What follows belongs to an exercise in optimizing a design on an open flow for small area; a production flow would make more cautious choices.
Only simulation tests tie the RTL to the original design; equivalence was not proved.
Some runs may be left out. An edit can pass the tests and still lose a function that they never use.
Power figures rest on the tool's default switching activity, not on a simulated workload.

Fig. 1: run 1, placed standard cells
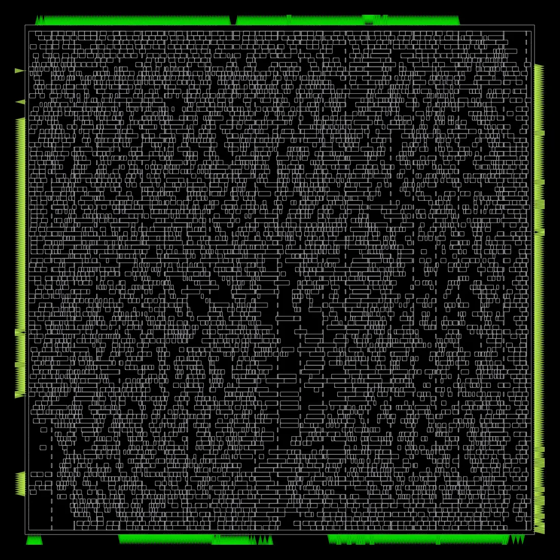
Fig. 2: run 1, signal wires on met1
(1 px per um)
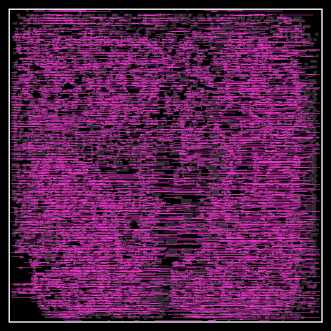
Fig. 3: run 1, cell area per tile
(1 px per um) The die is cut into 31 by 31 equal tiles; white is low, dark blue is high, 0 to 100% covered.
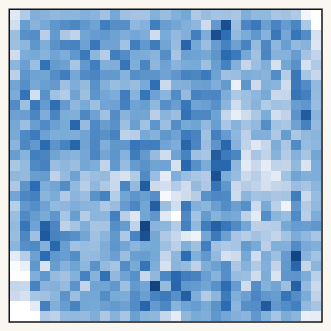
Fig. 4: run 1, gate families picked out
(1.5 px per um)
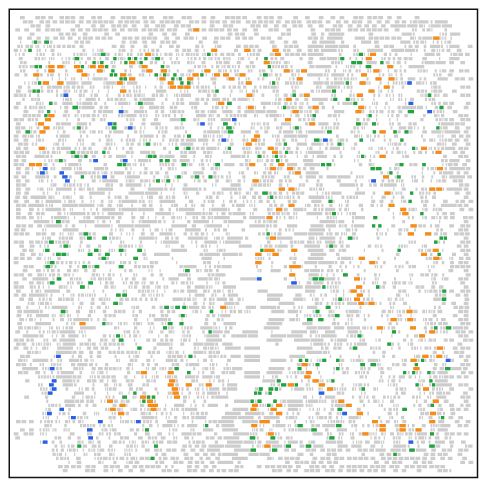
**run.sh**
```bash
#!/bin/bash
# synth_recipe.tcl (not shown) runs the flow's synth.tcl, then flattens the netlist and writes it again
# the make line also repeats each setting of config.mk as NAME=value (left out here)
make -C /OpenROAD-flow-scripts/flow DESIGN_CONFIG=/design/flow/config.mk WORK_HOME=/design/flow/orfs CLKGATE_MAP_FILE= SYNTH_SCRIPT=/design/flow/synth_recipe.tcl finish
```
**config.mk**
```make
export PLATFORM = sky130hd
export DESIGN_NAME = moldudp64
export DESIGN_NICKNAME = moldudp64
export VERILOG_FILES = /design/flow/design.v
export SDC_FILE = /design/flow/constraint.sdc
export NUM_CORES = 4
export LEC_CHECK = 0
export CAP_MARGIN = 20
export CORE_MARGIN = 2
export CORE_UTILIZATION = 40
export SLEW_MARGIN = 20
```
**constraint.sdc**
```tcl
create_clock -name core_clock -period 8.0 [get_ports {clk}]
set_input_delay 1.6000 -clock core_clock [delete_from_list [all_inputs] [get_ports {clk}]]
set_output_delay 1.6000 -clock core_clock [all_outputs]
set_load 0.01 [all_outputs]
```
**design.v**
```verilog
module endian_flip #(
	parameter B = 8 
)(
	input logic  [8*B-1:0] d_i,
	output logic [8*B-1:0] d_o
);
genvar i;
generate
	for( i=0; i < B; i++) begin
		assign d_o[8*i+7:8*i] = d_i[8*(B-i-1)+7:8*(B-i-1)];
	end
endgenerate
endmodule
module header(
	input [63:0]    data_i,
	input           h0_v_i,  
	input           h1_v_i,  
	input           h2_v_i,  
	output logic        sid_p0_v_o, 
	output logic [15:0] sid_p0_o,
	output logic        sid_p1_v_o,	 
	output logic [63:0] sid_p1_o,
	output logic        seq_p0_v_o,
	output logic [15:0] seq_p0_o,
	output logic        seq_p1_v_o,
	output logic [47:0] seq_p1_o,
	output logic        msg_cnt_v_o,
	output logic [15:0] msg_cnt_o 
);
assign sid_p0_v_o = h1_v_i;
endian_flip #(.B(2)) m_ef_sid_p0( 
	.d_i(data_i[15:0]),
	.d_o(sid_p0_o)
);
assign sid_p1_v_o = h0_v_i;
endian_flip #(.B(8)) m_ef_sid_p1( 
	.d_i(data_i),
	.d_o(sid_p1_o)
);
assign seq_p0_v_o = h2_v_i;
endian_flip #(.B(2)) m_ef_seq_p0(
	.d_i(data_i[15:0]),
	.d_o(seq_p0_o)
);
assign seq_p1_v_o = h1_v_i;
endian_flip #(.B(6)) m_ef_seq_p1(
	.d_i(data_i[63:16]),
	.d_o(seq_p1_o)
);
assign msg_cnt_v_o = h2_v_i;
endian_flip #(.B(2)) m_ef_msg_cnt(
	.d_i(data_i[31:16]),
	.d_o(msg_cnt_o)
);
endmodule
module countdown #(
	parameter CNT_W = 14,  
	parameter CNT_B = 14'b10011100010000  
)(
	input clk,
	input nreset,
	input        start_v_i,  
	output logic finished_o
);
reg   [CNT_W-1:0] cnt_q;
logic [CNT_W-1:0] cnt_next;
logic             zero;
assign zero     = ~|cnt_q; 
assign cnt_next = start_v_i ? CNT_B :
					zero ? '0 : cnt_q - {{CNT_W-1{1'b0}}, 1'd1};
always @(posedge clk)
begin
	if (~nreset ) begin
		cnt_q <= CNT_B;
	end else begin
		cnt_q <= cnt_next;
	end
end
assign finished_o = zero;
endmodule
module miss_msg_det #(
	parameter SEQ_NUM_W = 64,
	parameter SID_W     = 80,
	parameter ML_W      = 16,
	parameter SID_GAP_MAX_IDX = SEQ_NUM_W-1	
)(
	input clk,
	input nreset,
	input                 v_i,
	input [SID_W-1:0]     sid_i,
	input [SEQ_NUM_W-1:0] seq_num_i,
	input [ML_W-1:0]      msg_cnt_i,
	input                 eos_i,  
	output logic                 miss_seq_num_v_o,
	output logic [SID_W-1:0]     miss_seq_num_sid_o,
	output logic [SEQ_NUM_W-1:0] miss_seq_num_start_o,	
	output logic [SEQ_NUM_W-1:0] miss_seq_num_cnt_o,
	output logic                 miss_sid_v_o,
	output logic [SID_W-1:0]     miss_sid_start_o,
	output logic [SEQ_NUM_W-1:0] miss_sid_seq_num_start_o,
	output logic [SID_W-1:0]     miss_sid_cnt_o,
	output logic [SEQ_NUM_W-1:0] miss_sid_seq_num_end_o
);
reg   [SID_W-1:0] sid_q;
logic [SID_W-1:0] sid_next;
logic [SID_W-1:0] sid_add;
logic             sid_add_v;
logic             sid_add_overflow;
logic             sid_loop;
logic             sid_lt;
logic             sid_gap_v;
logic [SID_W-1:0] sid_gap;
logic             sid_match;
reg   [SEQ_NUM_W-1:0] seq_q;
logic [SEQ_NUM_W-1:0] seq_next;
logic [SEQ_NUM_W-1:0] seq_add;
logic                 seq_add_overflow;
logic                 seq_add_v;
logic                 seq_gap_v;
logic [SEQ_NUM_W-1:0] seq_gap;
logic [SEQ_NUM_W-1:0] seq_gap_add;
logic                 seq_gap_add_overflow;
logic                 seq_lt;  
logic [ML_W:0] msg_cnt_add_one;
assign { sid_add_overflow, sid_add } = sid_q + { {SID_W-1{1'b0}}, 1'b1};
assign sid_add_v = eos_i;
assign sid_gap   = sid_i - sid_q;
assign sid_gap_v = ~(|sid_gap[SID_W-1:SID_GAP_MAX_IDX]);  
assign sid_lt    = sid_gap_v & ( sid_q < sid_i );
assign sid_next  = sid_add_v ? sid_add : 
				   sid_lt ? sid_i : sid_q;
always @(posedge clk) begin
	if ( ~nreset ) begin
		sid_q <= {SID_W{1'b0}};
	end else if ( v_i ) begin
		sid_q <= sid_next;
	end
end
assign miss_sid_v_o     = sid_lt & v_i;
assign miss_sid_start_o = sid_q;
assign miss_sid_cnt_o   = sid_gap;
assign miss_sid_seq_num_start_o = seq_q;
assign miss_sid_seq_num_end_o   = seq_num_i;
assign msg_cnt_add_one = msg_cnt_i + {{ML_W-1{1'b0}}, 1'b1}; 
assign { seq_add_overflow,     seq_add     } = seq_q     + { {SEQ_NUM_W-ML_W-1{1'b0}}, msg_cnt_add_one };
assign { seq_gap_add_overflow, seq_gap_add } = seq_num_i + { {SEQ_NUM_W-ML_W-1{1'b0}}, msg_cnt_add_one }; 
assign sid_match = sid_q == sid_i;
assign seq_gap   = seq_num_i - seq_q;
assign seq_lt    = seq_q < seq_num_i;
assign seq_gap_v = seq_lt & v_i;  
assign seq_next = eos_i ? '0 : seq_gap_v ? seq_gap_add : seq_add;
always @(posedge clk) begin
	if ( ~nreset ) begin
		seq_q <= '0;
	end else if( v_i ) begin
		seq_q <= seq_next;
	end
end
assign miss_seq_num_v_o     = seq_gap_v & sid_match;
assign miss_seq_num_sid_o   = sid_q;
assign miss_seq_num_start_o = seq_q;
assign miss_seq_num_cnt_o   = seq_gap; 
endmodule
module dispatch #(
	parameter AXI_DATA_W = 64,
	parameter AXI_KEEP_W = (AXI_DATA_W/8),
	parameter KEEP_LW    = 3, 
	parameter LEN_W      = 16, 
	parameter OV_DATA_W  = 64-LEN_W, 
	parameter OV_KEEP_W  = (OV_DATA_W/8), 
	parameter OV_KEEP_LW = 3, 
	parameter HEADER_DATA_OFF = 6
)(
	input clk,
	input nreset,
	input                  valid_i,
	input [AXI_DATA_W-1:0] data_i,
	input [AXI_KEEP_W-1:0] keep_i,
	input                  init_v_i,
	input                  last_i,
	output                 msg_end_v_o,
	output                  valid_o,
	output                  start_o,
	output [AXI_DATA_W-1:0] data_o,
	output [KEEP_LW-1:0]    len_o,
	output                  ov_valid_o,
	output [OV_DATA_W-1:0]  ov_data_o,
	output [OV_KEEP_LW-1:0] ov_len_o
);
localparam SEL_DATA_SHIFT_MAX = LEN_W/8;
localparam HEADER_DATA_LEN    = AXI_KEEP_W - HEADER_DATA_OFF; 
logic fsm_invalid_next;
logic fsm_msg_next;
logic fsm_len_align_next;
logic fsm_len_split_next;
reg   fsm_invalid_q;
reg   fsm_msg_q;
reg   fsm_len_align_q;
reg   fsm_len_split_q;
logic               sel_msg_end;
logic [LEN_W-1:0]   sel_msg_len_q;
logic [LEN_W-1:0]   sel_msg_len_dec;
logic [LEN_W-1:0]   sel_msg_len_next;
logic [KEEP_LW-1:0] data_len;
assign data_len = sel_msg_end ? sel_msg_len_q : 
				( valid_i & init_v_i )? HEADER_DATA_LEN :  AXI_KEEP_W; 
assign sel_msg_end = ~|sel_msg_len_q[LEN_W-1:KEEP_LW] & ( sel_msg_len_q[KEEP_LW-1:0] <= AXI_KEEP_W ) & ~init_v_i;
assign sel_msg_len_dec = sel_msg_len_q - data_len;
logic               pload_overlap_v;
logic [KEEP_LW-1:0] pload_overlap_len;
logic [KEEP_LW-1:0] msg_overlap_len;
logic [KEEP_LW-1:0] sel_len_inc2;
logic               sel_len_inc2_overflow;
logic               msg_len_split;
logic               msg_len_align;
logic               msg_len_align_end;
logic               msg_len_inner;
assign pload_overlap_v   = valid_i & msg_len_inner & sel_msg_end & ~fsm_len_align_q & ~(msg_len_split|fsm_len_split_q);
assign pload_overlap_len = data_len - sel_msg_len_q[KEEP_LW-1:0];
assign { sel_len_inc2_overflow , sel_len_inc2 } = sel_msg_len_q[KEEP_LW-1:0] + 'd2;
assign msg_overlap_len   = AXI_KEEP_W - sel_len_inc2;
assign msg_len_split = sel_msg_len_q == 'd7;  
assign msg_len_align = sel_msg_len_q == 'd8;  
assign msg_len_inner =( AXI_KEEP_W > sel_msg_len_q[KEEP_LW-1:0] ) & ~msg_len_align_end;  
assign msg_len_align_end = ( AXI_KEEP_W == sel_len_inc2 ) & ~sel_len_inc2_overflow;  
logic               init_len_v;
logic [LEN_W-1:0]   init_len;
logic [LEN_W-1:0]   init_overlap_len;
logic [LEN_W-1:0]   header_msg_len;
logic [7:0]         init_len_p1;
logic [7:0]         init_len_split_half_next;
logic [7:0]         init_len_split_half_q;
logic [7:0]         init_len_p0;
assign init_len_v = valid_i & ( sel_msg_end | init_v_i | fsm_len_split_q );
assign init_len   = {LEN_W{init_v_i}}  & ( { data_i[39:32] , data_i[47:40] } - 'd2 )
				  | {LEN_W{fsm_msg_q & msg_len_align_end}} & { data_i[55:48], data_i[63:56] }
				  | {LEN_W{fsm_msg_q & pload_overlap_v  }} & init_overlap_len
				  | {LEN_W{fsm_len_align_q }} & ({ data_i[7:0], data_i[15:8] } -'d6)
				  | {LEN_W{fsm_len_split_q }} & ({ init_len_split_half_q, data_i[7:0]} - 'd7);
assign init_overlap_len = { init_len_p1, init_len_p0 } -{ {LEN_W-KEEP_LW{1'b0}} , {KEEP_LW{pload_overlap_v}} &  msg_overlap_len };
assign sel_msg_len_next = init_len_v ? init_len : 
						 sel_msg_end ? 'd0 : ( sel_msg_len_q - 'd8 );
always @(posedge clk) begin
	if ( ~nreset ) begin
		sel_msg_len_q <= '0;
	end else begin
		sel_msg_len_q <= sel_msg_len_next;
	end
end
logic [KEEP_LW-1:0] len_shift;
logic [LEN_W-1:0]  len_shifted_arr[AXI_KEEP_W-2:1];
logic [LEN_W-1:0]  len_shifted;
assign len_shift = sel_msg_len_q[KEEP_LW-1:0];
genvar s;
generate
for ( s = 1; s < AXI_KEEP_W-1; s++ ) begin
	assign len_shifted_arr[s] = data_i[s*8 + LEN_W-1: s*8];
end
endgenerate
always_comb begin
	len_shifted = '0;
	for(int i=1; i< AXI_KEEP_W-1; i++) begin
		if( len_shift == i ) len_shifted = len_shifted_arr[i]; 
	end
end
assign init_len_p0 = len_shifted[15:8];
assign init_len_p1 = len_shifted[7:0];
assign init_len_split_half_next = data_i[AXI_DATA_W-1:AXI_DATA_W-8];
always @(posedge clk) begin
	init_len_split_half_q <= init_len_split_half_next;
end
logic [KEEP_LW-1:0]    sel_data_len;
logic [KEEP_LW-1:0]    sel_data_len_start;
logic [KEEP_LW-1:0]    ov_data_len;
assign sel_data_len_start = {KEEP_LW{fsm_len_split_q}} & 'd7
					      | {KEEP_LW{fsm_len_align_q}} & 'd6
					      | {KEEP_LW{fsm_msg_q}} & AXI_KEEP_W
					      | {KEEP_LW{valid_i & init_v_i}} & 'd2;  
assign sel_data_len = ( fsm_msg_q & sel_msg_end) ? sel_msg_len_q : sel_data_len_start;
assign ov_data_len = msg_overlap_len;
logic [KEEP_LW-1:0]    sel_data_shift;
logic [KEEP_LW-1:0]    ov_data_shift;
logic [AXI_DATA_W-1:0] sel_data_shifted; 
logic [AXI_DATA_W-1:0] ov_data_shifted; 
logic [AXI_DATA_W-1:0] data_shifted_arr[AXI_KEEP_W-1:0]; 
assign sel_data_shift = {KEEP_LW{fsm_len_split_q}} & 'd1
					  | {KEEP_LW{fsm_len_align_q}} & 'd2
					  | {KEEP_LW{valid_i & init_v_i}} & HEADER_DATA_OFF; 
assign ov_data_shift = sel_len_inc2;
generate
for ( s = 0; s < AXI_KEEP_W; s++ ) begin
	assign data_shifted_arr[s] = data_i >> (8*s);
end
endgenerate
always_comb begin
	sel_data_shifted = '0;
	ov_data_shifted  = '0;
	for(int i=0; i<=SEL_DATA_SHIFT_MAX ; i++) begin
		if( sel_data_shift == i ) sel_data_shifted = data_shifted_arr[i];
	end 
	if ( sel_data_shift == HEADER_DATA_OFF ) sel_data_shifted = data_shifted_arr[HEADER_DATA_OFF];
	for(int i=0; i< AXI_KEEP_W; i++) begin
		if( ov_data_shift == i ) ov_data_shifted = data_shifted_arr[i]; 
	end
end
logic sel_valid;
logic ov_valid;
assign sel_valid = ( ~fsm_invalid_q | init_v_i ) & valid_i; 
assign ov_valid = ~fsm_invalid_q & pload_overlap_v & valid_i & ~last_i;
logic sel_data_start;
reg   msg_len_align_end_q;
logic msg_len_align_end_next;
assign msg_len_align_end_next = msg_len_align_end & sel_msg_end & fsm_msg_q;
always @(posedge clk) begin
	msg_len_align_end_q	 <= msg_len_align_end_next;
end
assign sel_data_start = (fsm_len_split_q | fsm_len_align_q | msg_len_align_end_q | init_v_i) & ~last_i;
assign valid_o    = sel_valid;
assign ov_valid_o = ov_valid;
assign start_o    = sel_data_start;
assign data_o     = sel_data_shifted;
assign ov_data_o  = ov_data_shifted;
assign len_o      = sel_data_len;
assign ov_len_o   = ov_data_len;
assign msg_end_v_o = ( sel_msg_end & ~(fsm_len_split_q|fsm_len_align_q) ) & valid_i;
assign fsm_invalid_next = fsm_invalid_q & ~(valid_i& init_v_i) 
						| valid_i & last_i;
assign fsm_msg_next = (( valid_i & init_v_i )  
				    | fsm_len_align_q 
					| fsm_len_split_q
					| fsm_msg_q & ~( fsm_len_split_next | fsm_len_align_next | last_i)
					) & ~( valid_i & last_i );
assign fsm_len_align_next = fsm_msg_q & sel_msg_end & msg_len_align; 
assign fsm_len_split_next = fsm_msg_q & sel_msg_end & msg_len_split; 
always @(posedge clk) begin
	if ( ~nreset ) begin
		fsm_invalid_q   <= 1'b1;
		fsm_msg_q       <= 1'b0;
		fsm_len_align_q <= 1'b0;
		fsm_len_split_q <= 1'b0;
	end else begin
		fsm_invalid_q   <= fsm_invalid_next;
		fsm_msg_q       <= fsm_msg_next;
		fsm_len_align_q <= fsm_len_align_next;
		fsm_len_split_q <= fsm_len_split_next;
	end
end
endmodule
module moldudp64 #(
	parameter AXI_DATA_W  = 64,
	parameter AXI_KEEP_W  = 8,
	parameter SID_W       = 80,
	parameter SEQ_NUM_W   = 64,
	parameter ML_W        = 16,  
	parameter EOS_MSG_CNT = {ML_W{1'b1}}, 
	parameter OV_DATA_W  = 64-ML_W, 
	parameter OV_KEEP_W  = (OV_DATA_W/8), 
	parameter OV_KEEP_LW = 3  
)(
	input clk,
	input nreset,
	input                  udp_axis_tvalid_i,
	input [AXI_KEEP_W-1:0] udp_axis_tkeep_i,
	input [AXI_DATA_W-1:0] udp_axis_tdata_i,
	input                  udp_axis_tlast_i,
	input                  udp_axis_tuser_i,
	output                 udp_axis_tready_o,
	output logic                 miss_seq_num_v_o,
	output logic [SID_W-1:0]     miss_seq_num_sid_o,
	output logic [SEQ_NUM_W-1:0] miss_seq_num_start_o,	
	output logic [SEQ_NUM_W-1:0] miss_seq_num_cnt_o,
	output logic                 miss_sid_v_o,
	output logic [SID_W-1:0]     miss_sid_start_o,
	output logic [SEQ_NUM_W-1:0] miss_sid_seq_num_start_o,
	output logic [SID_W-1:0]     miss_sid_cnt_o,
	output logic [SEQ_NUM_W-1:0] miss_sid_seq_num_end_o,	
	output logic            flatlined_v_o,
	output [SID_W-1:0]      mold_msg_sid_o,
	output [SEQ_NUM_W-1:0]  mold_msg_seq_num_o,
	output                   mold_msg_v_o,
	output                   mold_msg_start_o,  
	output [AXI_KEEP_LW-1:0] mold_msg_len_o,
	output [AXI_DATA_W-1:0]  mold_msg_data_o, 
	output                   mold_msg_ov_v_o,
	output [OV_KEEP_LW-1:0]  mold_msg_ov_len_o,
	output [OV_DATA_W-1:0]   mold_msg_ov_data_o
);
localparam AXI_MSG_L   = $clog2( AXI_DATA_W / 8 );
localparam AXI_KEEP_LW = $clog2( AXI_KEEP_W ) + 1;
localparam DFF_DATA_W  = AXI_DATA_W - 8;  
localparam DFF_DATA_LW = $clog2( DFF_DATA_W );  
localparam DATA_DIF_W  = AXI_DATA_W - DFF_DATA_W;  
reg   [SID_W-1:0]     sid_q;
logic [SID_W-1:0]     sid_next;
reg   [SEQ_NUM_W-1:0] seq;
reg   [SEQ_NUM_W-1:0] seq_q;
logic [SEQ_NUM_W-1:0] seq_next;
logic [SEQ_NUM_W-1:0] seq_add;
logic                 seq_add_overflow;
logic                 seq_msb_en;
logic                 seq_lsb_en;
logic                 seq_en;
logic        init_sid_p0_v; 
logic [15:0] init_sid_p0;
logic        init_sid_p1_v;
logic [63:0] init_sid_p1;
logic        init_seq_num_p0_v;
logic [15:0] init_seq_num_p0;
logic        init_seq_num_p1_v;
logic [47:0] init_seq_num_p1;
logic            msg_end_v;
logic            pkt_end_v;
reg   [ML_W-1:0] msg_cnt_q;
logic [ML_W-1:0] msg_cnt_next;
logic            msg_cnt_dec_v;
logic [ML_W-1:0] msg_cnt_dec;
logic            init_msg_cnt_v;
logic [ML_W-1:0] init_msg_cnt;
logic            init_eos; 
logic            cnt_en;
logic            cnt_end;
logic            cnt_end_next;
reg   fsm_invalid_q;
logic fsm_invalid_next;
logic h0_v;
reg   fsm_h1_q;
reg   fsm_h2_q;
logic fsm_h1_next;
logic fsm_h2_next;
reg   fsm_msg_q;
logic fsm_msg_next;
header m_header(
	.data_i(udp_axis_tdata_i),
	.h0_v_i(h0_v),
	.h1_v_i(fsm_h1_q),
	.h2_v_i(fsm_h2_q),
	.sid_p0_v_o(init_sid_p0_v), 
	.sid_p0_o  (init_sid_p0),
	.sid_p1_v_o(init_sid_p1_v),
	.sid_p1_o  (init_sid_p1),
	.seq_p0_v_o(init_seq_num_p0_v),
	.seq_p0_o  (init_seq_num_p0),
	.seq_p1_v_o(init_seq_num_p1_v),
	.seq_p1_o  (init_seq_num_p1),
	.msg_cnt_v_o(init_msg_cnt_v),
	.msg_cnt_o  (init_msg_cnt)
);
always @(posedge clk) begin
	if( init_sid_p0_v )
		sid_q[15:0] <= init_sid_p0;
	if( init_sid_p1_v ) 
		sid_q[79:16] <= init_sid_p1;
end
assign { seq_add_overflow, seq_add } = seq_q + {{SEQ_NUM_W-1{1'b0}}, 1'b1};
assign seq_next[15:0]  = init_seq_num_p0_v ? init_seq_num_p0 : seq_add[15:0];
assign seq_next[63:16] = init_seq_num_p1_v ? init_seq_num_p1 : seq_add[63:16];
assign seq = { seq_q[63:16] , init_seq_num_p0_v? init_seq_num_p0 : seq_q[15:0] }; 
assign seq_en     = msg_end_v;
assign seq_msb_en = seq_en | init_seq_num_p1_v;
assign seq_lsb_en = seq_en | init_seq_num_p0_v;
always @(posedge clk) begin
	if( seq_lsb_en )
		seq_q[15:0] <= seq_next[15:0];
	if( seq_msb_en ) 
		seq_q[63:16] <= seq_next[63:16];
end
assign msg_cnt_dec   = msg_cnt_q - { {ML_W-1{1'b0}}, 1'b1 };
assign msg_cnt_dec_v = msg_end_v & ~cnt_end;
assign msg_cnt_next = init_msg_cnt_v ? init_msg_cnt :
					  msg_cnt_dec_v  ? msg_cnt_dec : msg_cnt_q;
assign cnt_end_next = ~|msg_cnt_next;
assign cnt_end = ~|msg_cnt_q;
assign cnt_en = init_msg_cnt_v | msg_end_v;
always @(posedge clk) begin
	if ( ~nreset ) begin
		msg_cnt_q <= '0;
	end else if ( cnt_en ) begin
		msg_cnt_q <= msg_cnt_next;	
	end
end
assign init_eos = init_msg_cnt == EOS_MSG_CNT;
miss_msg_det #(
	.SEQ_NUM_W(SEQ_NUM_W),
	.SID_W(SID_W),
	.ML_W(ML_W)
) m_miss_det(
	.clk(clk),
	.nreset(nreset),
	.v_i      (fsm_h2_q                      ),
	.sid_i    (sid_q                         ),
	.seq_num_i({seq_q[63:16], init_seq_num_p0}),
	.msg_cnt_i(init_msg_cnt                  ),
	.eos_i    (init_eos                      ),  
	.miss_seq_num_v_o    (miss_seq_num_v_o    ),
	.miss_seq_num_sid_o  (miss_seq_num_sid_o  ),
	.miss_seq_num_start_o(miss_seq_num_start_o),	
	.miss_seq_num_cnt_o  (miss_seq_num_cnt_o  ),
	.miss_sid_v_o            (miss_sid_v_o            ),
	.miss_sid_start_o        (miss_sid_start_o        ),
	.miss_sid_seq_num_start_o(miss_sid_seq_num_start_o),
	.miss_sid_cnt_o          (miss_sid_cnt_o          ),
	.miss_sid_seq_num_end_o  (miss_sid_seq_num_end_o  )
);
	countdown #() m_cntdwn(
		.clk(clk),
		.nreset(nreset),
		.start_v_i (h0_v     ),
		.finished_o(flatlined_v_o)
	);
dispatch #(
	.AXI_DATA_W(AXI_DATA_W),
	.AXI_KEEP_W(AXI_KEEP_W),
	.KEEP_LW(AXI_KEEP_LW),
	.LEN_W(ML_W),
	.OV_DATA_W(OV_DATA_W), 
	.OV_KEEP_W(OV_KEEP_W),
	.OV_KEEP_LW(OV_KEEP_LW),
	.HEADER_DATA_OFF(6)
) m_mold_data_dispatch(
	.clk(clk),
	.nreset(nreset),
	.valid_i(udp_axis_tvalid_i),
	.data_i(udp_axis_tdata_i),
	.keep_i(udp_axis_tkeep_i),
	.init_v_i(fsm_h2_q),
	.last_i(udp_axis_tlast_i),
	.msg_end_v_o(msg_end_v),
	.valid_o(mold_msg_v_o),
	.start_o(mold_msg_start_o),
	.data_o(mold_msg_data_o),
	.len_o(mold_msg_len_o),
	.ov_valid_o(mold_msg_ov_v_o),
	.ov_data_o (mold_msg_ov_data_o),
	.ov_len_o  (mold_msg_ov_len_o)
);
logic tlast_q;
always @(posedge clk) begin
	if ( ~nreset ) begin
		tlast_q <= 1'b0;
	end else begin
		tlast_q <= udp_axis_tlast_i;
	end
end
assign fsm_invalid_next = udp_axis_tvalid_i
						& ( udp_axis_tlast_i | ( cnt_end & ~(h0_v | fsm_h1_q | fsm_h2_q) ))
						| ( fsm_invalid_q & ~udp_axis_tvalid_i);
assign h0_v            = udp_axis_tvalid_i & ( fsm_invalid_q | tlast_q ) ;
assign fsm_h1_next  = h0_v;
assign fsm_h2_next  = fsm_h1_q & udp_axis_tvalid_i;
assign fsm_msg_next = fsm_h2_q 
                    | fsm_msg_q & ~(cnt_end | udp_axis_tlast_i); 
always @(posedge clk) begin
	if ( ~nreset ) begin
		fsm_invalid_q <= 1'b1;
		fsm_h1_q      <= 1'b0;
		fsm_h2_q      <= 1'b0;
		fsm_msg_q     <= 1'b0;
	end else begin
		fsm_invalid_q <=fsm_invalid_next;
		fsm_h1_q      <=fsm_h1_next;
		fsm_h2_q      <=fsm_h2_next;
		fsm_msg_q     <=fsm_msg_next;
	end
end
assign udp_axis_tready_o  = 1'b1;  
assign mold_msg_sid_o     = sid_q;
assign mold_msg_seq_num_o = seq;
endmodule
```
==> flow_summary.yaml, run 1 <==
outcome:
  outcome: "finished clean"
clock_tree:
  cts_setup_buffers: 0
  htree_num_levels: 2
  worstSkewPairLatency_ns: 0.62
  cts_buffers: 46
  cts_tree: "built"
  numClockSinks: 351
  cts_buffer_depth: 3
  holdBufCountCts: 0
  path_clk_slew_ns: 0.06
  ctsResizeCount: 0
  root_buffer: "clkbuf_16"
yosys:
  synthXorXnorAreaFrac_pct: 7.50
  synth_top_flop_cell: "dfxtp_1"
  synth_top_family_by_area: "compound AO/OA/AOI/OAI gates"
  synth-seq-cells: 351
  synth_top_area_cell: "edfxtp_1"
  synth_fp_nets: 5467
  yosysWarningCount: 7
  avgSynthCellArea_um2: 7.25
  synthTopCellsByCount: "540 x nand2_1, 422 x a21oi_1, 389 x o21ai_0"
  async_flop_share_pct: 0
  synth_cells: 5204
  synth.cell_area_mm2: 0.0377
  muxShareOfSynthArea_pct: 1.07
  yosysTopAreaCellShare_pct: 11.5
  synth-seq-area-share_pct: 22.4
  synthAdderAreaFrac_pct: 6.25
  synth-edff-count: 144
  synth_compound_area_share_pct: 27.9
  synth_cell_types: 96
  synth_most_common_cell: "nand2_1"
  synth-simple-area-share_pct: 23.5
  ys_top_cells_by_area: "edfxtp_1 11%, dfxtp_1 11%, ha_1 6.0%"
sta:
  timing_hold_violations_final: 0
  setup_violations: 0
  finalMaxSlewViolations: 0
  max-slew-margin-rel_pct: 23.7
  fmax_mhz: 130
  fin_crit_ns: 7.72
  fin_tns_setup_ns: 0
  whs_ns: 0.462
  worst_clock_skew_ns: 0.0304
  period_share_pct: 96.5
  tightestPinTransition_ns: 1.13
  layout_setup_ws_ns: 0.282
global_routing:
  grt_start_max_net_pins: 97
  gr-usage-all-layers_pct: 39.5
  first_global_vias: 41100
  busiest_layer: "met2"
  grt_pass1_wl_mm: 288
  grtUsageMet2_pct: 63.2
  grt_remaining_overflow: 0
  grtUsageMet3_pct: 8.36
  antenna_found_initial: 11
setup_path:
  rr_startpoint: "m_miss_det.seq_q[0]"
  crit_end: "miss_seq_num_cnt_o[57]"
  cp_max_fo: 6
  ff2ff_path_depth: 31
  crit_arrival_ns: 6.12
  path_class: "in2out"
  crit_start: "udp_axis_tdata_i[0]"
  crit_required_ns: 6.40
  r2r_slack_ns: 1.19
  reg2reg_to: "m_miss_det.seq_q[58]"
  cp-end-kind: "output pin"
  start_kind: "primary input"
floorplan:
  die-height_um: 311
  io_pins: 843
  die-area_mm2: 0.0968
  die_w_um: 311
power_and_ir_drop:
  p_total_mw: 9.36
  ir_drop_v: 0.000178
  power_density_mw_per_mm2: 196
  p_leak_nw: 16.7
route:
  highest_layer: "met5"
  drt.antenna.violating_nets: 0
  route.layer.met1.wl_mm: 78.6
  via_per_inst: 6.35
  drt_iter0_drc: 4845
  met3WireLength_mm: 20.7
  drc: 0
  detail_route.first_pass.iterations: 11
  wl_met2_mm: 90.0
  drt-wirelength-per-cell_um: 28.8
  vias: 44400
worst_hold_path:
  hold_class: "reg2reg"
  hold_depth: 1
placed_design:
  dpl_cell_area_mm2: 0.0461
  place_congestion: 1.04
  place_ws_ns: -0.384
  dpl.hpwl_mm: 152
  port_buffers: 832
  dp_cells: 6898
final_layout:
  mostFrequentLayoutCells: "827 x clkdlybuf4s50_1, 539 x nand2_1, 419 x a21oi_1, 387 x o21ai_0, 374 x nor2_1"
  fin_area_mm2: 0.0478
  area_growth_pct: 26.7
  drive_above_1_share_pct: 7.29
  nets: 5957
flow_run:
  drv_cap: 0
-- Fig. 1 (at the start) --
Tap Cells: 1254
Final Util: 51.1%
sequential share of cell area: 17.7%
Core Rows: 112
core area: 0.0935 mm^2

-- Fig. 2 (at the start) --
longest straight run = 111 um
main direction = horizontal
GR Util met1: 49.9%
final wirelength: 201 mm

-- Fig. 3 (at the start) --
nearly empty tiles = 1.0%
fullest tile = 93%
tiles over 75% full = 4.0%
mean over tiles = 48%
initial core utilization: 40.4%

-- Fig. 4 (at the start) --
green -> non-inverting ao/oa cells  # cells 269, where all over the die
orange -> fa/ha/maj cells  # cells 186, where all over the die
blue -> mux cells  # cells 40, where all over the die
Post-Layout Cell Count: 6990
multi-input combinational area share: 52.5%
most common cell after layout, fill and taps aside: clkdlybuf4s50_1

-- run 1: worst max-delay path, cell delays in order --
cell             delay (ns)
clkdlybuf4s50_1        0.46
buf_4                  0.21
ha_1                   0.34
a211oi_1               0.29
nor2_1                 0.10
nor4_1                 0.35
o31ai_1                0.13
a21oi_1                0.28
o22ai_2                0.20
a211oi_1               0.38
o31ai_1                0.18
o21ai_0                0.21
buf_4                  0.16
a21oi_1                0.13
or4_1                  0.43
nand4_1                0.10
clkdlybuf4s50_1        0.54
-- run 1: worst min path at each step --
stage                            from                end  slack [ns]
CTS                 m_cntdwn.cnt_q[0]  m_cntdwn.cnt_q[0]        0.46
global placement    m_cntdwn.cnt_q[0]  m_cntdwn.cnt_q[0]        0.44
detailed placement  m_cntdwn.cnt_q[0]  m_cntdwn.cnt_q[0]        0.45
finish              m_cntdwn.cnt_q[0]  m_cntdwn.cnt_q[0]        0.46
floorplan                    register           register        0.43
global route        m_cntdwn.cnt_q[0]  m_cntdwn.cnt_q[0]        0.48
-- run 1: registers in the layout, indices dropped and copies added, names as in the netlist, named ones only --
signal / cells
msg_cnt_q: 16
fsm_h2_q: 1
m_mold_data_dispatch.fsm_len_align_q: 1
m_mold_data_dispatch.sel_msg_len_q: 16
tlast_q: 1
m_mold_data_dispatch.msg_len_align_end_q: 1
m_mold_data_dispatch.fsm_msg_q: 1
m_miss_det.sid_q: 80
m_cntdwn.cnt_q: 14
m_miss_det.seq_q: 64
m_mold_data_dispatch.init_len_split_half_q: 8
m_mold_data_dispatch.fsm_invalid_q: 1
seq_q: 64
sid_q: 80
m_mold_data_dispatch.fsm_len_split_q: 1
fsm_h1_q: 1
-- run 1: final cells by class --
type,instances,area [um^2]
multi-input combinational,3989,25100
fill,9306,45700
antenna,5,12.5
clock inverter,27,350
timing repair buffer,1068,10100
clock buffer,58,1250
sequential,351,8480
tap,1254,1570
inverter,238,895
-- run 1: cell families (layout without fill, tap and decap cells) --
logic type / Yosys count / in the layout
buf+inv: 864 / 1391
xor+xnor: 323 / 323
flops: 351 / 351
simple gates: 1826 / 1826
mux: 40 / 40
compound gates: 1613 / 1613
other cells: 1 / 6
fa+ha+maj: 186 / 186
-- run 1: where the power goes --
group / total (mW) / internal (mW) / switching, mW
registers: 2.36 / 2.09 / 0.263
logic: 4.72 / 2.11 / 2.61
clock network: 2.29 / 1.36 / 0.925
total: 9.36 / 5.56 / 3.80
Fig. 5: run 1, ports around the boundary
(1.5 px per um) Pins as bars across the die edge, other pins in gray.
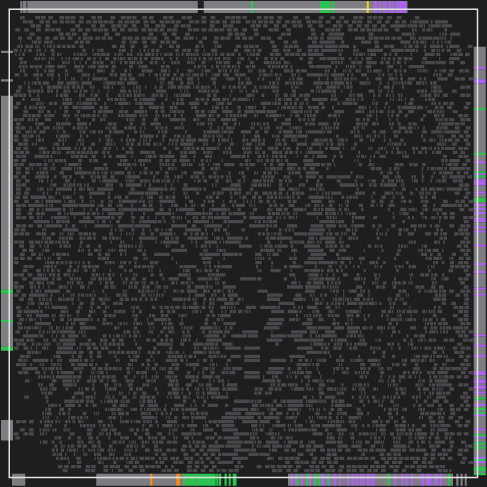

--- run 2 (changed files replaced; the others as in run 1) ---
==> design.v <==
module endian_flip #(
	parameter B = 8 
)(
	input logic  [8*B-1:0] d_i,
	output logic [8*B-1:0] d_o
);
genvar i;
generate
	for( i=0; i < B; i++) begin
		assign d_o[8*i+7:8*i] = d_i[8*(B-i-1)+7:8*(B-i-1)];
	end
endgenerate
endmodule
module pfx_carry #(
	parameter W = 8
)(
	input  [W-1:0] p,
	input  [W-1:0] g,
	input          ci,
	output [W-1:0] co
);
integer i, j;
reg [W-1:0] pp, gg;
always @(*) begin
	pp = p;
	gg = g;
	gg[0] = g[0] | (p[0] & ci);
	for (i = 1; i <= $clog2(W); i = i+1) begin
		for (j = 2**i - 1; j < W; j = j + 2**i) begin
			gg[j] = gg[j] | pp[j] & gg[j - 2**(i-1)];
			pp[j] = pp[j] & pp[j - 2**(i-1)];
		end
	end
	for (i = $clog2(W); i > 0; i = i-1) begin
		for (j = 2**i + 2**(i-1) - 1; j < W; j = j + 2**i) begin
			gg[j] = gg[j] | pp[j] & gg[j - 2**(i-1)];
			pp[j] = pp[j] & pp[j - 2**(i-1)];
		end
	end
end
assign co = gg;
endmodule
module add_bk #(
	parameter W = 8
)(
	input  [W-1:0] a,
	input  [W-1:0] b,
	input          ci,
	output [W-1:0] s,
	output         co
);
wire [W-1:0] p, g, c;
assign p = a ^ b;
assign g = a & b;
pfx_carry #(.W(W)) m_pfx(.p(p), .g(g), .ci(ci), .co(c));
assign s  = p ^ {c[W-2:0], ci};
assign co = c[W-1];
endmodule
module inc_bk #(
	parameter W = 8
)(
	input  [W-1:0] a,
	input          ci,
	output [W-1:0] s,
	output         co
);
wire [W-1:0] c;
pfx_carry #(.W(W)) m_pfx(.p(a), .g({W{1'b0}}), .ci(ci), .co(c));
assign s  = a ^ {c[W-2:0], ci};
assign co = c[W-1];
endmodule
module header(
	input [63:0]    data_i,
	input           h0_v_i,  
	input           h1_v_i,  
	input           h2_v_i,  
	output logic        sid_p0_v_o, 
	output logic [15:0] sid_p0_o,
	output logic        sid_p1_v_o,	 
	output logic [63:0] sid_p1_o,
	output logic        seq_p0_v_o,
	output logic [15:0] seq_p0_o,
	output logic        seq_p1_v_o,
	output logic [47:0] seq_p1_o,
	output logic        msg_cnt_v_o,
	output logic [15:0] msg_cnt_o 
);
assign sid_p0_v_o = h1_v_i;
endian_flip #(.B(2)) m_ef_sid_p0( 
	.d_i(data_i[15:0]),
	.d_o(sid_p0_o)
);
assign sid_p1_v_o = h0_v_i;
endian_flip #(.B(8)) m_ef_sid_p1( 
	.d_i(data_i),
	.d_o(sid_p1_o)
);
assign seq_p0_v_o = h2_v_i;
endian_flip #(.B(2)) m_ef_seq_p0(
	.d_i(data_i[15:0]),
	.d_o(seq_p0_o)
);
assign seq_p1_v_o = h1_v_i;
endian_flip #(.B(6)) m_ef_seq_p1(
	.d_i(data_i[63:16]),
	.d_o(seq_p1_o)
);
assign msg_cnt_v_o = h2_v_i;
endian_flip #(.B(2)) m_ef_msg_cnt(
	.d_i(data_i[31:16]),
	.d_o(msg_cnt_o)
);
endmodule
module countdown #(
	parameter CNT_W = 14,  
	parameter CNT_B = 14'b10011100010000  
)(
	input clk,
	input nreset,
	input        start_v_i,  
	output logic finished_o
);
reg   [CNT_W-1:0] cnt_q;
logic [CNT_W-1:0] cnt_next;
logic             zero;
assign zero     = ~|cnt_q; 
logic [CNT_W-1:0] cnt_dec_n;
inc_bk #(.W(CNT_W)) m_dec(.a(~cnt_q), .ci(1'b1), .s(cnt_dec_n), .co());
assign cnt_next = start_v_i ? CNT_B :
					zero ? '0 : ~cnt_dec_n;
always @(posedge clk)
begin
	if (~nreset ) begin
		cnt_q <= CNT_B;
	end else begin
		cnt_q <= cnt_next;
	end
end
assign finished_o = zero;
endmodule
module miss_msg_det #(
	parameter SEQ_NUM_W = 64,
	parameter SID_W     = 80,
	parameter ML_W      = 16,
	parameter SID_GAP_MAX_IDX = SEQ_NUM_W-1	
)(
	input clk,
	input nreset,
	input                 v_i,
	input [SID_W-1:0]     sid_i,
	input [SEQ_NUM_W-1:0] seq_num_i,
	input [ML_W-1:0]      msg_cnt_i,
	input                 eos_i,  
	output logic                 miss_seq_num_v_o,
	output logic [SID_W-1:0]     miss_seq_num_sid_o,
	output logic [SEQ_NUM_W-1:0] miss_seq_num_start_o,	
	output logic [SEQ_NUM_W-1:0] miss_seq_num_cnt_o,
	output logic                 miss_sid_v_o,
	output logic [SID_W-1:0]     miss_sid_start_o,
	output logic [SEQ_NUM_W-1:0] miss_sid_seq_num_start_o,
	output logic [SID_W-1:0]     miss_sid_cnt_o,
	output logic [SEQ_NUM_W-1:0] miss_sid_seq_num_end_o
);
reg   [SID_W-1:0]     sid_q;
reg   [SEQ_NUM_W-1:0] seq_q;
logic [SID_W-1:0] sid_gap;
logic             sid_ge;
logic             sid_match;
logic             sid_lt;
logic [SID_W-1:0] sid_add;
add_bk #(.W(SID_W)) m_sid_sub(.a(sid_i), .b(~sid_q), .ci(1'b1), .s(sid_gap), .co(sid_ge));
assign sid_match = sid_i == sid_q;
assign sid_lt    = sid_ge & ~sid_match & ~(|sid_gap[SID_W-1:SID_GAP_MAX_IDX]);
inc_bk #(.W(SID_W)) m_sid_inc(.a(sid_q), .ci(1'b1), .s(sid_add), .co());
always @(posedge clk) begin
	if ( ~nreset ) begin
		sid_q <= {SID_W{1'b0}};
	end else if ( v_i & eos_i ) begin
		sid_q <= sid_add;
	end else if ( v_i & sid_lt ) begin
		sid_q <= sid_i;
	end
end
assign miss_sid_v_o     = sid_lt & v_i;
assign miss_sid_start_o = sid_q;
assign miss_sid_cnt_o   = sid_gap;
assign miss_sid_seq_num_start_o = seq_q;
assign miss_sid_seq_num_end_o   = seq_num_i;
logic [SEQ_NUM_W-1:0] seq_gap;
logic                 seq_ge;
logic                 seq_lt;
logic [SEQ_NUM_W-1:0] seq_base;
logic [SEQ_NUM_W-1:0] seq_next;
logic                 seq_lo_co;
add_bk #(.W(SEQ_NUM_W)) m_seq_sub(.a(seq_num_i), .b(~seq_q), .ci(1'b1), .s(seq_gap), .co(seq_ge));
assign seq_lt   = seq_ge & ~(seq_num_i == seq_q);
assign seq_base = seq_lt ? seq_num_i : seq_q;
add_bk #(.W(ML_W)) m_seq_add_lo(.a(seq_base[ML_W-1:0]), .b(msg_cnt_i), .ci(1'b1),
	.s(seq_next[ML_W-1:0]), .co(seq_lo_co));
inc_bk #(.W(SEQ_NUM_W-ML_W)) m_seq_add_hi(.a(seq_base[SEQ_NUM_W-1:ML_W]), .ci(seq_lo_co),
	.s(seq_next[SEQ_NUM_W-1:ML_W]), .co());
always @(posedge clk) begin
	if ( ~nreset ) begin
		seq_q <= '0;
	end else if( v_i ) begin
		seq_q <= eos_i ? '0 : seq_next;
	end
end
assign miss_seq_num_v_o     = seq_lt & v_i & sid_match;
assign miss_seq_num_sid_o   = sid_q;
assign miss_seq_num_start_o = seq_q;
assign miss_seq_num_cnt_o   = seq_gap;
endmodule
module dispatch #(
	parameter AXI_DATA_W = 64,
	parameter AXI_KEEP_W = (AXI_DATA_W/8),
	parameter KEEP_LW    = 3, 
	parameter LEN_W      = 16, 
	parameter OV_DATA_W  = 64-LEN_W, 
	parameter OV_KEEP_W  = (OV_DATA_W/8), 
	parameter OV_KEEP_LW = 3, 
	parameter HEADER_DATA_OFF = 6
)(
	input clk,
	input nreset,
	input                  valid_i,
	input [AXI_DATA_W-1:0] data_i,
	input [AXI_KEEP_W-1:0] keep_i,
	input                  init_v_i,
	input                  last_i,
	output                 msg_end_v_o,
	output                  valid_o,
	output                  start_o,
	output [AXI_DATA_W-1:0] data_o,
	output [KEEP_LW-1:0]    len_o,
	output                  ov_valid_o,
	output [OV_DATA_W-1:0]  ov_data_o,
	output [OV_KEEP_LW-1:0] ov_len_o
);
logic [7:0] b [0:7];
genvar s;
generate
for ( s = 0; s < 8; s++ ) begin : g_b
	assign b[s] = data_i[8*s+7:8*s];
end
endgenerate
logic fsm_invalid_next;
logic fsm_msg_next;
logic fsm_len_align_next;
logic fsm_len_split_next;
reg   fsm_invalid_q;
reg   fsm_msg_q;
reg   fsm_len_align_q;
reg   fsm_len_split_q;
logic [LEN_W-1:0] sel_msg_len_q;
logic [LEN_W-1:0] sel_msg_len_next;
logic [3:0]       l4;
logic             len_hi_zero;
logic             sel_msg_end;
logic             msg_len_split;
logic             msg_len_align;
logic             msg_len_align_end;
logic             msg_len_inner;
logic             pload_overlap_v;
assign l4                = sel_msg_len_q[3:0];
assign len_hi_zero       = ~|sel_msg_len_q[LEN_W-1:4];
assign sel_msg_end       = len_hi_zero & ( ~l4[3] | ~|l4[2:0] ) & ~init_v_i;
assign msg_len_split     = len_hi_zero & ( l4 == 4'd7 );
assign msg_len_align     = len_hi_zero & ( l4 == 4'd8 );
assign msg_len_align_end = l4 == 4'd6;
assign msg_len_inner     = ~l4[3] & ~msg_len_align_end;
assign pload_overlap_v   = valid_i & msg_len_inner & sel_msg_end & ~fsm_len_align_q & ~(msg_len_split|fsm_len_split_q);
logic [7:0] sh1 [0:7];
logic [7:0] sh2 [0:7];
logic [7:0] sh4 [0:7];
generate
for ( s = 0; s < 8; s++ ) begin : g_sh
	assign sh1[s] = ( l4[0] & s < 7 ) ? b[s+1 < 8 ? s+1 : 7] : b[s];
	assign sh2[s] = ( l4[1] & s < 6 ) ? sh1[s+2 < 8 ? s+2 : 7] : sh1[s];
	assign sh4[s] = ( l4[2] & s < 4 ) ? sh2[s+4 < 8 ? s+4 : 7] : sh2[s];
end
endgenerate
logic             init_len_v;
logic [LEN_W-1:0] init_hdr_len;
logic [LEN_W-2:0] init_hdr_len_n;
logic [7:0]       init_len_split_half_q;
logic             c_align_end, c_overlap, c_align, c_split, c_cont;
logic [LEN_W-1:0] len_y;
logic [3:0]       len_k;
logic [3:0]       len_lo;
logic             len_lo_co;
logic [LEN_W-5:0] len_hi_n;
logic [LEN_W-1:0] len_sub;
assign init_len_v = valid_i & ( sel_msg_end | init_v_i | fsm_len_split_q );
inc_bk #(.W(LEN_W-1)) m_hdr_dec(.a(~{b[4], b[5][7:1]}), .ci(1'b1), .s(init_hdr_len_n), .co());
assign init_hdr_len = { ~init_hdr_len_n, b[5][0] };
assign c_align_end = init_len_v & fsm_msg_q & msg_len_align_end;
assign c_overlap   = init_len_v & fsm_msg_q & pload_overlap_v;
assign c_align     = init_len_v & fsm_len_align_q;
assign c_split     = init_len_v & fsm_len_split_q;
assign c_cont      = ~init_len_v & ~sel_msg_end;
assign len_y = {LEN_W{c_align_end}} & { b[6], b[7] }
             | {LEN_W{c_overlap & |l4}} & { sh4[0], sh4[1] }
             | {LEN_W{c_align}} & { b[0], b[1] }
             | {LEN_W{c_split}} & { init_len_split_half_q, b[0] }
             | {LEN_W{c_cont}} & sel_msg_len_q;
assign len_k = {4{c_overlap}} & ( 4'd6 - l4 )
             | {4{c_align}} & 4'd6
             | {4{c_split}} & 4'd7
             | {4{c_cont}} & 4'd8;
add_bk #(.W(4)) m_len_lo(.a(len_y[3:0]), .b(~len_k), .ci(1'b1), .s(len_lo), .co(len_lo_co));
inc_bk #(.W(LEN_W-4)) m_len_hi(.a(~len_y[LEN_W-1:4]), .ci(~len_lo_co), .s(len_hi_n), .co());
assign len_sub = { ~len_hi_n, len_lo };
assign sel_msg_len_next = ( {LEN_W{init_len_v & init_v_i}} & init_hdr_len ) | len_sub;
always @(posedge clk) begin
	if ( ~nreset ) begin
		sel_msg_len_q <= '0;
	end else begin
		sel_msg_len_q <= sel_msg_len_next;
	end
end
always @(posedge clk) begin
	init_len_split_half_q <= b[7];
end
logic [KEEP_LW-1:0] sel_data_len_start;
logic [KEEP_LW-1:0] sel_data_len;
assign sel_data_len_start = {KEEP_LW{fsm_len_split_q}} & 'd7
					      | {KEEP_LW{fsm_len_align_q}} & 'd6
					      | {KEEP_LW{fsm_msg_q}} & AXI_KEEP_W
					      | {KEEP_LW{valid_i & init_v_i}} & 'd2;  
assign sel_data_len = ( fsm_msg_q & sel_msg_end) ? sel_msg_len_q[KEEP_LW-1:0] : sel_data_len_start;
logic init_sel;
logic [7:0] d [0:7];
assign init_sel = valid_i & init_v_i;
assign d[0] = init_sel ? ( fsm_len_split_q ? 8'd0 : b[6] ) :
              fsm_len_split_q ? b[1] : fsm_len_align_q ? b[2] : b[0];
assign d[1] = init_sel ? ( fsm_len_split_q ? 8'd0 : b[7] ) :
              fsm_len_split_q ? b[2] : fsm_len_align_q ? b[3] : b[1];
generate
for ( s = 2; s < 6; s++ ) begin : g_d
	assign d[s] = {8{~init_sel}} & ( fsm_len_split_q ? b[s+1] : fsm_len_align_q ? b[s+2] : b[s] );
end
endgenerate
assign d[6] = {8{~init_sel}} & ( fsm_len_split_q ? b[7] : b[6] );
assign d[7] = {8{~init_sel}} & b[7];
logic sel_valid;
logic ov_valid;
assign sel_valid = ( ~fsm_invalid_q | init_v_i ) & valid_i; 
assign ov_valid = ~fsm_invalid_q & pload_overlap_v & valid_i & ~last_i;
logic sel_data_start;
reg   msg_len_align_end_q;
logic msg_len_align_end_next;
assign msg_len_align_end_next = msg_len_align_end & sel_msg_end & fsm_msg_q;
always @(posedge clk) begin
	msg_len_align_end_q	 <= msg_len_align_end_next;
end
assign sel_data_start = (fsm_len_split_q | fsm_len_align_q | msg_len_align_end_q | init_v_i) & ~last_i;
assign valid_o    = sel_valid;
assign ov_valid_o = ov_valid;
assign start_o    = sel_data_start;
assign data_o     = { d[7], d[6], d[5], d[4], d[3], d[2], d[1], d[0] };
assign ov_data_o  = { sh4[7], sh4[6], sh4[5], sh4[4], sh4[3], sh4[2] };
assign len_o      = sel_data_len;
assign ov_len_o   = 3'd6 - l4[2:0];
assign msg_end_v_o = ( sel_msg_end & ~(fsm_len_split_q|fsm_len_align_q) ) & valid_i;
assign fsm_invalid_next = fsm_invalid_q & ~(valid_i& init_v_i) 
						| valid_i & last_i;
assign fsm_msg_next = (( valid_i & init_v_i )  
				    | fsm_len_align_q 
					| fsm_len_split_q
					| fsm_msg_q & ~( fsm_len_split_next | fsm_len_align_next | last_i)
					) & ~( valid_i & last_i );
assign fsm_len_align_next = fsm_msg_q & sel_msg_end & msg_len_align; 
assign fsm_len_split_next = fsm_msg_q & sel_msg_end & msg_len_split; 
always @(posedge clk) begin
	if ( ~nreset ) begin
		fsm_invalid_q   <= 1'b1;
		fsm_msg_q       <= 1'b0;
		fsm_len_align_q <= 1'b0;
		fsm_len_split_q <= 1'b0;
	end else begin
		fsm_invalid_q   <= fsm_invalid_next;
		fsm_msg_q       <= fsm_msg_next;
		fsm_len_align_q <= fsm_len_align_next;
		fsm_len_split_q <= fsm_len_split_next;
	end
end
endmodule
module moldudp64 #(
	parameter AXI_DATA_W  = 64,
	parameter AXI_KEEP_W  = 8,
	parameter SID_W       = 80,
	parameter SEQ_NUM_W   = 64,
	parameter ML_W        = 16,  
	parameter EOS_MSG_CNT = {ML_W{1'b1}}, 
	parameter OV_DATA_W  = 64-ML_W, 
	parameter OV_KEEP_W  = (OV_DATA_W/8), 
	parameter OV_KEEP_LW = 3  
)(
	input clk,
	input nreset,
	input                  udp_axis_tvalid_i,
	input [AXI_KEEP_W-1:0] udp_axis_tkeep_i,
	input [AXI_DATA_W-1:0] udp_axis_tdata_i,
	input                  udp_axis_tlast_i,
	input                  udp_axis_tuser_i,
	output                 udp_axis_tready_o,
	output logic                 miss_seq_num_v_o,
	output logic [SID_W-1:0]     miss_seq_num_sid_o,
	output logic [SEQ_NUM_W-1:0] miss_seq_num_start_o,	
	output logic [SEQ_NUM_W-1:0] miss_seq_num_cnt_o,
	output logic                 miss_sid_v_o,
	output logic [SID_W-1:0]     miss_sid_start_o,
	output logic [SEQ_NUM_W-1:0] miss_sid_seq_num_start_o,
	output logic [SID_W-1:0]     miss_sid_cnt_o,
	output logic [SEQ_NUM_W-1:0] miss_sid_seq_num_end_o,	
	output logic            flatlined_v_o,
	output [SID_W-1:0]      mold_msg_sid_o,
	output [SEQ_NUM_W-1:0]  mold_msg_seq_num_o,
	output                   mold_msg_v_o,
	output                   mold_msg_start_o,  
	output [AXI_KEEP_LW-1:0] mold_msg_len_o,
	output [AXI_DATA_W-1:0]  mold_msg_data_o, 
	output                   mold_msg_ov_v_o,
	output [OV_KEEP_LW-1:0]  mold_msg_ov_len_o,
	output [OV_DATA_W-1:0]   mold_msg_ov_data_o
);
localparam AXI_MSG_L   = $clog2( AXI_DATA_W / 8 );
localparam AXI_KEEP_LW = $clog2( AXI_KEEP_W ) + 1;
localparam DFF_DATA_W  = AXI_DATA_W - 8;  
localparam DFF_DATA_LW = $clog2( DFF_DATA_W );  
localparam DATA_DIF_W  = AXI_DATA_W - DFF_DATA_W;  
reg   [SID_W-1:0]     sid_q;
logic [SID_W-1:0]     sid_next;
reg   [SEQ_NUM_W-1:0] seq;
reg   [SEQ_NUM_W-1:0] seq_q;
logic [SEQ_NUM_W-1:0] seq_next;
logic [SEQ_NUM_W-1:0] seq_add;
logic                 seq_add_overflow;
logic                 seq_msb_en;
logic                 seq_lsb_en;
logic                 seq_en;
logic        init_sid_p0_v; 
logic [15:0] init_sid_p0;
logic        init_sid_p1_v;
logic [63:0] init_sid_p1;
logic        init_seq_num_p0_v;
logic [15:0] init_seq_num_p0;
logic        init_seq_num_p1_v;
logic [47:0] init_seq_num_p1;
logic            msg_end_v;
logic            pkt_end_v;
reg   [ML_W-1:0] msg_cnt_q;
logic [ML_W-1:0] msg_cnt_next;
logic            msg_cnt_dec_v;
logic [ML_W-1:0] msg_cnt_dec;
logic            init_msg_cnt_v;
logic [ML_W-1:0] init_msg_cnt;
logic            init_eos; 
logic            cnt_en;
logic            cnt_end;
logic            cnt_end_next;
reg   fsm_invalid_q;
logic fsm_invalid_next;
logic h0_v;
reg   fsm_h1_q;
reg   fsm_h2_q;
logic fsm_h1_next;
logic fsm_h2_next;
reg   fsm_msg_q;
logic fsm_msg_next;
header m_header(
	.data_i(udp_axis_tdata_i),
	.h0_v_i(h0_v),
	.h1_v_i(fsm_h1_q),
	.h2_v_i(fsm_h2_q),
	.sid_p0_v_o(init_sid_p0_v), 
	.sid_p0_o  (init_sid_p0),
	.sid_p1_v_o(init_sid_p1_v),
	.sid_p1_o  (init_sid_p1),
	.seq_p0_v_o(init_seq_num_p0_v),
	.seq_p0_o  (init_seq_num_p0),
	.seq_p1_v_o(init_seq_num_p1_v),
	.seq_p1_o  (init_seq_num_p1),
	.msg_cnt_v_o(init_msg_cnt_v),
	.msg_cnt_o  (init_msg_cnt)
);
always @(posedge clk) begin
	if( init_sid_p0_v )
		sid_q[15:0] <= init_sid_p0;
	if( init_sid_p1_v ) 
		sid_q[79:16] <= init_sid_p1;
end
inc_bk #(.W(SEQ_NUM_W)) m_seq_inc(.a(seq_q), .ci(1'b1), .s(seq_add), .co(seq_add_overflow));
assign seq_next[15:0]  = init_seq_num_p0_v ? init_seq_num_p0 : seq_add[15:0];
assign seq_next[63:16] = init_seq_num_p1_v ? init_seq_num_p1 : seq_add[63:16];
assign seq = { seq_q[63:16] , init_seq_num_p0_v? init_seq_num_p0 : seq_q[15:0] }; 
assign seq_en     = msg_end_v;
assign seq_msb_en = seq_en | init_seq_num_p1_v;
assign seq_lsb_en = seq_en | init_seq_num_p0_v;
always @(posedge clk) begin
	if( seq_lsb_en )
		seq_q[15:0] <= seq_next[15:0];
	if( seq_msb_en ) 
		seq_q[63:16] <= seq_next[63:16];
end
logic [ML_W-1:0] msg_cnt_dec_n;
inc_bk #(.W(ML_W)) m_msg_cnt_dec(.a(~msg_cnt_q), .ci(1'b1), .s(msg_cnt_dec_n), .co());
assign msg_cnt_dec   = ~msg_cnt_dec_n;
assign msg_cnt_dec_v = msg_end_v & ~cnt_end;
assign msg_cnt_next = init_msg_cnt_v ? init_msg_cnt :
					  msg_cnt_dec_v  ? msg_cnt_dec : msg_cnt_q;
assign cnt_end_next = ~|msg_cnt_next;
assign cnt_end = ~|msg_cnt_q;
assign cnt_en = init_msg_cnt_v | msg_end_v;
always @(posedge clk) begin
	if ( ~nreset ) begin
		msg_cnt_q <= '0;
	end else if ( cnt_en ) begin
		msg_cnt_q <= msg_cnt_next;	
	end
end
assign init_eos = init_msg_cnt == EOS_MSG_CNT;
miss_msg_det #(
	.SEQ_NUM_W(SEQ_NUM_W),
	.SID_W(SID_W),
	.ML_W(ML_W)
) m_miss_det(
	.clk(clk),
	.nreset(nreset),
	.v_i      (fsm_h2_q                      ),
	.sid_i    (sid_q                         ),
	.seq_num_i({seq_q[63:16], init_seq_num_p0}),
	.msg_cnt_i(init_msg_cnt                  ),
	.eos_i    (init_eos                      ),  
	.miss_seq_num_v_o    (miss_seq_num_v_o    ),
	.miss_seq_num_sid_o  (miss_seq_num_sid_o  ),
	.miss_seq_num_start_o(miss_seq_num_start_o),	
	.miss_seq_num_cnt_o  (miss_seq_num_cnt_o  ),
	.miss_sid_v_o            (miss_sid_v_o            ),
	.miss_sid_start_o        (miss_sid_start_o        ),
	.miss_sid_seq_num_start_o(miss_sid_seq_num_start_o),
	.miss_sid_cnt_o          (miss_sid_cnt_o          ),
	.miss_sid_seq_num_end_o  (miss_sid_seq_num_end_o  )
);
	countdown #() m_cntdwn(
		.clk(clk),
		.nreset(nreset),
		.start_v_i (h0_v     ),
		.finished_o(flatlined_v_o)
	);
dispatch #(
	.AXI_DATA_W(AXI_DATA_W),
	.AXI_KEEP_W(AXI_KEEP_W),
	.KEEP_LW(AXI_KEEP_LW),
	.LEN_W(ML_W),
	.OV_DATA_W(OV_DATA_W), 
	.OV_KEEP_W(OV_KEEP_W),
	.OV_KEEP_LW(OV_KEEP_LW),
	.HEADER_DATA_OFF(6)
) m_mold_data_dispatch(
	.clk(clk),
	.nreset(nreset),
	.valid_i(udp_axis_tvalid_i),
	.data_i(udp_axis_tdata_i),
	.keep_i(udp_axis_tkeep_i),
	.init_v_i(fsm_h2_q),
	.last_i(udp_axis_tlast_i),
	.msg_end_v_o(msg_end_v),
	.valid_o(mold_msg_v_o),
	.start_o(mold_msg_start_o),
	.data_o(mold_msg_data_o),
	.len_o(mold_msg_len_o),
	.ov_valid_o(mold_msg_ov_v_o),
	.ov_data_o (mold_msg_ov_data_o),
	.ov_len_o  (mold_msg_ov_len_o)
);
logic tlast_q;
always @(posedge clk) begin
	if ( ~nreset ) begin
		tlast_q <= 1'b0;
	end else begin
		tlast_q <= udp_axis_tlast_i;
	end
end
assign fsm_invalid_next = udp_axis_tvalid_i
						& ( udp_axis_tlast_i | ( cnt_end & ~(h0_v | fsm_h1_q | fsm_h2_q) ))
						| ( fsm_invalid_q & ~udp_axis_tvalid_i);
assign h0_v            = udp_axis_tvalid_i & ( fsm_invalid_q | tlast_q ) ;
assign fsm_h1_next  = h0_v;
assign fsm_h2_next  = fsm_h1_q & udp_axis_tvalid_i;
assign fsm_msg_next = fsm_h2_q 
                    | fsm_msg_q & ~(cnt_end | udp_axis_tlast_i); 
always @(posedge clk) begin
	if ( ~nreset ) begin
		fsm_invalid_q <= 1'b1;
		fsm_h1_q      <= 1'b0;
		fsm_h2_q      <= 1'b0;
		fsm_msg_q     <= 1'b0;
	end else begin
		fsm_invalid_q <=fsm_invalid_next;
		fsm_h1_q      <=fsm_h1_next;
		fsm_h2_q      <=fsm_h2_next;
		fsm_msg_q     <=fsm_msg_next;
	end
end
assign udp_axis_tready_o  = 1'b1;  
assign mold_msg_sid_o     = sid_q;
assign mold_msg_seq_num_o = seq;
endmodule
==> config.mk <==
export PLATFORM = sky130hd
export DESIGN_NAME = moldudp64
export DESIGN_NICKNAME = moldudp64
export VERILOG_FILES = /design/flow/design.v
export SDC_FILE = /design/flow/constraint.sdc
export NUM_CORES = 4
export LEC_CHECK = 0
export ABC_AREA = 1
export CAP_MARGIN = 20
export CORE_MARGIN = 2
export CORE_UTILIZATION = 55
export CTS_BUF_LIST = sky130_fd_sc_hd__clkbuf_2 sky130_fd_sc_hd__clkbuf_4
export SLEW_MARGIN = 20
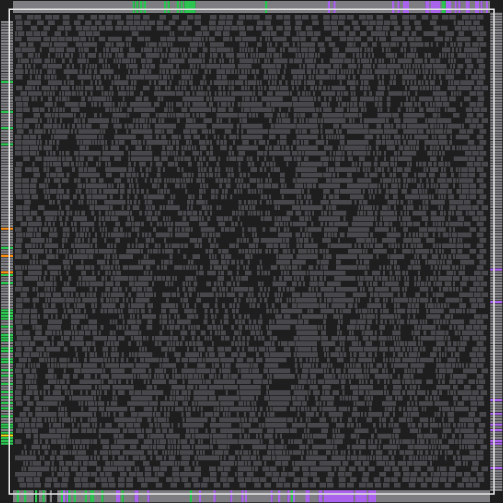
Fig. 6. Ports around the boundary (run 2).
(2 px per um) Pins as bars across the die edge, other pins in gray.
yellow -> `flatlined_v_o`  # pins 1, direction output, edge left
purple -> `mold_msg_sid_o`  # pins 80, direction output, edge 46 bottom, 25 top, 9 right
orange -> `mold_msg_ov_len_o`  # pins 3, direction output, edge left
green -> `udp_axis_tdata_i`  # pins 64, direction input, edge 33 left, 17 top, 14 bottom
all pins by edge = 259 top, 252 bottom, 176 right, 156 left

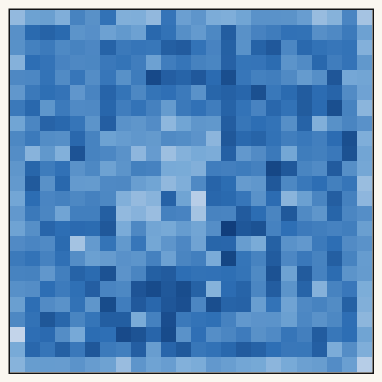
Fig. 7. Cell area per tile (run 2).
(1.5 px per um) The die is cut into 24 by 24 equal tiles; white is low, dark blue is high, 0 to 100% covered.
mean over tiles = 66%
tiles over 75% full = 24%
fullest tile = 94%

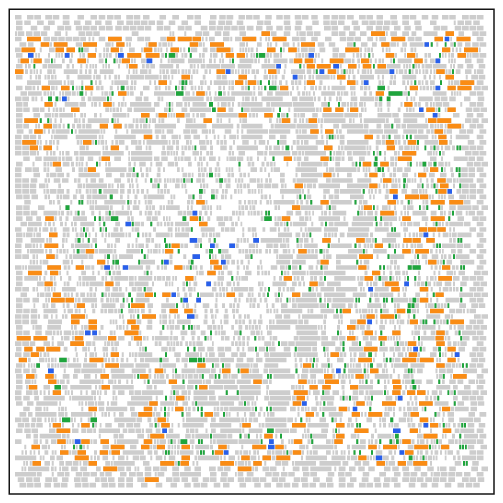
Fig. 8. Gate families picked out (run 2).
(2 px per um)
multi-input combinational area share: 44.9%
Post-Layout Cell Count: 5696
most common cell after layout, fill and taps aside: nand2_1

==> run 2 against run 1 <==
Utilization up 19 points. Count of clock-buffer cells in the layout is 87 higher. Via count shrank 28%. Worst hold slack got worse by 0.022 ns. First-iteration DRC count decreased by 18%. Clock skew grew 0.027 ns. Fmax shrank 0.18%. Register-to-register slack worse by 0.10 ns. Still clean. Sequential power fell by 3%.
==> flow_summary.yaml, run 2 <==
outcome:
  outcome: "finished clean"
clock_tree:
  cts_buffers: 100
  worstSkewPairLatency_ns: 0.93
  cts_buffer_depth: 3
  path_clk_slew_ns: 0.07
  cts_tree: "built"
  holdBufCountCts: 0
  htree_num_levels: 3
  numClockSinks: 351
final_layout:
  drive_above_1_share_pct: 6.38
  mostFrequentLayoutCells: "870 x nand2_1, 831 x clkdlybuf4s50_1, 568 x inv_1, 403 x o21ai_0, 355 x nor2_1"
  top_regs: "m_miss_det.sid_q: 80 flops, sid_q: 80 flops"
  area_growth_pct: 27.2
yosys:
  synth-seq-area-share_pct: 27.3
  synthTopCellsByCount: "871 x nand2_1, 570 x inv_1, 403 x o21ai_0"
  synth_top_area_cell: "edfxtp_1"
  synth_cell_types: 60
  async_flop_share_pct: 0
  synth.cell_area_mm2: 0.0311
  synth_fp_nets: 4725
  yosysWarningCount: 18
  synth-edff-count: 144
  yosysTopAreaCellShare_pct: 13.9
  synth_most_common_cell: "nand2_1"
  synth_top_flop_cell: "dfxtp_1"
  avgSynthCellArea_um2: 7.27
  synth_cells: 4274
  ys_top_cells_by_area: "edfxtp_1 14%, dfxtp_1 13%, ha_1 12%"
floorplan:
  initial_utilization_pct: 55.4
  die-area_mm2: 0.0584
  core_mm2: 0.0561
  io_pins: 843
  die_w_um: 242
  die-height_um: 242
global_routing:
  grt_remaining_overflow: 0
  gr-usage-all-layers_pct: 43.4
  grt_pass1_wl_mm: 191
  antenna_found_initial: 11
  first_global_vias: 29700
  grt_start_max_net_pins: 109
setup_path:
  crit_end: "miss_sid_v_o"
  critPathMaxStageDelay_ns: 0.55
  reg2reg_to: "m_miss_det.seq_q[63]"
  crit_arrival_ns: 6.13
  crit_buf_inv: 5
  crit_required_ns: 6.40
  start_kind: "register"
  crit_start: "m_miss_det.sid_q[0]"
  cp_max_fo: 6
  rr_startpoint: "seq_q[29]"
  r2r_slack_ns: 1.09
  cp_common_cell: "nand2_1"
  critical_path.slowest_cell: "clkdlybuf4s50_1"
  critical_path_depth: 24
  critical_path.cell_chain: "ha_1 -> fa_1 -> nand3b_1 -> nand2_1 -> inv_1 -> o211ai_1 -> buf_4 -> nand2_1 -> nand2_1 -> nand2_1 -> nand2_1 -> inv_1 -> o21bai_1 -> a21o_1 -> nand2_1 -> nand2_1 -> a21oi_1 -> fa_1 -> xnor2_1 -> nor4_1 -> o2111a_1 -> nand2_1 -> inv_1 -> clkdlybuf4s50_1"
  cp-end-kind: "output pin"
route:
  drc: 0
  drt-wirelength-per-cell_um: 23.1
  drt_iter0_drc: 3982
  detail_route.first_pass.iterations: 10
  via_per_inst: 5.65
  vias: 32200
sta:
  worst_clock_skew_ns: 0.0573
  layout_setup_ws_ns: 0.269
  fin_crit_ns: 7.73
  period_share_pct: 96.6
  setup_violations: 0
  timing_hold_violations_final: 0
  fmax_mhz: 129
worst_hold_path:
  hold_class: "reg2reg"
power_and_ir_drop:
  power_density_mw_per_mm2: 184
  p_leak_nw: 17.1
placed_design:
  port_buffers: 832
  place_congestion: 1.05
  place_ws_ns: -0.0534
flow_run:
  drv_cap: 0
## run 2: area by class of cell
class	count	area, um^2
clock buffers	145	1090
flip-flops and latches	351	8480
inverters	579	2180
repair buffers	897	8810
well taps	756	946
multi-input cells	2906	17800
diodes	17	42.5
fillers	4848	16500
clock inverters	45	223
## run 2: metal layers
layer  GRT usage [%]  wire length [um]  vias up
met4            28.1              9700        4
met1            51.7             47700    14800
met3            13.9             16500      485
met2            67.5             57900     2014
met5               0                25        -
li1                -                 -    14900
## run 2: stage by stage
stage | instances | utilization, % | setup TNS [ns] | hold WS [ns] | instance area, um^2
after CTS | 5677 | 70.4 | 0 | 0.440 | 39500
after global routing | 5691 | 70.5 | -0.0297 | 0.457 | 39500
after floorplan | 4274 | - | 0 | 0.393 | 31100
after detailed placement | 5487 | 68.0 | -0.0534 | 0.431 | 38100
after global placement | 5487 | 68.0 | 0 | 0.403 | 38100
final | 5696 | 70.5 | 0 | 0.440 | 39500
## run 2: kinds of logic (layout without fill, tap and decap cells)
kind of cell    Yosys count  in the layout  synth area share, %
xor+xnor                159            159                 4.48
buf+inv                1017           1666                 15.7
compound gates          860            860                 15.3
simple gates           1512           1512                 20.3
fa+ha+maj               374            374                 17.0
other cells               1             18               0.0121
flops                   351            351                 27.3
## run 2: where the power goes
part	internal [mW]	switching [mW]	total, mW
logic	1.42	1.82	3.23
registers	2.07	0.211	2.28
clock network	0.873	0.895	1.77
total	4.36	2.92	7.29
## run 2: how the worst min path moves through the flow
stage                       from           endpoint  slack (ns)  cells past startpoint
4_1_cts        m_cntdwn.cnt_q[0]  m_cntdwn.cnt_q[0]        0.44                      1
5_1_grt        m_cntdwn.cnt_q[0]  m_cntdwn.cnt_q[0]        0.46                      1
6_report       m_cntdwn.cnt_q[0]  m_cntdwn.cnt_q[0]        0.44                      1
3_3_place_gp   m_cntdwn.cnt_q[0]  m_cntdwn.cnt_q[0]        0.40                      1
2_1_floorplan  m_cntdwn.cnt_q[0]  m_cntdwn.cnt_q[0]        0.39                      1
3_5_place_dp   m_cntdwn.cnt_q[0]  m_cntdwn.cnt_q[0]        0.43                      1
## run 2: what timing repair did
| action | 4_1_cts | 5_1_grt |
|---|---|---|
| gates resized for setup | 0 | 1 |
| hold endpoints to repair | 0 | 0 |
| buffers inserted | 0 | 2 |
| setup endpoints to repair | 0 | 1 |
Fig. 9: run 2, placed standard cells
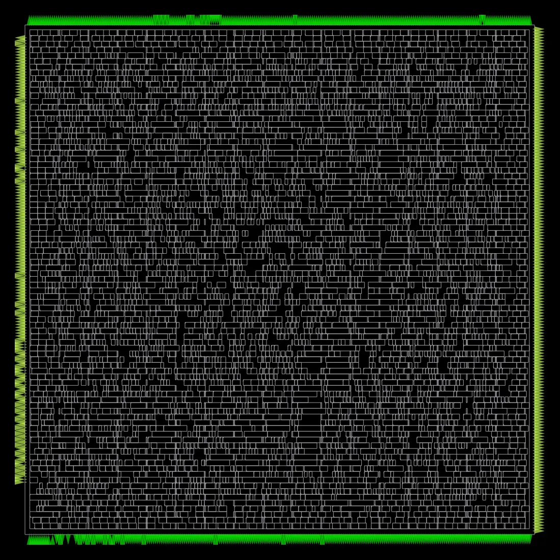

==> inputs of run 3 (changes only) <==
--- a/design.v
+++ b/design.v
@@ -48,7 +48,9 @@
 	input          ci,
 	output [W-1:0] s,
-	output         co
+	output         co,
+	output         eq
 );
 wire [W-1:0] p, g, c;
+assign eq = &p;
 assign p = a ^ b;
 assign g = a & b;
@@ -70,4 +72,75 @@
 assign co = c[W-1];
 endmodule
+module inc_blk #(
+	parameter W = 8,
+	parameter K = 8
+)(
+	input  [W-1:0] a,
+	input          ci,
+	output [W-1:0] s,
+	output         co
+);
+localparam NB = (W+K-1)/K;
+wire [NB:0] bc;
+wire [W:0]  c;
+assign bc[0] = ci;
+genvar i, j;
+generate
+for (i = 0; i < NB; i = i+1) begin : g_blk
+	localparam LO = i*K;
+	localparam HI = (i*K+K > W) ? W : i*K+K;
+	assign c[LO] = bc[i];
+	for (j = LO+1; j < HI; j = j+1) begin : g_bt
+		assign c[j] = c[j-1] & a[j-1];
+	end
+	assign bc[i+1] = bc[i] & (&a[HI-1:LO]);
+end
+endgenerate
+assign s  = a ^ c[W-1:0];
+assign co = bc[NB];
+endmodule
+module add_ci #(
+	parameter W = 8,
+	parameter K = 8
+)(
+	input  [W-1:0] a,
+	input  [W-1:0] b,
+	input          ci,
+	output [W-1:0] s,
+	output         co,
+	output         eq,   
+	output [(W+K-1)/K-1:0] bco  
+);
+localparam NB = (W+K-1)/K;
+wire [W-1:0]  s0;
+wire [W:0]    t;
+wire [NB-1:0] bg, bp, bc;
+genvar i, j;
+generate
+for (i = 0; i < NB; i = i+1) begin : g_blk
+	localparam LO = i*K;
+	localparam HI = (i*K+K > W) ? W : i*K+K;
+	wire [HI-LO:0] cc;
+	assign cc[0] = 1'b0;
+	for (j = LO; j < HI; j = j+1) begin : g_bt
+		assign s0[j]      = a[j] ^ b[j] ^ cc[j-LO];
+		assign cc[j-LO+1] = a[j] & b[j] | cc[j-LO] & (a[j] ^ b[j]);
+	end
+	assign bg[i] = cc[HI-LO];
+	assign bp[i] = &s0[HI-1:LO];
+	assign t[LO] = (i == 0) ? ci : bc[i-1];
+	for (j = LO; j < HI; j = j+1) begin : g_inc
+		assign s[j]   = s0[j] ^ t[j];
+		if (j+1 < HI) begin : g_t
+			assign t[j+1] = s0[j] & t[j];
+		end
+	end
+end
+endgenerate
+pfx_carry #(.W(NB)) m_pfx(.p(bp), .g(bg), .ci(ci), .co(bc));
+assign co  = bc[NB-1];
+assign eq  = &bp;
+assign bco = bc;
+endmodule
 module header(
 	input [63:0]    data_i,
@@ -126,5 +199,5 @@
 assign zero     = ~|cnt_q; 
 logic [CNT_W-1:0] cnt_dec_n;
-inc_bk #(.W(CNT_W)) m_dec(.a(~cnt_q), .ci(1'b1), .s(cnt_dec_n), .co());
+inc_blk #(.W(CNT_W),.K(7)) m_dec(.a(~cnt_q), .ci(1'b1), .s(cnt_dec_n), .co());
 assign cnt_next = start_v_i ? CNT_B :
 					zero ? '0 : ~cnt_dec_n;
@@ -164,13 +237,23 @@
 reg   [SID_W-1:0]     sid_q;
 reg   [SEQ_NUM_W-1:0] seq_q;
-logic [SID_W-1:0] sid_gap;
-logic             sid_ge;
-logic             sid_match;
-logic             sid_lt;
-logic [SID_W-1:0] sid_add;
-add_bk #(.W(SID_W)) m_sid_sub(.a(sid_i), .b(~sid_q), .ci(1'b1), .s(sid_gap), .co(sid_ge));
-assign sid_match = sid_i == sid_q;
-assign sid_lt    = sid_ge & ~sid_match & ~(|sid_gap[SID_W-1:SID_GAP_MAX_IDX]);
-inc_bk #(.W(SID_W)) m_sid_inc(.a(sid_q), .ci(1'b1), .s(sid_add), .co());
+localparam SID_K  = 7;
+localparam SID_NB = (SID_W+SID_K-1)/SID_K;
+logic [SID_W-1:0]  sid_gap;
+logic              sid_ge;
+logic              sid_match;
+logic              sid_lt;
+logic [SID_W-1:0]  sid_add;
+logic [SID_NB-1:0] sid_bco;
+add_ci #(.W(SID_W), .K(SID_K)) m_sid_sub(.a(sid_i), .b(~sid_q), .ci(1'b1), .s(sid_gap), .co(sid_ge),
+	.eq(sid_match), .bco(sid_bco));
+localparam HZ_W = SID_W - SID_GAP_MAX_IDX;
+logic [HZ_W-1:0] hz_x, hz_y, hz_c;
+logic            sid_hi_zero;
+assign hz_x = sid_i[SID_W-1:SID_GAP_MAX_IDX];
+assign hz_y = ~sid_q[SID_W-1:SID_GAP_MAX_IDX];
+assign hz_c = { hz_x[HZ_W-2:0] | hz_y[HZ_W-2:0], sid_bco[SID_GAP_MAX_IDX/SID_K-1] };
+assign sid_hi_zero = &( ~( hz_x ^ hz_y ^ hz_c ) );
+assign sid_lt    = sid_ge & ~sid_match & sid_hi_zero;
+inc_blk #(.W(SID_W)) m_sid_inc(.a(sid_q), .ci(1'b1), .s(sid_add), .co());
 always @(posedge clk) begin
 	if ( ~nreset ) begin
@@ -193,9 +276,10 @@
 logic [SEQ_NUM_W-1:0] seq_next;
 logic                 seq_lo_co;
-add_bk #(.W(SEQ_NUM_W)) m_seq_sub(.a(seq_num_i), .b(~seq_q), .ci(1'b1), .s(seq_gap), .co(seq_ge));
-assign seq_lt   = seq_ge & ~(seq_num_i == seq_q);
+logic                 seq_eq;
+add_bk #(.W(SEQ_NUM_W)) m_seq_sub(.a(seq_num_i), .b(~seq_q), .ci(1'b1), .s(seq_gap), .co(seq_ge), .eq(seq_eq));
+assign seq_lt   = seq_ge & ~seq_eq;
 assign seq_base = seq_lt ? seq_num_i : seq_q;
 add_bk #(.W(ML_W)) m_seq_add_lo(.a(seq_base[ML_W-1:0]), .b(msg_cnt_i), .ci(1'b1),
-	.s(seq_next[ML_W-1:0]), .co(seq_lo_co));
+	.s(seq_next[ML_W-1:0]), .co(seq_lo_co), .eq());
 inc_bk #(.W(SEQ_NUM_W-ML_W)) m_seq_add_hi(.a(seq_base[SEQ_NUM_W-1:ML_W]), .ci(seq_lo_co),
 	.s(seq_next[SEQ_NUM_W-1:ML_W]), .co());
@@ -271,12 +355,22 @@
 assign msg_len_inner     = ~l4[3] & ~msg_len_align_end;
 assign pload_overlap_v   = valid_i & msg_len_inner & sel_msg_end & ~fsm_len_align_q & ~(msg_len_split|fsm_len_split_q);
-logic [7:0] sh1 [0:7];
-logic [7:0] sh2 [0:7];
 logic [7:0] sh4 [0:7];
+logic [6:0] l4_dec;
+genvar m;
 generate
+for ( m = 0; m < 7; m++ ) begin : g_dec
+	assign l4_dec[m] = l4[2:0] == m;
+end
 for ( s = 0; s < 8; s++ ) begin : g_sh
-	assign sh1[s] = ( l4[0] & s < 7 ) ? b[s+1 < 8 ? s+1 : 7] : b[s];
-	assign sh2[s] = ( l4[1] & s < 6 ) ? sh1[s+2 < 8 ? s+2 : 7] : sh1[s];
-	assign sh4[s] = ( l4[2] & s < 4 ) ? sh2[s+4 < 8 ? s+4 : 7] : sh2[s];
+	logic [7:0] sh_or [0:7];
+	assign sh_or[0] = {8{l4_dec[0]}} & b[s];
+	for ( m = 1; m < 8; m++ ) begin : g_m
+		if ( s + m < 8 && m < 7 && ( s < 2 || s + m < 8 ) ) begin : g_t
+			assign sh_or[m] = sh_or[m-1] | {8{l4_dec[m]}} & b[s+m];
+		end else begin : g_n
+			assign sh_or[m] = sh_or[m-1];
+		end
+	end
+	assign sh4[s] = sh_or[7];
 end
 endgenerate
@@ -295,4 +389,5 @@
 inc_bk #(.W(LEN_W-1)) m_hdr_dec(.a(~{b[4], b[5][7:1]}), .ci(1'b1), .s(init_hdr_len_n), .co());
 assign init_hdr_len = { ~init_hdr_len_n, b[5][0] };
+logic c_field;
 assign c_align_end = init_len_v & fsm_msg_q & msg_len_align_end;
 assign c_overlap   = init_len_v & fsm_msg_q & pload_overlap_v;
@@ -300,14 +395,12 @@
 assign c_split     = init_len_v & fsm_len_split_q;
 assign c_cont      = ~init_len_v & ~sel_msg_end;
-assign len_y = {LEN_W{c_align_end}} & { b[6], b[7] }
-             | {LEN_W{c_overlap & |l4}} & { sh4[0], sh4[1] }
-             | {LEN_W{c_align}} & { b[0], b[1] }
+assign c_field     = c_align_end | c_overlap & |l4 | c_align;
+assign len_y = {LEN_W{c_field}} & { sh4[0], sh4[1] }
              | {LEN_W{c_split}} & { init_len_split_half_q, b[0] }
              | {LEN_W{c_cont}} & sel_msg_len_q;
-assign len_k = {4{c_overlap}} & ( 4'd6 - l4 )
-             | {4{c_align}} & 4'd6
+assign len_k = {4{c_align_end | c_overlap | c_align}} & ( 4'd6 - l4 )
              | {4{c_split}} & 4'd7
              | {4{c_cont}} & 4'd8;
-add_bk #(.W(4)) m_len_lo(.a(len_y[3:0]), .b(~len_k), .ci(1'b1), .s(len_lo), .co(len_lo_co));
+add_bk #(.W(4)) m_len_lo(.a(len_y[3:0]), .b(~len_k), .ci(1'b1), .s(len_lo), .co(len_lo_co), .eq());
 inc_bk #(.W(LEN_W-4)) m_len_hi(.a(~len_y[LEN_W-1:4]), .ci(~len_lo_co), .s(len_hi_n), .co());
 assign len_sub = { ~len_hi_n, len_lo };
@@ -333,14 +426,17 @@
 logic [7:0] d [0:7];
 assign init_sel = valid_i & init_v_i;
-assign d[0] = init_sel ? ( fsm_len_split_q ? 8'd0 : b[6] ) :
-              fsm_len_split_q ? b[1] : fsm_len_align_q ? b[2] : b[0];
-assign d[1] = init_sel ? ( fsm_len_split_q ? 8'd0 : b[7] ) :
-              fsm_len_split_q ? b[2] : fsm_len_align_q ? b[3] : b[1];
+logic d_hdr, d_split, d_align, d_msg;
+assign d_hdr   = init_sel & ~fsm_len_split_q;
+assign d_split = ~init_sel & fsm_len_split_q;
+assign d_align = ~init_sel & ~fsm_len_split_q & fsm_len_align_q;
+assign d_msg   = ~init_sel & ~fsm_len_split_q & ~fsm_len_align_q;
+assign d[0] = {8{d_hdr}} & b[6] | {8{d_split}} & b[1] | {8{d_align}} & b[2] | {8{d_msg}} & b[0];
+assign d[1] = {8{d_hdr}} & b[7] | {8{d_split}} & b[2] | {8{d_align}} & b[3] | {8{d_msg}} & b[1];
 generate
 for ( s = 2; s < 6; s++ ) begin : g_d
-	assign d[s] = {8{~init_sel}} & ( fsm_len_split_q ? b[s+1] : fsm_len_align_q ? b[s+2] : b[s] );
+	assign d[s] = {8{d_split}} & b[s+1] | {8{d_align}} & b[s+2] | {8{d_msg}} & b[s];
 end
 endgenerate
-assign d[6] = {8{~init_sel}} & ( fsm_len_split_q ? b[7] : b[6] );
+assign d[6] = {8{d_split}} & b[7] | {8{d_msg}} & b[6];
 assign d[7] = {8{~init_sel}} & b[7];
 logic sel_valid;
@@ -492,5 +588,5 @@
 		sid_q[79:16] <= init_sid_p1;
 end
-inc_bk #(.W(SEQ_NUM_W)) m_seq_inc(.a(seq_q), .ci(1'b1), .s(seq_add), .co(seq_add_overflow));
+inc_blk #(.W(SEQ_NUM_W)) m_seq_inc(.a(seq_q), .ci(1'b1), .s(seq_add), .co(seq_add_overflow));
 assign seq_next[15:0]  = init_seq_num_p0_v ? init_seq_num_p0 : seq_add[15:0];
 assign seq_next[63:16] = init_seq_num_p1_v ? init_seq_num_p1 : seq_add[63:16];
@@ -506,5 +602,5 @@
 end
 logic [ML_W-1:0] msg_cnt_dec_n;
-inc_bk #(.W(ML_W)) m_msg_cnt_dec(.a(~msg_cnt_q), .ci(1'b1), .s(msg_cnt_dec_n), .co());
+inc_blk #(.W(ML_W)) m_msg_cnt_dec(.a(~msg_cnt_q), .ci(1'b1), .s(msg_cnt_dec_n), .co());
 assign msg_cnt_dec   = ~msg_cnt_dec_n;
 assign msg_cnt_dec_v = msg_end_v & ~cnt_end;
==> flow/run.sh (new file) <==
#!/bin/bash
set -euo pipefail
export BUFFER_PORTS_ARGS="-buffer_cell sky130_fd_sc_hd__buf_1"
bash standard.sh > standard.log 2>&1
==> standard.sh (new file) <==
#!/bin/bash
# synth_recipe.tcl (not shown) runs the flow's synth.tcl, then flattens the netlist and writes it again
# the make line also repeats each setting of config.mk as NAME=value (left out here)
make -C /OpenROAD-flow-scripts/flow DESIGN_CONFIG=/design/flow/config.mk WORK_HOME=/design/flow/orfs CLKGATE_MAP_FILE= SYNTH_SCRIPT=/design/flow/synth_recipe.tcl "${@:-finish}"
--- a/config.mk
+++ b/config.mk
@@ -9,5 +9,7 @@
 export CAP_MARGIN = 20
 export CORE_MARGIN = 2
-export CORE_UTILIZATION = 55
-export CTS_BUF_LIST = sky130_fd_sc_hd__clkbuf_2 sky130_fd_sc_hd__clkbuf_4
+export CORE_UTILIZATION = 40
+export CTS_BUF_LIST = sky130_fd_sc_hd__clkbuf_8
+export CTS_CLUSTER_DIAMETER = 60
+export CTS_CLUSTER_SIZE = 16
 export SLEW_MARGIN = 20
removed: run.sh
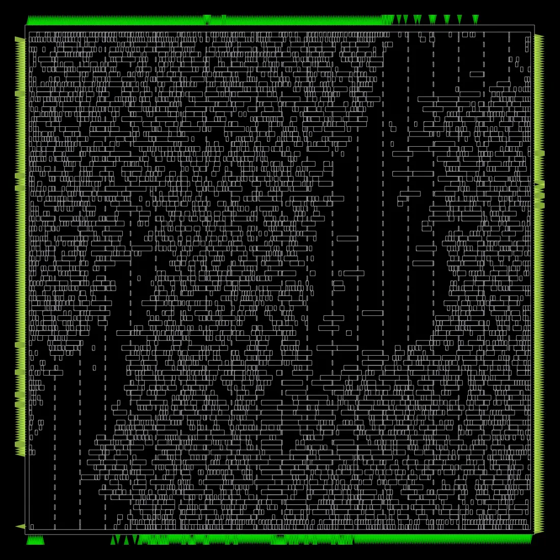
Fig. 10. Placed standard cells (run 3).
FF+latch count: 351
Final Util: 45.4%

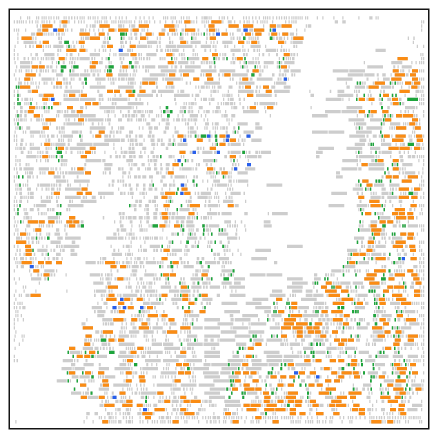
Fig. 11. Gate families picked out (run 3).
(1.5 px per um)
Post-Layout Cell Count: 5371
multi-input combinational area share: 51.8%
most common cell after layout, fill and taps aside: buf_1

==> run 3 against run 2 <==
Still clean. Sequential cell count did not move. Worst setup slack got worse by 0.17 ns. Worst hold slack got worse by 0.027 ns. Cell count fell by 5.7%. Sequential power barely moved. Die area rose by 33%. Power fell by 12%. Via count fell by 7.9%. Critical path type unchanged.
==> flow_summary.yaml, run 3 <==
yosys:
  synth_top_flop_cell: "dfxtp_1"
  synth.cell_area_mm2: 0.0302
  synth_top_area_cell: "ha_1"
  async_flop_share_pct: 0
  synth_cell_types: 54
  ys_top_cells_by_area: "ha_1 16%, edfxtp_1 14%, dfxtp_1 14%"
  synthTopCellsByCount: "745 x nand2_1, 438 x inv_1, 383 x ha_1"
  synth-edff-count: 144
  synth_most_common_cell: "nand2_1"
  avgSynthCellArea_um2: 7.95
  synth_cells: 3796
  yosysWarningCount: 22
  synth-seq-area-share_pct: 28.1
  synth_fp_nets: 4366
worst_hold_path:
  hold_class: "reg2reg"
  hold_depth: 1
  hold_path_end: "m_cntdwn.cnt_q[0]"
global_routing:
  gr-usage-all-layers_pct: 32.8
  antenna_found_initial: 5
  first_global_vias: 26800
  grt_remaining_overflow: 0
setup_path:
  reg2reg_to: "m_miss_det.sid_q[18]"
  cp_max_fo: 3
  r2r_slack_ns: 0.81
  crit_arrival_ns: 6.30
placed_design:
  place_congestion: 0.967
  dp_cells: 5270
  place_ws_ns: 0.263
  port_buffers: 832
sta:
  fin_crit_ns: 7.90
  period_share_pct: 98.7
  layout_setup_ws_ns: 0.101
floorplan:
  initial_utilization_pct: 40.4
  die-area_mm2: 0.0776
  io_pins: 843
outcome:
  outcome: "finished clean"
clock_tree:
  holdBufCountCts: 0
  cts_buffer_depth: 3
  cts_tree: "built"
final_layout:
  regArea_mm2: 0.00848
  top_regs: "m_miss_det.sid_q: 80 flops, sid_q: 80 flops"
power_and_ir_drop:
  power_density_mw_per_mm2: 190
route:
  drt_iter0_drc: 3053
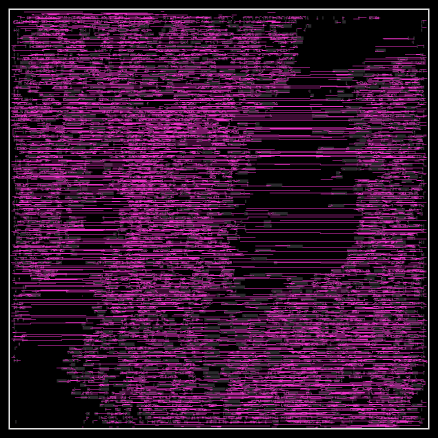
Fig. 12. Signal wires on met1 (run 3).
(1.5 px per um)
wire length on this layer = 54.3 mm
main direction = horizontal
via count: 29600
GR Util met1: 42.7%
final wirelength: 133 mm

## run 3: power by group
part           leakage (nW)  switching [mW]  internal, mW
sequential             3.05           0.233          2.07
clock                 0.480           0.871         0.631
combinational          10.8            1.68         0.944
total                  14.3            2.79          3.64
## run 3: metrics by stage
stage               TNS (ns)  hold WS, ns  cell area, um^2
global route         -0.0332        0.420            33900
detailed placement         0        0.401            32600
global placement           0        0.403            32600
floorplan                  0        0.393            30200
finish                     0        0.413            33900
CTS                        0        0.414            33700
## run 3: cell type report
type	count	share of cell area, %
repair buffers	934	11.6
clock buffers	44	1.79
well taps	969	3.58
multi-input cells	2576	51.8
inverters	461	5.12
clock inverters	32	1.01
flip-flops and latches	351	25.0
diodes	4	0.0296
## run 3: kinds of logic after synthesis
family	after synthesis	share of synthesized area, %
adders and majority gates	493	23.2
AOI/OAI and AO/OA	686	13.6
xor gates and xnor gates	79	2.29
buffers and inverters	869	14.3
and+or+nand+nor	1317	18.6
other	1	0.0124
DFF	351	28.1
## run 3: how the worst max path moves through the flow
stage,from,endpoint,slack [ns],cells after the start
floorplan,m_miss_det.sid_q[0],miss_sid_v_o,0.99,31
global placement,sid_q[0],miss_sid_cnt_o[76],0.35,29
detailed placement,sid_q[0],miss_sid_cnt_o[76],0.26,29
CTS,m_miss_det.sid_q[7],miss_sid_cnt_o[76],0.005,30
global route,sid_q[14],miss_sid_cnt_o[76],-0.03,25
finish,sid_q[56],miss_sid_cnt_o[76],0.10,19
## run 3: per-layer routing
metal | up-vias | wire, um | global-route usage (%)
li1 | 13600 | - | -
met3 | 353 | 11700 | 6.57
met5 | - | 0 | 0
met4 | 0 | 7400 | 16.1
met1 | 14000 | 54300 | 42.7
met2 | 1626 | 59400 | 51.9
## run 3: timing repair
action	in CTS	in global routing
setup endpoints to repair	8	12
gates resized for setup	17	25
pin swaps	8	13
setup buffers	18	2
## run 3: worst max-delay path, stage by stage, from the launching register on
cell and delay (ns):
edfxtp_1 0.56, ha_1 0.27, fa_1 0.39, fa_1 0.39, fa_1 0.39, fa_1 0.39
fa_1 0.36, inv_1 0.08, fa_1 0.44, or3_1 0.49, or2_2 0.35, o21ai_4 0.21
ha_2 0.20, ha_1 0.14, ha_1 0.14, ha_1 0.14, ha_1 0.15, ha_2 0.20
xnor2_2 0.15, buf_2 0.18
Fig. 13: run 3, ports around the boundary
(1.5 px per um) Pins as bars across the die edge, other pins in gray.
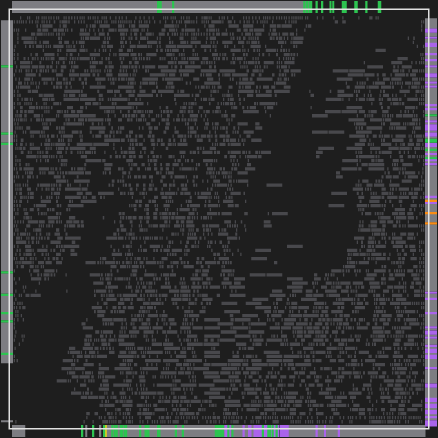

==> inputs of run 4 (changes only) <==
--- a/config.mk
+++ b/config.mk
@@ -10,6 +10,4 @@
 export CORE_MARGIN = 2
 export CORE_UTILIZATION = 40
-export CTS_BUF_LIST = sky130_fd_sc_hd__clkbuf_8
-export CTS_CLUSTER_DIAMETER = 60
-export CTS_CLUSTER_SIZE = 16
+export CTS_BUF_LIST = sky130_fd_sc_hd__clkbuf_4 sky130_fd_sc_hd__clkbuf_8
 export SLEW_MARGIN = 20
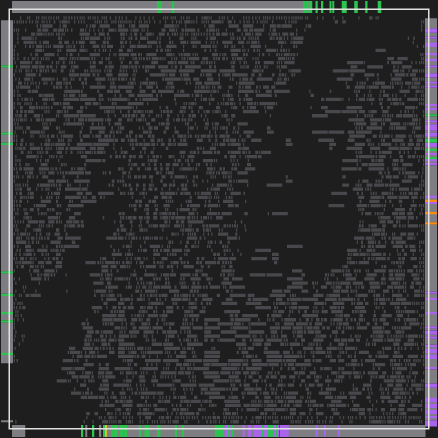
Fig. 14. Ports around the boundary (run 4).
(1.5 px per um) Pins as bars across the die edge, other pins in gray.
purple -> `mold_msg_sid_o`  # pins 80, direction output, edge 52 right, 28 bottom
yellow -> `flatlined_v_o`  # pins 1, direction output, edge bottom
orange -> `mold_msg_ov_len_o`  # pins 3, direction output, edge right
green -> `udp_axis_tdata_i`  # pins 64, direction input, edge 31 bottom, 20 top, 8 left, 5 right
IO Port Bufs: 832
Die H: 279 um

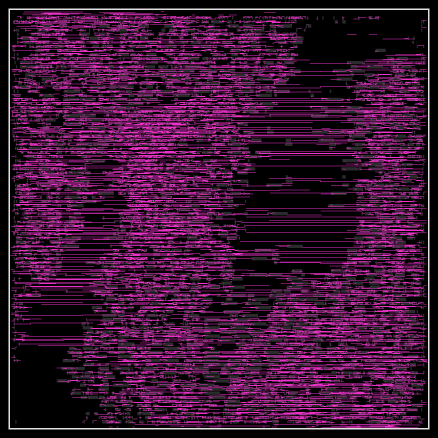
Fig. 15. Signal wires on met1 (run 4).
(1.5 px per um)
wire length on this layer = 53.4 mm
main direction = horizontal
share of all routed wire = 40%
longest straight run = 120 um
final wirelength: 133 mm
GR Util met1: 42.3%
via count: 29700

==> run 4 against run 3 <==
Area after synthesis stayed put. Count of clock-buffer cells in the layout is 66 higher. Synthesized cell count stayed put. Utilization rose by 0.67 points. Clock skew down 0.0043 ns. Critical path depth unchanged. Non-clock buffer count down 10. Sequential cell count did not move. Largest cell class unchanged.
==> flow_summary.yaml, run 4 <==
placed_design:
  dp_cells: 5270
  dpl_cell_area_mm2: 0.0326
  dpl.hpwl_mm: 102
  place_ws_ns: 0.263
  place_congestion: 0.967
global_routing:
  first_global_vias: 27000
  gr-usage-all-layers_pct: 32.9
  grt_remaining_overflow: 0
  grt_start_max_net_pins: 91
  grt_pass1_wl_mm: 187
  antenna_found_initial: 8
setup_path:
  critical_path.cell_chain: "ha_1 -> fa_1 -> fa_1 -> fa_1 -> fa_1 -> fa_1 -> inv_1 -> fa_1 -> or3_1 -> or2_2 -> o21ai_4 -> ha_2 -> ha_1 -> ha_1 -> ha_1 -> ha_1 -> ha_2 -> xnor2_2 -> buf_2"
  cp-end-kind: "output pin"
  path_class: "reg2out"
  cp_max_fo: 3
  crit_required_ns: 6.40
  cp_common_cell: "fa_1"
  start_kind: "register"
  critical_path.slowest_cell: "edfxtp_1"
  critPathMaxStageDelay_ns: 0.54
  crit_arrival_ns: 6.27
final_layout:
  area_growth_pct: 13.9
  fin_util_pct: 46.1
  top_regs: "m_miss_det.sid_q: 80 flops, sid_q: 80 flops"
  stdcell_count: 5416
  layout_commonest_cell: "buf_1"
  drive_above_1_share_pct: 7.99
  fin_area_mm2: 0.0344
  mostFrequentLayoutCells: "830 x buf_1, 735 x nand2_1, 434 x inv_1, 378 x ha_1, 257 x nor2_1"
  nets: 4956
power_and_ir_drop:
  p_int_mw: 4.16
  p_leak_nw: 14.6
  ir_drop_v: 0.000100
  clkPwrFrac_pct: 29.2
  p_total_mw: 6.97
  switching_share_pct: 40.2
  combPwrFrac_pct: 37.7
  p_seq_share_pct: 33.1
  p_switching_mw: 2.80
  power_density_mw_per_mm2: 203
yosys:
  avgSynthCellArea_um2: 7.95
  synth.cell_area_mm2: 0.0302
  synth_top_flop_cell: "dfxtp_1"
  synth-seq-cells: 351
  yosysWarningCount: 22
  synth-seq-area-share_pct: 28.1
  synth_cells: 3796
  yosysTopAreaCellShare_pct: 15.9
  synth-edff-count: 144
  synthTopCellsByCount: "745 x nand2_1, 438 x inv_1, 383 x ha_1"
  ys_top_cells_by_area: "ha_1 16%, edfxtp_1 14%, dfxtp_1 14%"
  async_flop_share_pct: 0
  synth_top_area_cell: "ha_1"
  synth_fp_nets: 4366
  synth_most_common_cell: "nand2_1"
  synth_cell_types: 54
sta:
  fmax_mhz: 127
  whs_ns: 0.408
  fin_tns_setup_ns: 0
  timing_hold_violations_final: 0
  fin_crit_ns: 7.87
  tightestPinTransition_ns: 1.14
  layout_setup_ws_ns: 0.132
  period_share_pct: 98.3
  finalMaxSlewViolations: 0
  worst_clock_skew_ns: 0.0569
  max-slew-margin-rel_pct: 23.9
  setup_violations: 0
clock_tree:
  cts_buffer_depth: 3
  htree_num_levels: 3
  numClockSinks: 351
  root_buffer: "clkbuf_8"
  cts_buffers: 72
  holdBufCountCts: 0
  path_clk_slew_ns: 0.06
  cts_tree: "built"
  worstSkewPairLatency_ns: 0.69
floorplan:
  io_pins: 843
  die_w_um: 279
  initial_utilization_pct: 40.4
  core_mm2: 0.0746
  die-area_mm2: 0.0776
  rows: 100
route:
  drc: 0
  drt-wirelength-per-cell_um: 24.5
  drt_iter0_drc: 3183
  drt.antenna.violating_nets: 0
  via_per_inst: 5.49
  detail_route.first_pass.iterations: 7
outcome:
  outcome: "finished clean"
worst_hold_path:
  hold_class: "reg2reg"
flow_run:
  drv_cap: 0
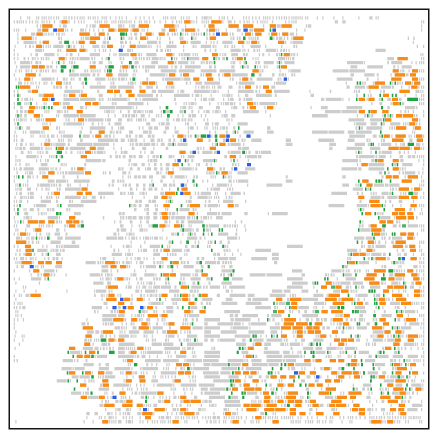
Fig. 16. Gate families picked out (run 4).
(1.5 px per um)
green -> nor cells  # cells 369, where all over the die
blue -> non-inverting ao/oa cells  # cells 29
orange -> fa/ha/maj cells  # cells 493, where all over the die

## run 4: cell counts after synthesis
No cell type changed its count.
## run 4: kinds of logic after synthesis
family / count (synthesis) / synth area share, %
other: 1 / 0.0124
flip-flops: 351 / 28.1
buffers and inverters: 869 / 14.3
AO/OA/AOI/OAI: 686 / 13.6
AND/OR/NAND/NOR: 1317 / 18.6
adder cells (fa/ha/maj): 493 / 23.2
XOR/XNOR: 79 / 2.29
## run 4: power by group through the flow
| stage | Clock, mW | Sequential (mW) | Combinational (mW) |
|---|---|---|---|
| finish | 2.04 | 2.31 | 2.62 |
| global route | 2.15 | 2.32 | 2.94 |
| CTS | 2.08 | 2.30 | 2.60 |
| detailed placement | 0 | 2.34 | 2.58 |
| global placement | 0 | 2.34 | 2.55 |
| floorplan | 0 | 2.26 | 1.90 |
## run 4: final cells by class
cell class                 instances  area (um^2)
inverter                         461         1730
sequential                       351         8480
antenna                            5         12.5
clock buffer                     110         1350
timing repair buffer             924         3850
tap                              969         1210
fill                            7611        40200
clock inverter                    20          169
multi-input combinational       2576        17600
## run 4: worst max-delay path: cells and delay by family (launching register included)
family	cells	cell delay [ns]
flops	1	0.54
simple gates	2	0.84
compound gates	1	0.21
buf+inv	2	0.26
fa+ha+maj	13	3.59
xor+xnor	1	0.15
## run 4: final timing paths
check,startpoint,slack [ns],endpoint,cells past startpoint
setup / recovery,sid_q[56],0.13,miss_sid_cnt_o[76],19
hold / removal,m_cntdwn.cnt_q[0],0.41,m_cntdwn.cnt_q[0],1
setup reg to reg,m_miss_det.sid_q[7],1.26,m_miss_det.sid_q[9],34
hold reg to reg,m_cntdwn.cnt_q[0],0.41,m_cntdwn.cnt_q[0],1
## run 4: routing by layer
| metal | vias to the layer above | GRT usage [%] | routed length [um] |
|---|---|---|---|
| met2 | 1692 | 52.1 | 59600 |
| li1 | 13700 | - | - |
| met4 | 0 | 16.2 | 7360 |
| met1 | 14000 | 42.3 | 53400 |
| met3 | 347 | 7.44 | 12600 |
| met5 | - | 0 | 0 |
## run 4: timing repair
item,in CTS,in global routing
buffers inserted,5,5
endpoints found under the setup margin,8,12
pin swaps,4,16
gates resized for setup,12,29
Fig. 17: run 4, placed standard cells
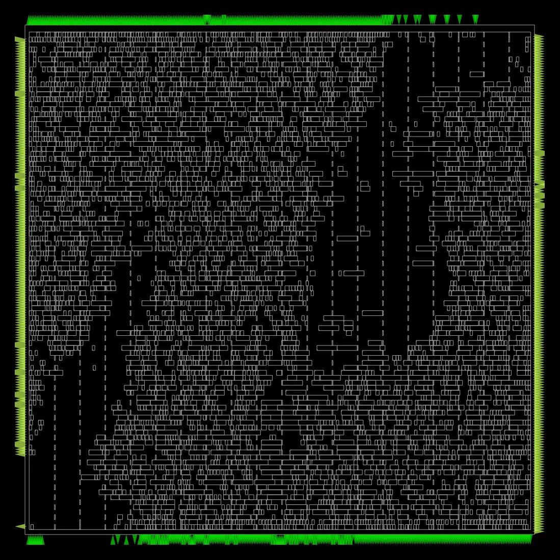

==> inputs of run 5 (changes only) <==
--- a/design.v
+++ b/design.v
@@ -223,4 +223,6 @@
 	input [SID_W-1:0]     sid_i,
 	input [SEQ_NUM_W-1:0] seq_num_i,
+	input [SEQ_NUM_W-1:0] cur_seq_i,
+	output [SEQ_NUM_W-1:0] cur_seq_inc_o,
 	input [ML_W-1:0]      msg_cnt_i,
 	input                 eos_i,  
@@ -279,6 +281,8 @@
 add_bk #(.W(SEQ_NUM_W)) m_seq_sub(.a(seq_num_i), .b(~seq_q), .ci(1'b1), .s(seq_gap), .co(seq_ge), .eq(seq_eq));
 assign seq_lt   = seq_ge & ~seq_eq;
-assign seq_base = seq_lt ? seq_num_i : seq_q;
-add_bk #(.W(ML_W)) m_seq_add_lo(.a(seq_base[ML_W-1:0]), .b(msg_cnt_i), .ci(1'b1),
+assign seq_base[SEQ_NUM_W-1:ML_W] = ( v_i & ~seq_lt ) ? seq_q[SEQ_NUM_W-1:ML_W] : cur_seq_i[SEQ_NUM_W-1:ML_W];
+assign seq_base[ML_W-1:0] = ~v_i ? cur_seq_i[ML_W-1:0] :
+                            seq_lt ? seq_num_i[ML_W-1:0] : seq_q[ML_W-1:0];
+add_bk #(.W(ML_W)) m_seq_add_lo(.a(seq_base[ML_W-1:0]), .b(msg_cnt_i & {ML_W{v_i}}), .ci(1'b1),
 	.s(seq_next[ML_W-1:0]), .co(seq_lo_co), .eq());
 inc_bk #(.W(SEQ_NUM_W-ML_W)) m_seq_add_hi(.a(seq_base[SEQ_NUM_W-1:ML_W]), .ci(seq_lo_co),
@@ -291,4 +295,5 @@
 	end
 end
+assign cur_seq_inc_o = seq_next;
 assign miss_seq_num_v_o     = seq_lt & v_i & sid_match;
 assign miss_seq_num_sid_o   = sid_q;
@@ -588,5 +593,4 @@
 		sid_q[79:16] <= init_sid_p1;
 end
-inc_blk #(.W(SEQ_NUM_W)) m_seq_inc(.a(seq_q), .ci(1'b1), .s(seq_add), .co(seq_add_overflow));
 assign seq_next[15:0]  = init_seq_num_p0_v ? init_seq_num_p0 : seq_add[15:0];
 assign seq_next[63:16] = init_seq_num_p1_v ? init_seq_num_p1 : seq_add[63:16];
@@ -628,4 +632,6 @@
 	.sid_i    (sid_q                         ),
 	.seq_num_i({seq_q[63:16], init_seq_num_p0}),
+	.cur_seq_i(seq_q                         ),
+	.cur_seq_inc_o(seq_add                   ),
 	.msg_cnt_i(init_msg_cnt                  ),
 	.eos_i    (init_eos                      ),  
--- a/config.mk
+++ b/config.mk
@@ -10,4 +10,6 @@
 export CORE_MARGIN = 2
 export CORE_UTILIZATION = 40
-export CTS_BUF_LIST = sky130_fd_sc_hd__clkbuf_4 sky130_fd_sc_hd__clkbuf_8
+export CTS_BUF_LIST = sky130_fd_sc_hd__clkbuf_8
+export CTS_CLUSTER_DIAMETER = 60
+export CTS_CLUSTER_SIZE = 16
 export SLEW_MARGIN = 20
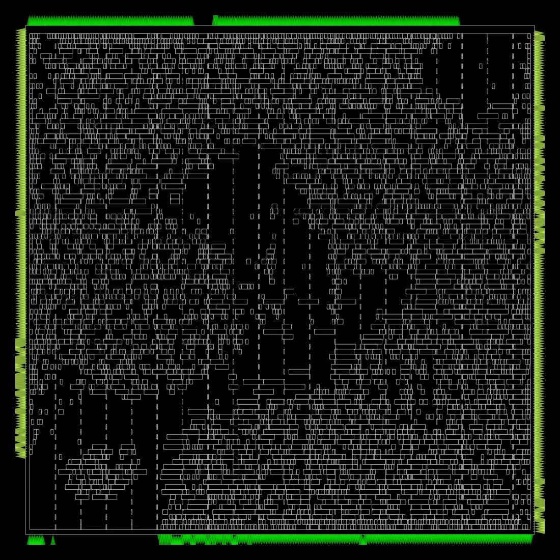
Fig. 18. Placed standard cells (run 5).
core area: 0.0732 mm^2
# fillers: 7595

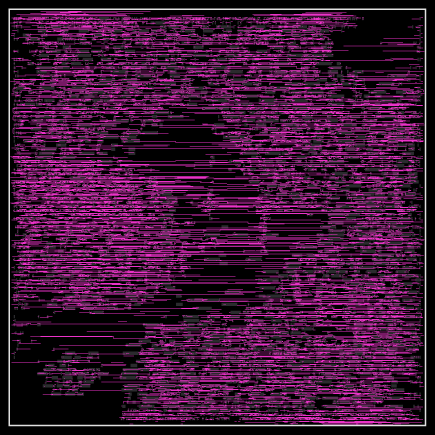
Fig. 19. Signal wires on met1 (run 5).
(1.5 px per um)
nets with wire on the layer = 4444
longest straight run = 110 um
main direction = horizontal

==> run 5 against run 4 <==
Die area down 1.5%. Via count grew 1.1%. Synthesized cell count grew 0.53%. Worst setup slack gained 0.019 ns. Cell count decreased by 0.30%. Sequential cell count unchanged. Still clean. Largest cell class unchanged.
==> flow_summary.yaml, run 5 <==
floorplan:
  die-area_mm2: 0.0764
  rows: 99
  initial_utilization_pct: 40.6
  die_w_um: 276
  io_pins: 843
  die-height_um: 276
yosys:
  synth_top_area_cell: "edfxtp_1"
  synth_cells: 3816
  synth.cell_area_mm2: 0.0297
  synth-edff-count: 144
  avgSynthCellArea_um2: 7.78
  async_flop_share_pct: 0
  synth-seq-area-share_pct: 28.5
  ys_top_cells_by_area: "edfxtp_1 15%, dfxtp_1 14%, ha_1 14%"
  synth_top_flop_cell: "dfxtp_1"
  synth_fp_nets: 4331
  synth-seq-cells: 351
  synth_cell_types: 60
  yosysTopAreaCellShare_pct: 14.6
  yosysWarningCount: 22
route:
  routed_wl_mm: 140
  drt-wirelength-per-cell_um: 25.9
  detail_route.first_pass.iterations: 6
  drc: 0
  drt.antenna.violating_nets: 0
  via_per_inst: 5.57
setup_path:
  start_kind: "register"
  cp_max_fo: 3
  critPathMaxStageDelay_ns: 0.51
  crit_required_ns: 6.40
  critical_path.slowest_cell: "fa_2"
  crit_buf_inv: 5
  crit_family: "adder cells"
  cp_common_cell: "fa_1"
  path_class: "reg2out"
  cp-end-kind: "output pin"
  crit_arrival_ns: 6.25
sta:
  fmax_mhz: 127
  setup_violations: 0
  finalMaxSlewViolations: 0
  fin_crit_ns: 7.85
  max-slew-margin-rel_pct: 23.1
  worst_clock_skew_ns: 0.0386
  tightestPinTransition_ns: 1.15
  period_share_pct: 98.1
  timing_hold_violations_final: 0
clock_tree:
  cts_buffers: 43
  numClockSinks: 351
  path_clk_slew_ns: 0.10
  htree_num_levels: 2
  worstSkewPairLatency_ns: 0.67
  cts_buffer_depth: 3
final_layout:
  stdcell_count: 5400
  regArea_mm2: 0.00849
  drive_above_1_share_pct: 7.10
  top_regs: "m_miss_det.sid_q: 80 flops, sid_q: 80 flops"
  mostFrequentLayoutCells: "840 x nand2_1, 828 x buf_1, 469 x inv_1, 321 x ha_1, 279 x nor2_1"
  nets: 4917
  fin_util_pct: 45.8
  layout_commonest_cell: "nand2_1"
  multi_input_area_mm2: 0.0170
global_routing:
  antenna_found_initial: 11
  first_global_vias: 27600
  grt_remaining_overflow: 0
  gr-usage-all-layers_pct: 35.0
  grt_start_max_net_pins: 84
  grt_pass1_wl_mm: 197
power_and_ir_drop:
  ir_drop_v: 0.000106
  p_leak_nw: 14.4
  power_density_mw_per_mm2: 197
outcome:
  outcome: "finished clean"
placed_design:
  dpl.hpwl_mm: 107
  port_buffers: 832
  dp_cells: 5291
  place_congestion: 0.978
flow_run:
  drv_cap: 0
worst_hold_path:
  hold_class: "reg2reg"
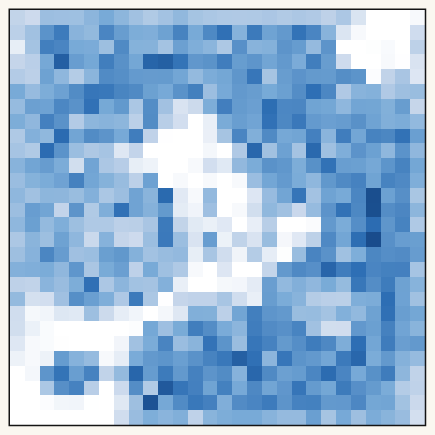
Fig. 20. Cell area per tile (run 5).
(1.5 px per um) The die is cut into 28 by 28 equal tiles; white is low, dark blue is high, 0 to 100% covered.
nearly empty tiles = 8.7%
tiles over 75% full = 2.9%
fullest tile = 89%
mean over tiles = 42%

## run 5: cell count changes after synthesis, sizes merged, moves of 14 or more
cell / change
o21ai: +32
nand3: -26
ha: -55
nor2: +14
inv: +38
nor3: -33
nand2: +101
xnor2: +14
or2: -22
a21oi: -74
## run 5: per-stage QoR
stage | hold slack [ns] | power, mW | setup WS (ns) | setup TNS, ns | area [um^2]
final | 0.413 | 6.60 | 0.151 | 0 | 33600
after floorplan | 0.393 | 4.14 | 0.858 | 0 | 29700
after global routing | 0.432 | 7.01 | -0.0657 | -0.168 | 33600
after global placement | 0.401 | 5.03 | 0.0622 | 0 | 32200
after CTS | 0.418 | 6.58 | 0.00609 | 0 | 33300
after detailed placement | 0.406 | 5.07 | -0.0943 | -0.411 | 32200
## run 5: where the power goes
part / internal (mW) / switching [mW]
registers: 2.10 / 0.211
clock network: 0.631 / 0.873
logic: 0.953 / 1.83
total: 3.68 / 2.91
## run 5: path summary, 6_finish.rpt
kind / depth (start not counted) / slack (ns) / endpoint / start
setup / recovery: 26 / 0.15 / miss_sid_cnt_o[76] / sid_q[14]
hold / removal: 1 / 0.41 / m_cntdwn.cnt_q[0] / m_cntdwn.cnt_q[0]
setup reg to reg: 30 / 1.00 / m_miss_det.sid_q[71] / sid_q[14]
hold reg to reg: 1 / 0.41 / m_cntdwn.cnt_q[0] / m_cntdwn.cnt_q[0]
## run 5: what timing repair did
action,in CTS,in global routing
endpoints found under the setup margin,11,15
pin swaps,7,18
hold buffers,0,0
gates resized for setup,20,56
buffers inserted,8,17
## run 5: logic make-up after synthesis
group,synth area share (%)
AO/OA/AOI/OAI,13.9
XOR/XNOR,2.77
adder cells (fa/ha/maj),21.2
buffers and inverters,15.1
flip-flops,28.5
other,0.0126
AND/OR/NAND/NOR,18.5
## run 5: area by class of cell
type | count | share of cell area (%)
Timing Repair Buffer | 949 | 12.0
Clock inverter | 32 | 0.910
Tap cell | 959 | 3.58
Antenna cell | 5 | 0.0373
Inverter | 505 | 5.66
Sequential cell | 351 | 25.3
Multi-Input combinational cell | 2552 | 50.6
Clock buffer | 47 | 1.93
## run 5: layer usage
| metal | part of all wire (%) | global-route usage (%) | vias up |
|---|---|---|---|
| met4 | 4.9 | 15.6 | 8 |
| li1 | - | - | 13500 |
| met5 | 0.042 | 0 | - |
| met3 | 10 | 7.93 | 346 |
| met1 | 40 | 45.0 | 14400 |
| met2 | 45 | 56.0 | 1784 |
Fig. 21: run 5, gate families picked out
(1.5 px per um)
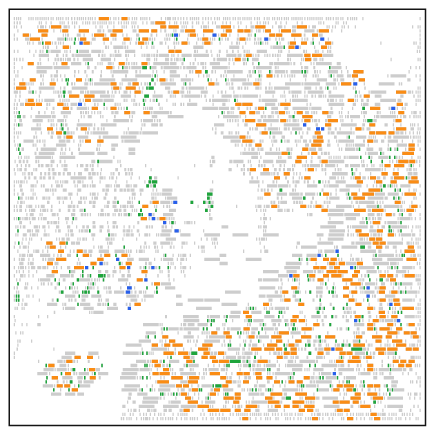

==> inputs of run 6 (changes only) <==
==> flow/run.sh (replaced) <==
#!/bin/bash
set -euo pipefail
export BUFFER_PORTS_ARGS="-buffer_cell sky130_fd_sc_hd__buf_1"
export RECOVER_POWER=100
bash standard.sh > standard.log 2>&1
--- a/config.mk
+++ b/config.mk
@@ -7,5 +7,5 @@
 export LEC_CHECK = 0
 export ABC_AREA = 1
-export CAP_MARGIN = 20
+export CAP_MARGIN = 0
 export CORE_MARGIN = 2
 export CORE_UTILIZATION = 40
@@ -13,3 +13,3 @@
 export CTS_CLUSTER_DIAMETER = 60
 export CTS_CLUSTER_SIZE = 16
-export SLEW_MARGIN = 20
+export SLEW_MARGIN = 0
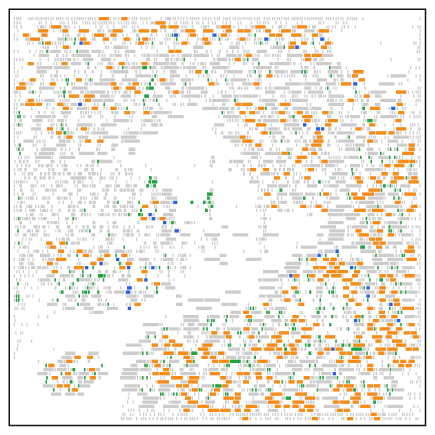
Fig. 22. Gate families picked out (run 6).
(1.5 px per um)
orange -> fa/ha/maj cells  # cells 438, where all over the die
blue -> non-inverting ao/oa cells  # cells 37, where all over the die
green -> nor cells  # cells 355, where all over the die

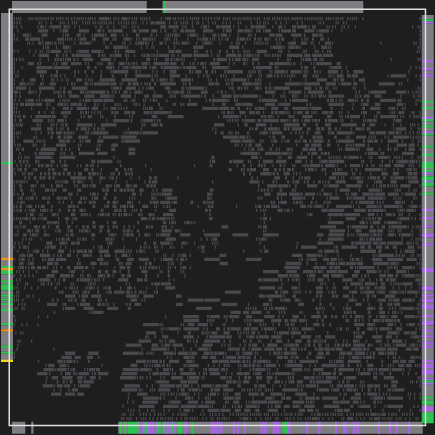
Fig. 23. Ports around the boundary (run 6).
(1.5 px per um) Pins as bars across the die edge, other pins in gray.
Die X: 276 um
Die H: 276 um

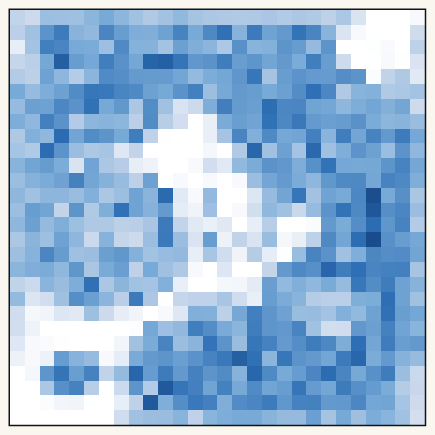
Fig. 24. Cell area per tile (run 6).
(1.5 px per um) The die is cut into 28 by 28 equal tiles; white is low, dark blue is high, 0 to 100% covered.
tiles over 75% full = 2.9%
nearly empty tiles = 8.8%
mean over tiles = 42%
fullest tile = 89%

==> run 6 against run 5 <==
The layout now fails its checks (capacitance limit, slew limit). Worst hold slack is essentially flat. Critical endpoint unchanged. Via count about the same. Final area is 0.60% lower. Clock power about the same. Sequential power about the same. Register-to-register slack worse by 0.02 ns. Largest power group unchanged. Cell count is essentially flat. Combinational power about the same. Critical path type unchanged. Power decreased by 0.12%. Utilization shrank 0.27 points. Largest cell class unchanged. Non-clock buffer count unchanged. Routed wire length about the same.
==> flow_summary.yaml, run 6 <==
yosys:
  synth-seq-cells: 351
  yosysWarningCount: 22
  async_flop_share_pct: 0
  ys_top_cells_by_area: "edfxtp_1 15%, dfxtp_1 14%, ha_1 14%"
  synth.cell_area_mm2: 0.0297
  synth_cells: 3816
  synth_top_flop_cell: "dfxtp_1"
  avgSynthCellArea_um2: 7.78
  synth-edff-count: 144
  synth_top_area_cell: "edfxtp_1"
  synth_fp_nets: 4331
  synth_cell_types: 60
  synth-seq-area-share_pct: 28.5
  yosysTopAreaCellShare_pct: 14.6
placed_design:
  dpl.hpwl_mm: 107
  port_buffers: 832
  dpl_cell_area_mm2: 0.0322
setup_path:
  cp_common_cell: "fa_1"
  path_class: "reg2out"
  critPathMaxStageDelay_ns: 0.51
  start_kind: "register"
  crit_arrival_ns: 6.26
  crit_family: "adder cells"
  cp_max_fo: 3
  critical_path.slowest_cell: "fa_2"
  crit_required_ns: 6.40
  r2r_slack_ns: 0.98
  cp-end-kind: "output pin"
  crit_buf_inv: 5
final_layout:
  nets: 4917
  fin_area_mm2: 0.0334
  layout_commonest_cell: "nand2_1"
  top_regs: "m_miss_det.sid_q: 80 flops, sid_q: 80 flops"
  mostFrequentLayoutCells: "840 x nand2_1, 798 x buf_1, 470 x inv_1, 321 x ha_1, 279 x nor2_1"
  drive_above_1_share_pct: 5.79
global_routing:
  grt_start_max_net_pins: 84
  gr-usage-all-layers_pct: 35.0
  antenna_found_initial: 12
  grt_util_met1_pct: 45.0
  first_global_vias: 27600
  grt_remaining_overflow: 0
  grtUsageMet2_pct: 56.0
  grtUsageMet3_pct: 7.93
  grt_pass1_wl_mm: 197
  busiest_layer: "met2"
route:
  routed_wl_mm: 140
  via_per_inst: 5.57
  detail_route.first_pass.iterations: 7
  drc: 0
  drt.antenna.violating_nets: 0
  drt-wirelength-per-cell_um: 25.9
sta:
  finalMaxSlewViolations: 218
  period_share_pct: 98.3
  timing_hold_violations_final: 0
  tightestPinTransition_ns: 4.14
  setup_violations: 0
  whs_ns: 0.413
  worst_clock_skew_ns: 0.0330
  max-slew-margin-rel_pct: -176
  fmax_mhz: 127
  fin_tns_setup_ns: 0
  fin_crit_ns: 7.86
worst_hold_path:
  hold_class: "reg2reg"
floorplan:
  initial_utilization_pct: 40.6
  io_pins: 843
  die-area_mm2: 0.0764
  rows: 99
  core_mm2: 0.0732
flow_run:
  drv_cap: 4
clock_tree:
  numClockSinks: 351
  holdBufCountCts: 0
  path_clk_slew_ns: 0.10
  htree_num_levels: 2
  cts_buffers: 43
  worstSkewPairLatency_ns: 0.66
outcome:
  outcome: "finished with violations"
  so_faults: "capacitance limit, slew limit"
power_and_ir_drop:
  ir_drop_v: 0.000105
  p_leak_nw: 14.2
  power_density_mw_per_mm2: 197
run 6: kinds of logic after synthesis:
family	share of synthesized area, %
AOI/OAI and AO/OA	13.9
xor gates and xnor gates	2.77
adders and majority gates	21.2
buffers and inverters	15.1
DFF	28.5
other	0.0126
and+or+nand+nor	18.5
run 6: where the power goes:
part | total (mW) | internal, mW | leakage (nW) | switching [mW]
registers | 2.32 | 2.10 | 3.05 | 0.211
logic | 2.77 | 0.944 | 10.7 | 1.83
clock network | 1.50 | 0.631 | 0.492 | 0.871
total | 6.59 | 3.68 | 14.2 | 2.91
run 6: worst paths after layout:
path	startpoint	endpoint	depth (start not counted)
worst max-delay path	sid_q[14]	miss_sid_cnt_o[76]	26
worst min-delay path	m_cntdwn.cnt_q[0]	m_cntdwn.cnt_q[0]	1
worst max register to register	sid_q[14]	m_miss_det.sid_q[71]	30
worst min register to register	m_cntdwn.cnt_q[0]	m_cntdwn.cnt_q[0]	1
run 6: repair_timing:
action                                  4_1_cts  5_1_grt
pin swaps                                     7       18
setup buffers                                 8       17
endpoints found under the setup margin       11       15
resized for setup                            20       56
run 6: per-layer routing:
metal  up-vias  part of all wire (%)
met5         -                 0.029
met4         6                   4.8
met3       345                   9.5
met2      1741                    45
met1     14400                    40
li1      13600                     -
run 6: stage by stage:
step,instances,setup slack (ns),power (mW),utilization (%)
after detailed placement,5291,-0.0943,5.07,44.0
after floorplan,3816,0.858,4.14,-
final,5401,0.138,6.59,45.6
after global placement,5291,0.0622,5.03,44.0
after global routing,5396,-0.0657,7.01,45.6
after CTS,5378,0.00609,6.58,45.4
run 6: final cells by class:
class / count / area [um^2]
diodes: 6 / 15.0
clock inverters: 32 / 305
repair buffers: 949 / 3830
well taps: 959 / 1200
multi-input cells: 2552 / 17000
fillers: 7648 / 39800
clock buffers: 47 / 647
inverters: 505 / 1900
flip-flops and latches: 351 / 8490
run 6: worst register-to-register path: cells and delay by family, from the launching register on:
kind | cells | cell delay, ns
buffers and inverters | 5 | 0.93
and+or+nand+nor | 14 | 1.97
DFF | 1 | 0.42
adders and majority gates | 8 | 2.97
AOI/OAI and AO/OA | 3 | 0.61

what the ideal ports hide:
No port has a modelled driver above. Below, the same layouts with a new extraction and two added sets of constraints. Step 1, drivers: a clkbuf_16 drives clk and a buf_2 each remaining input, both assumed. Step 2 moves the port delays by t, midway between the first and last clock arrival at a register: inputs arrive t later, outputs are due t later. That takes back most of the time a late clock gives input paths. a / b / c = no drivers / after step 1 / after step 2; a / b = the first two.
run	t (ns)	setup WS [ns]	latest minus earliest clock arrival (ns)	worst slew at a driven data input, ns	cell pins on the clock port's net
run 1	0.682	0.282 / 0.254 / -0.163	0.031 / 0.030	0.14	1
run 2	0.968	0.269 / 0.203 / -0.181	0.059 / 0.059	0.17	1
run 3	0.719	0.101 / 0.028 / 0.327	0.062 / 0.062	0.12	1
run 4	0.729	0.132 / 0.062 / 0.291	0.057 / 0.058	0.11	1
run 5	0.706	0.151 / 0.092 / -0.228	0.040 / 0.040	0.13	1
run 6	0.707	0.138 / 0.079 / -0.273	0.040 / 0.040	0.13	1
For run 2, which loses most, drivers alone change the setup slack by -0.066 ns; drivers and shift together by -0.450 ns.
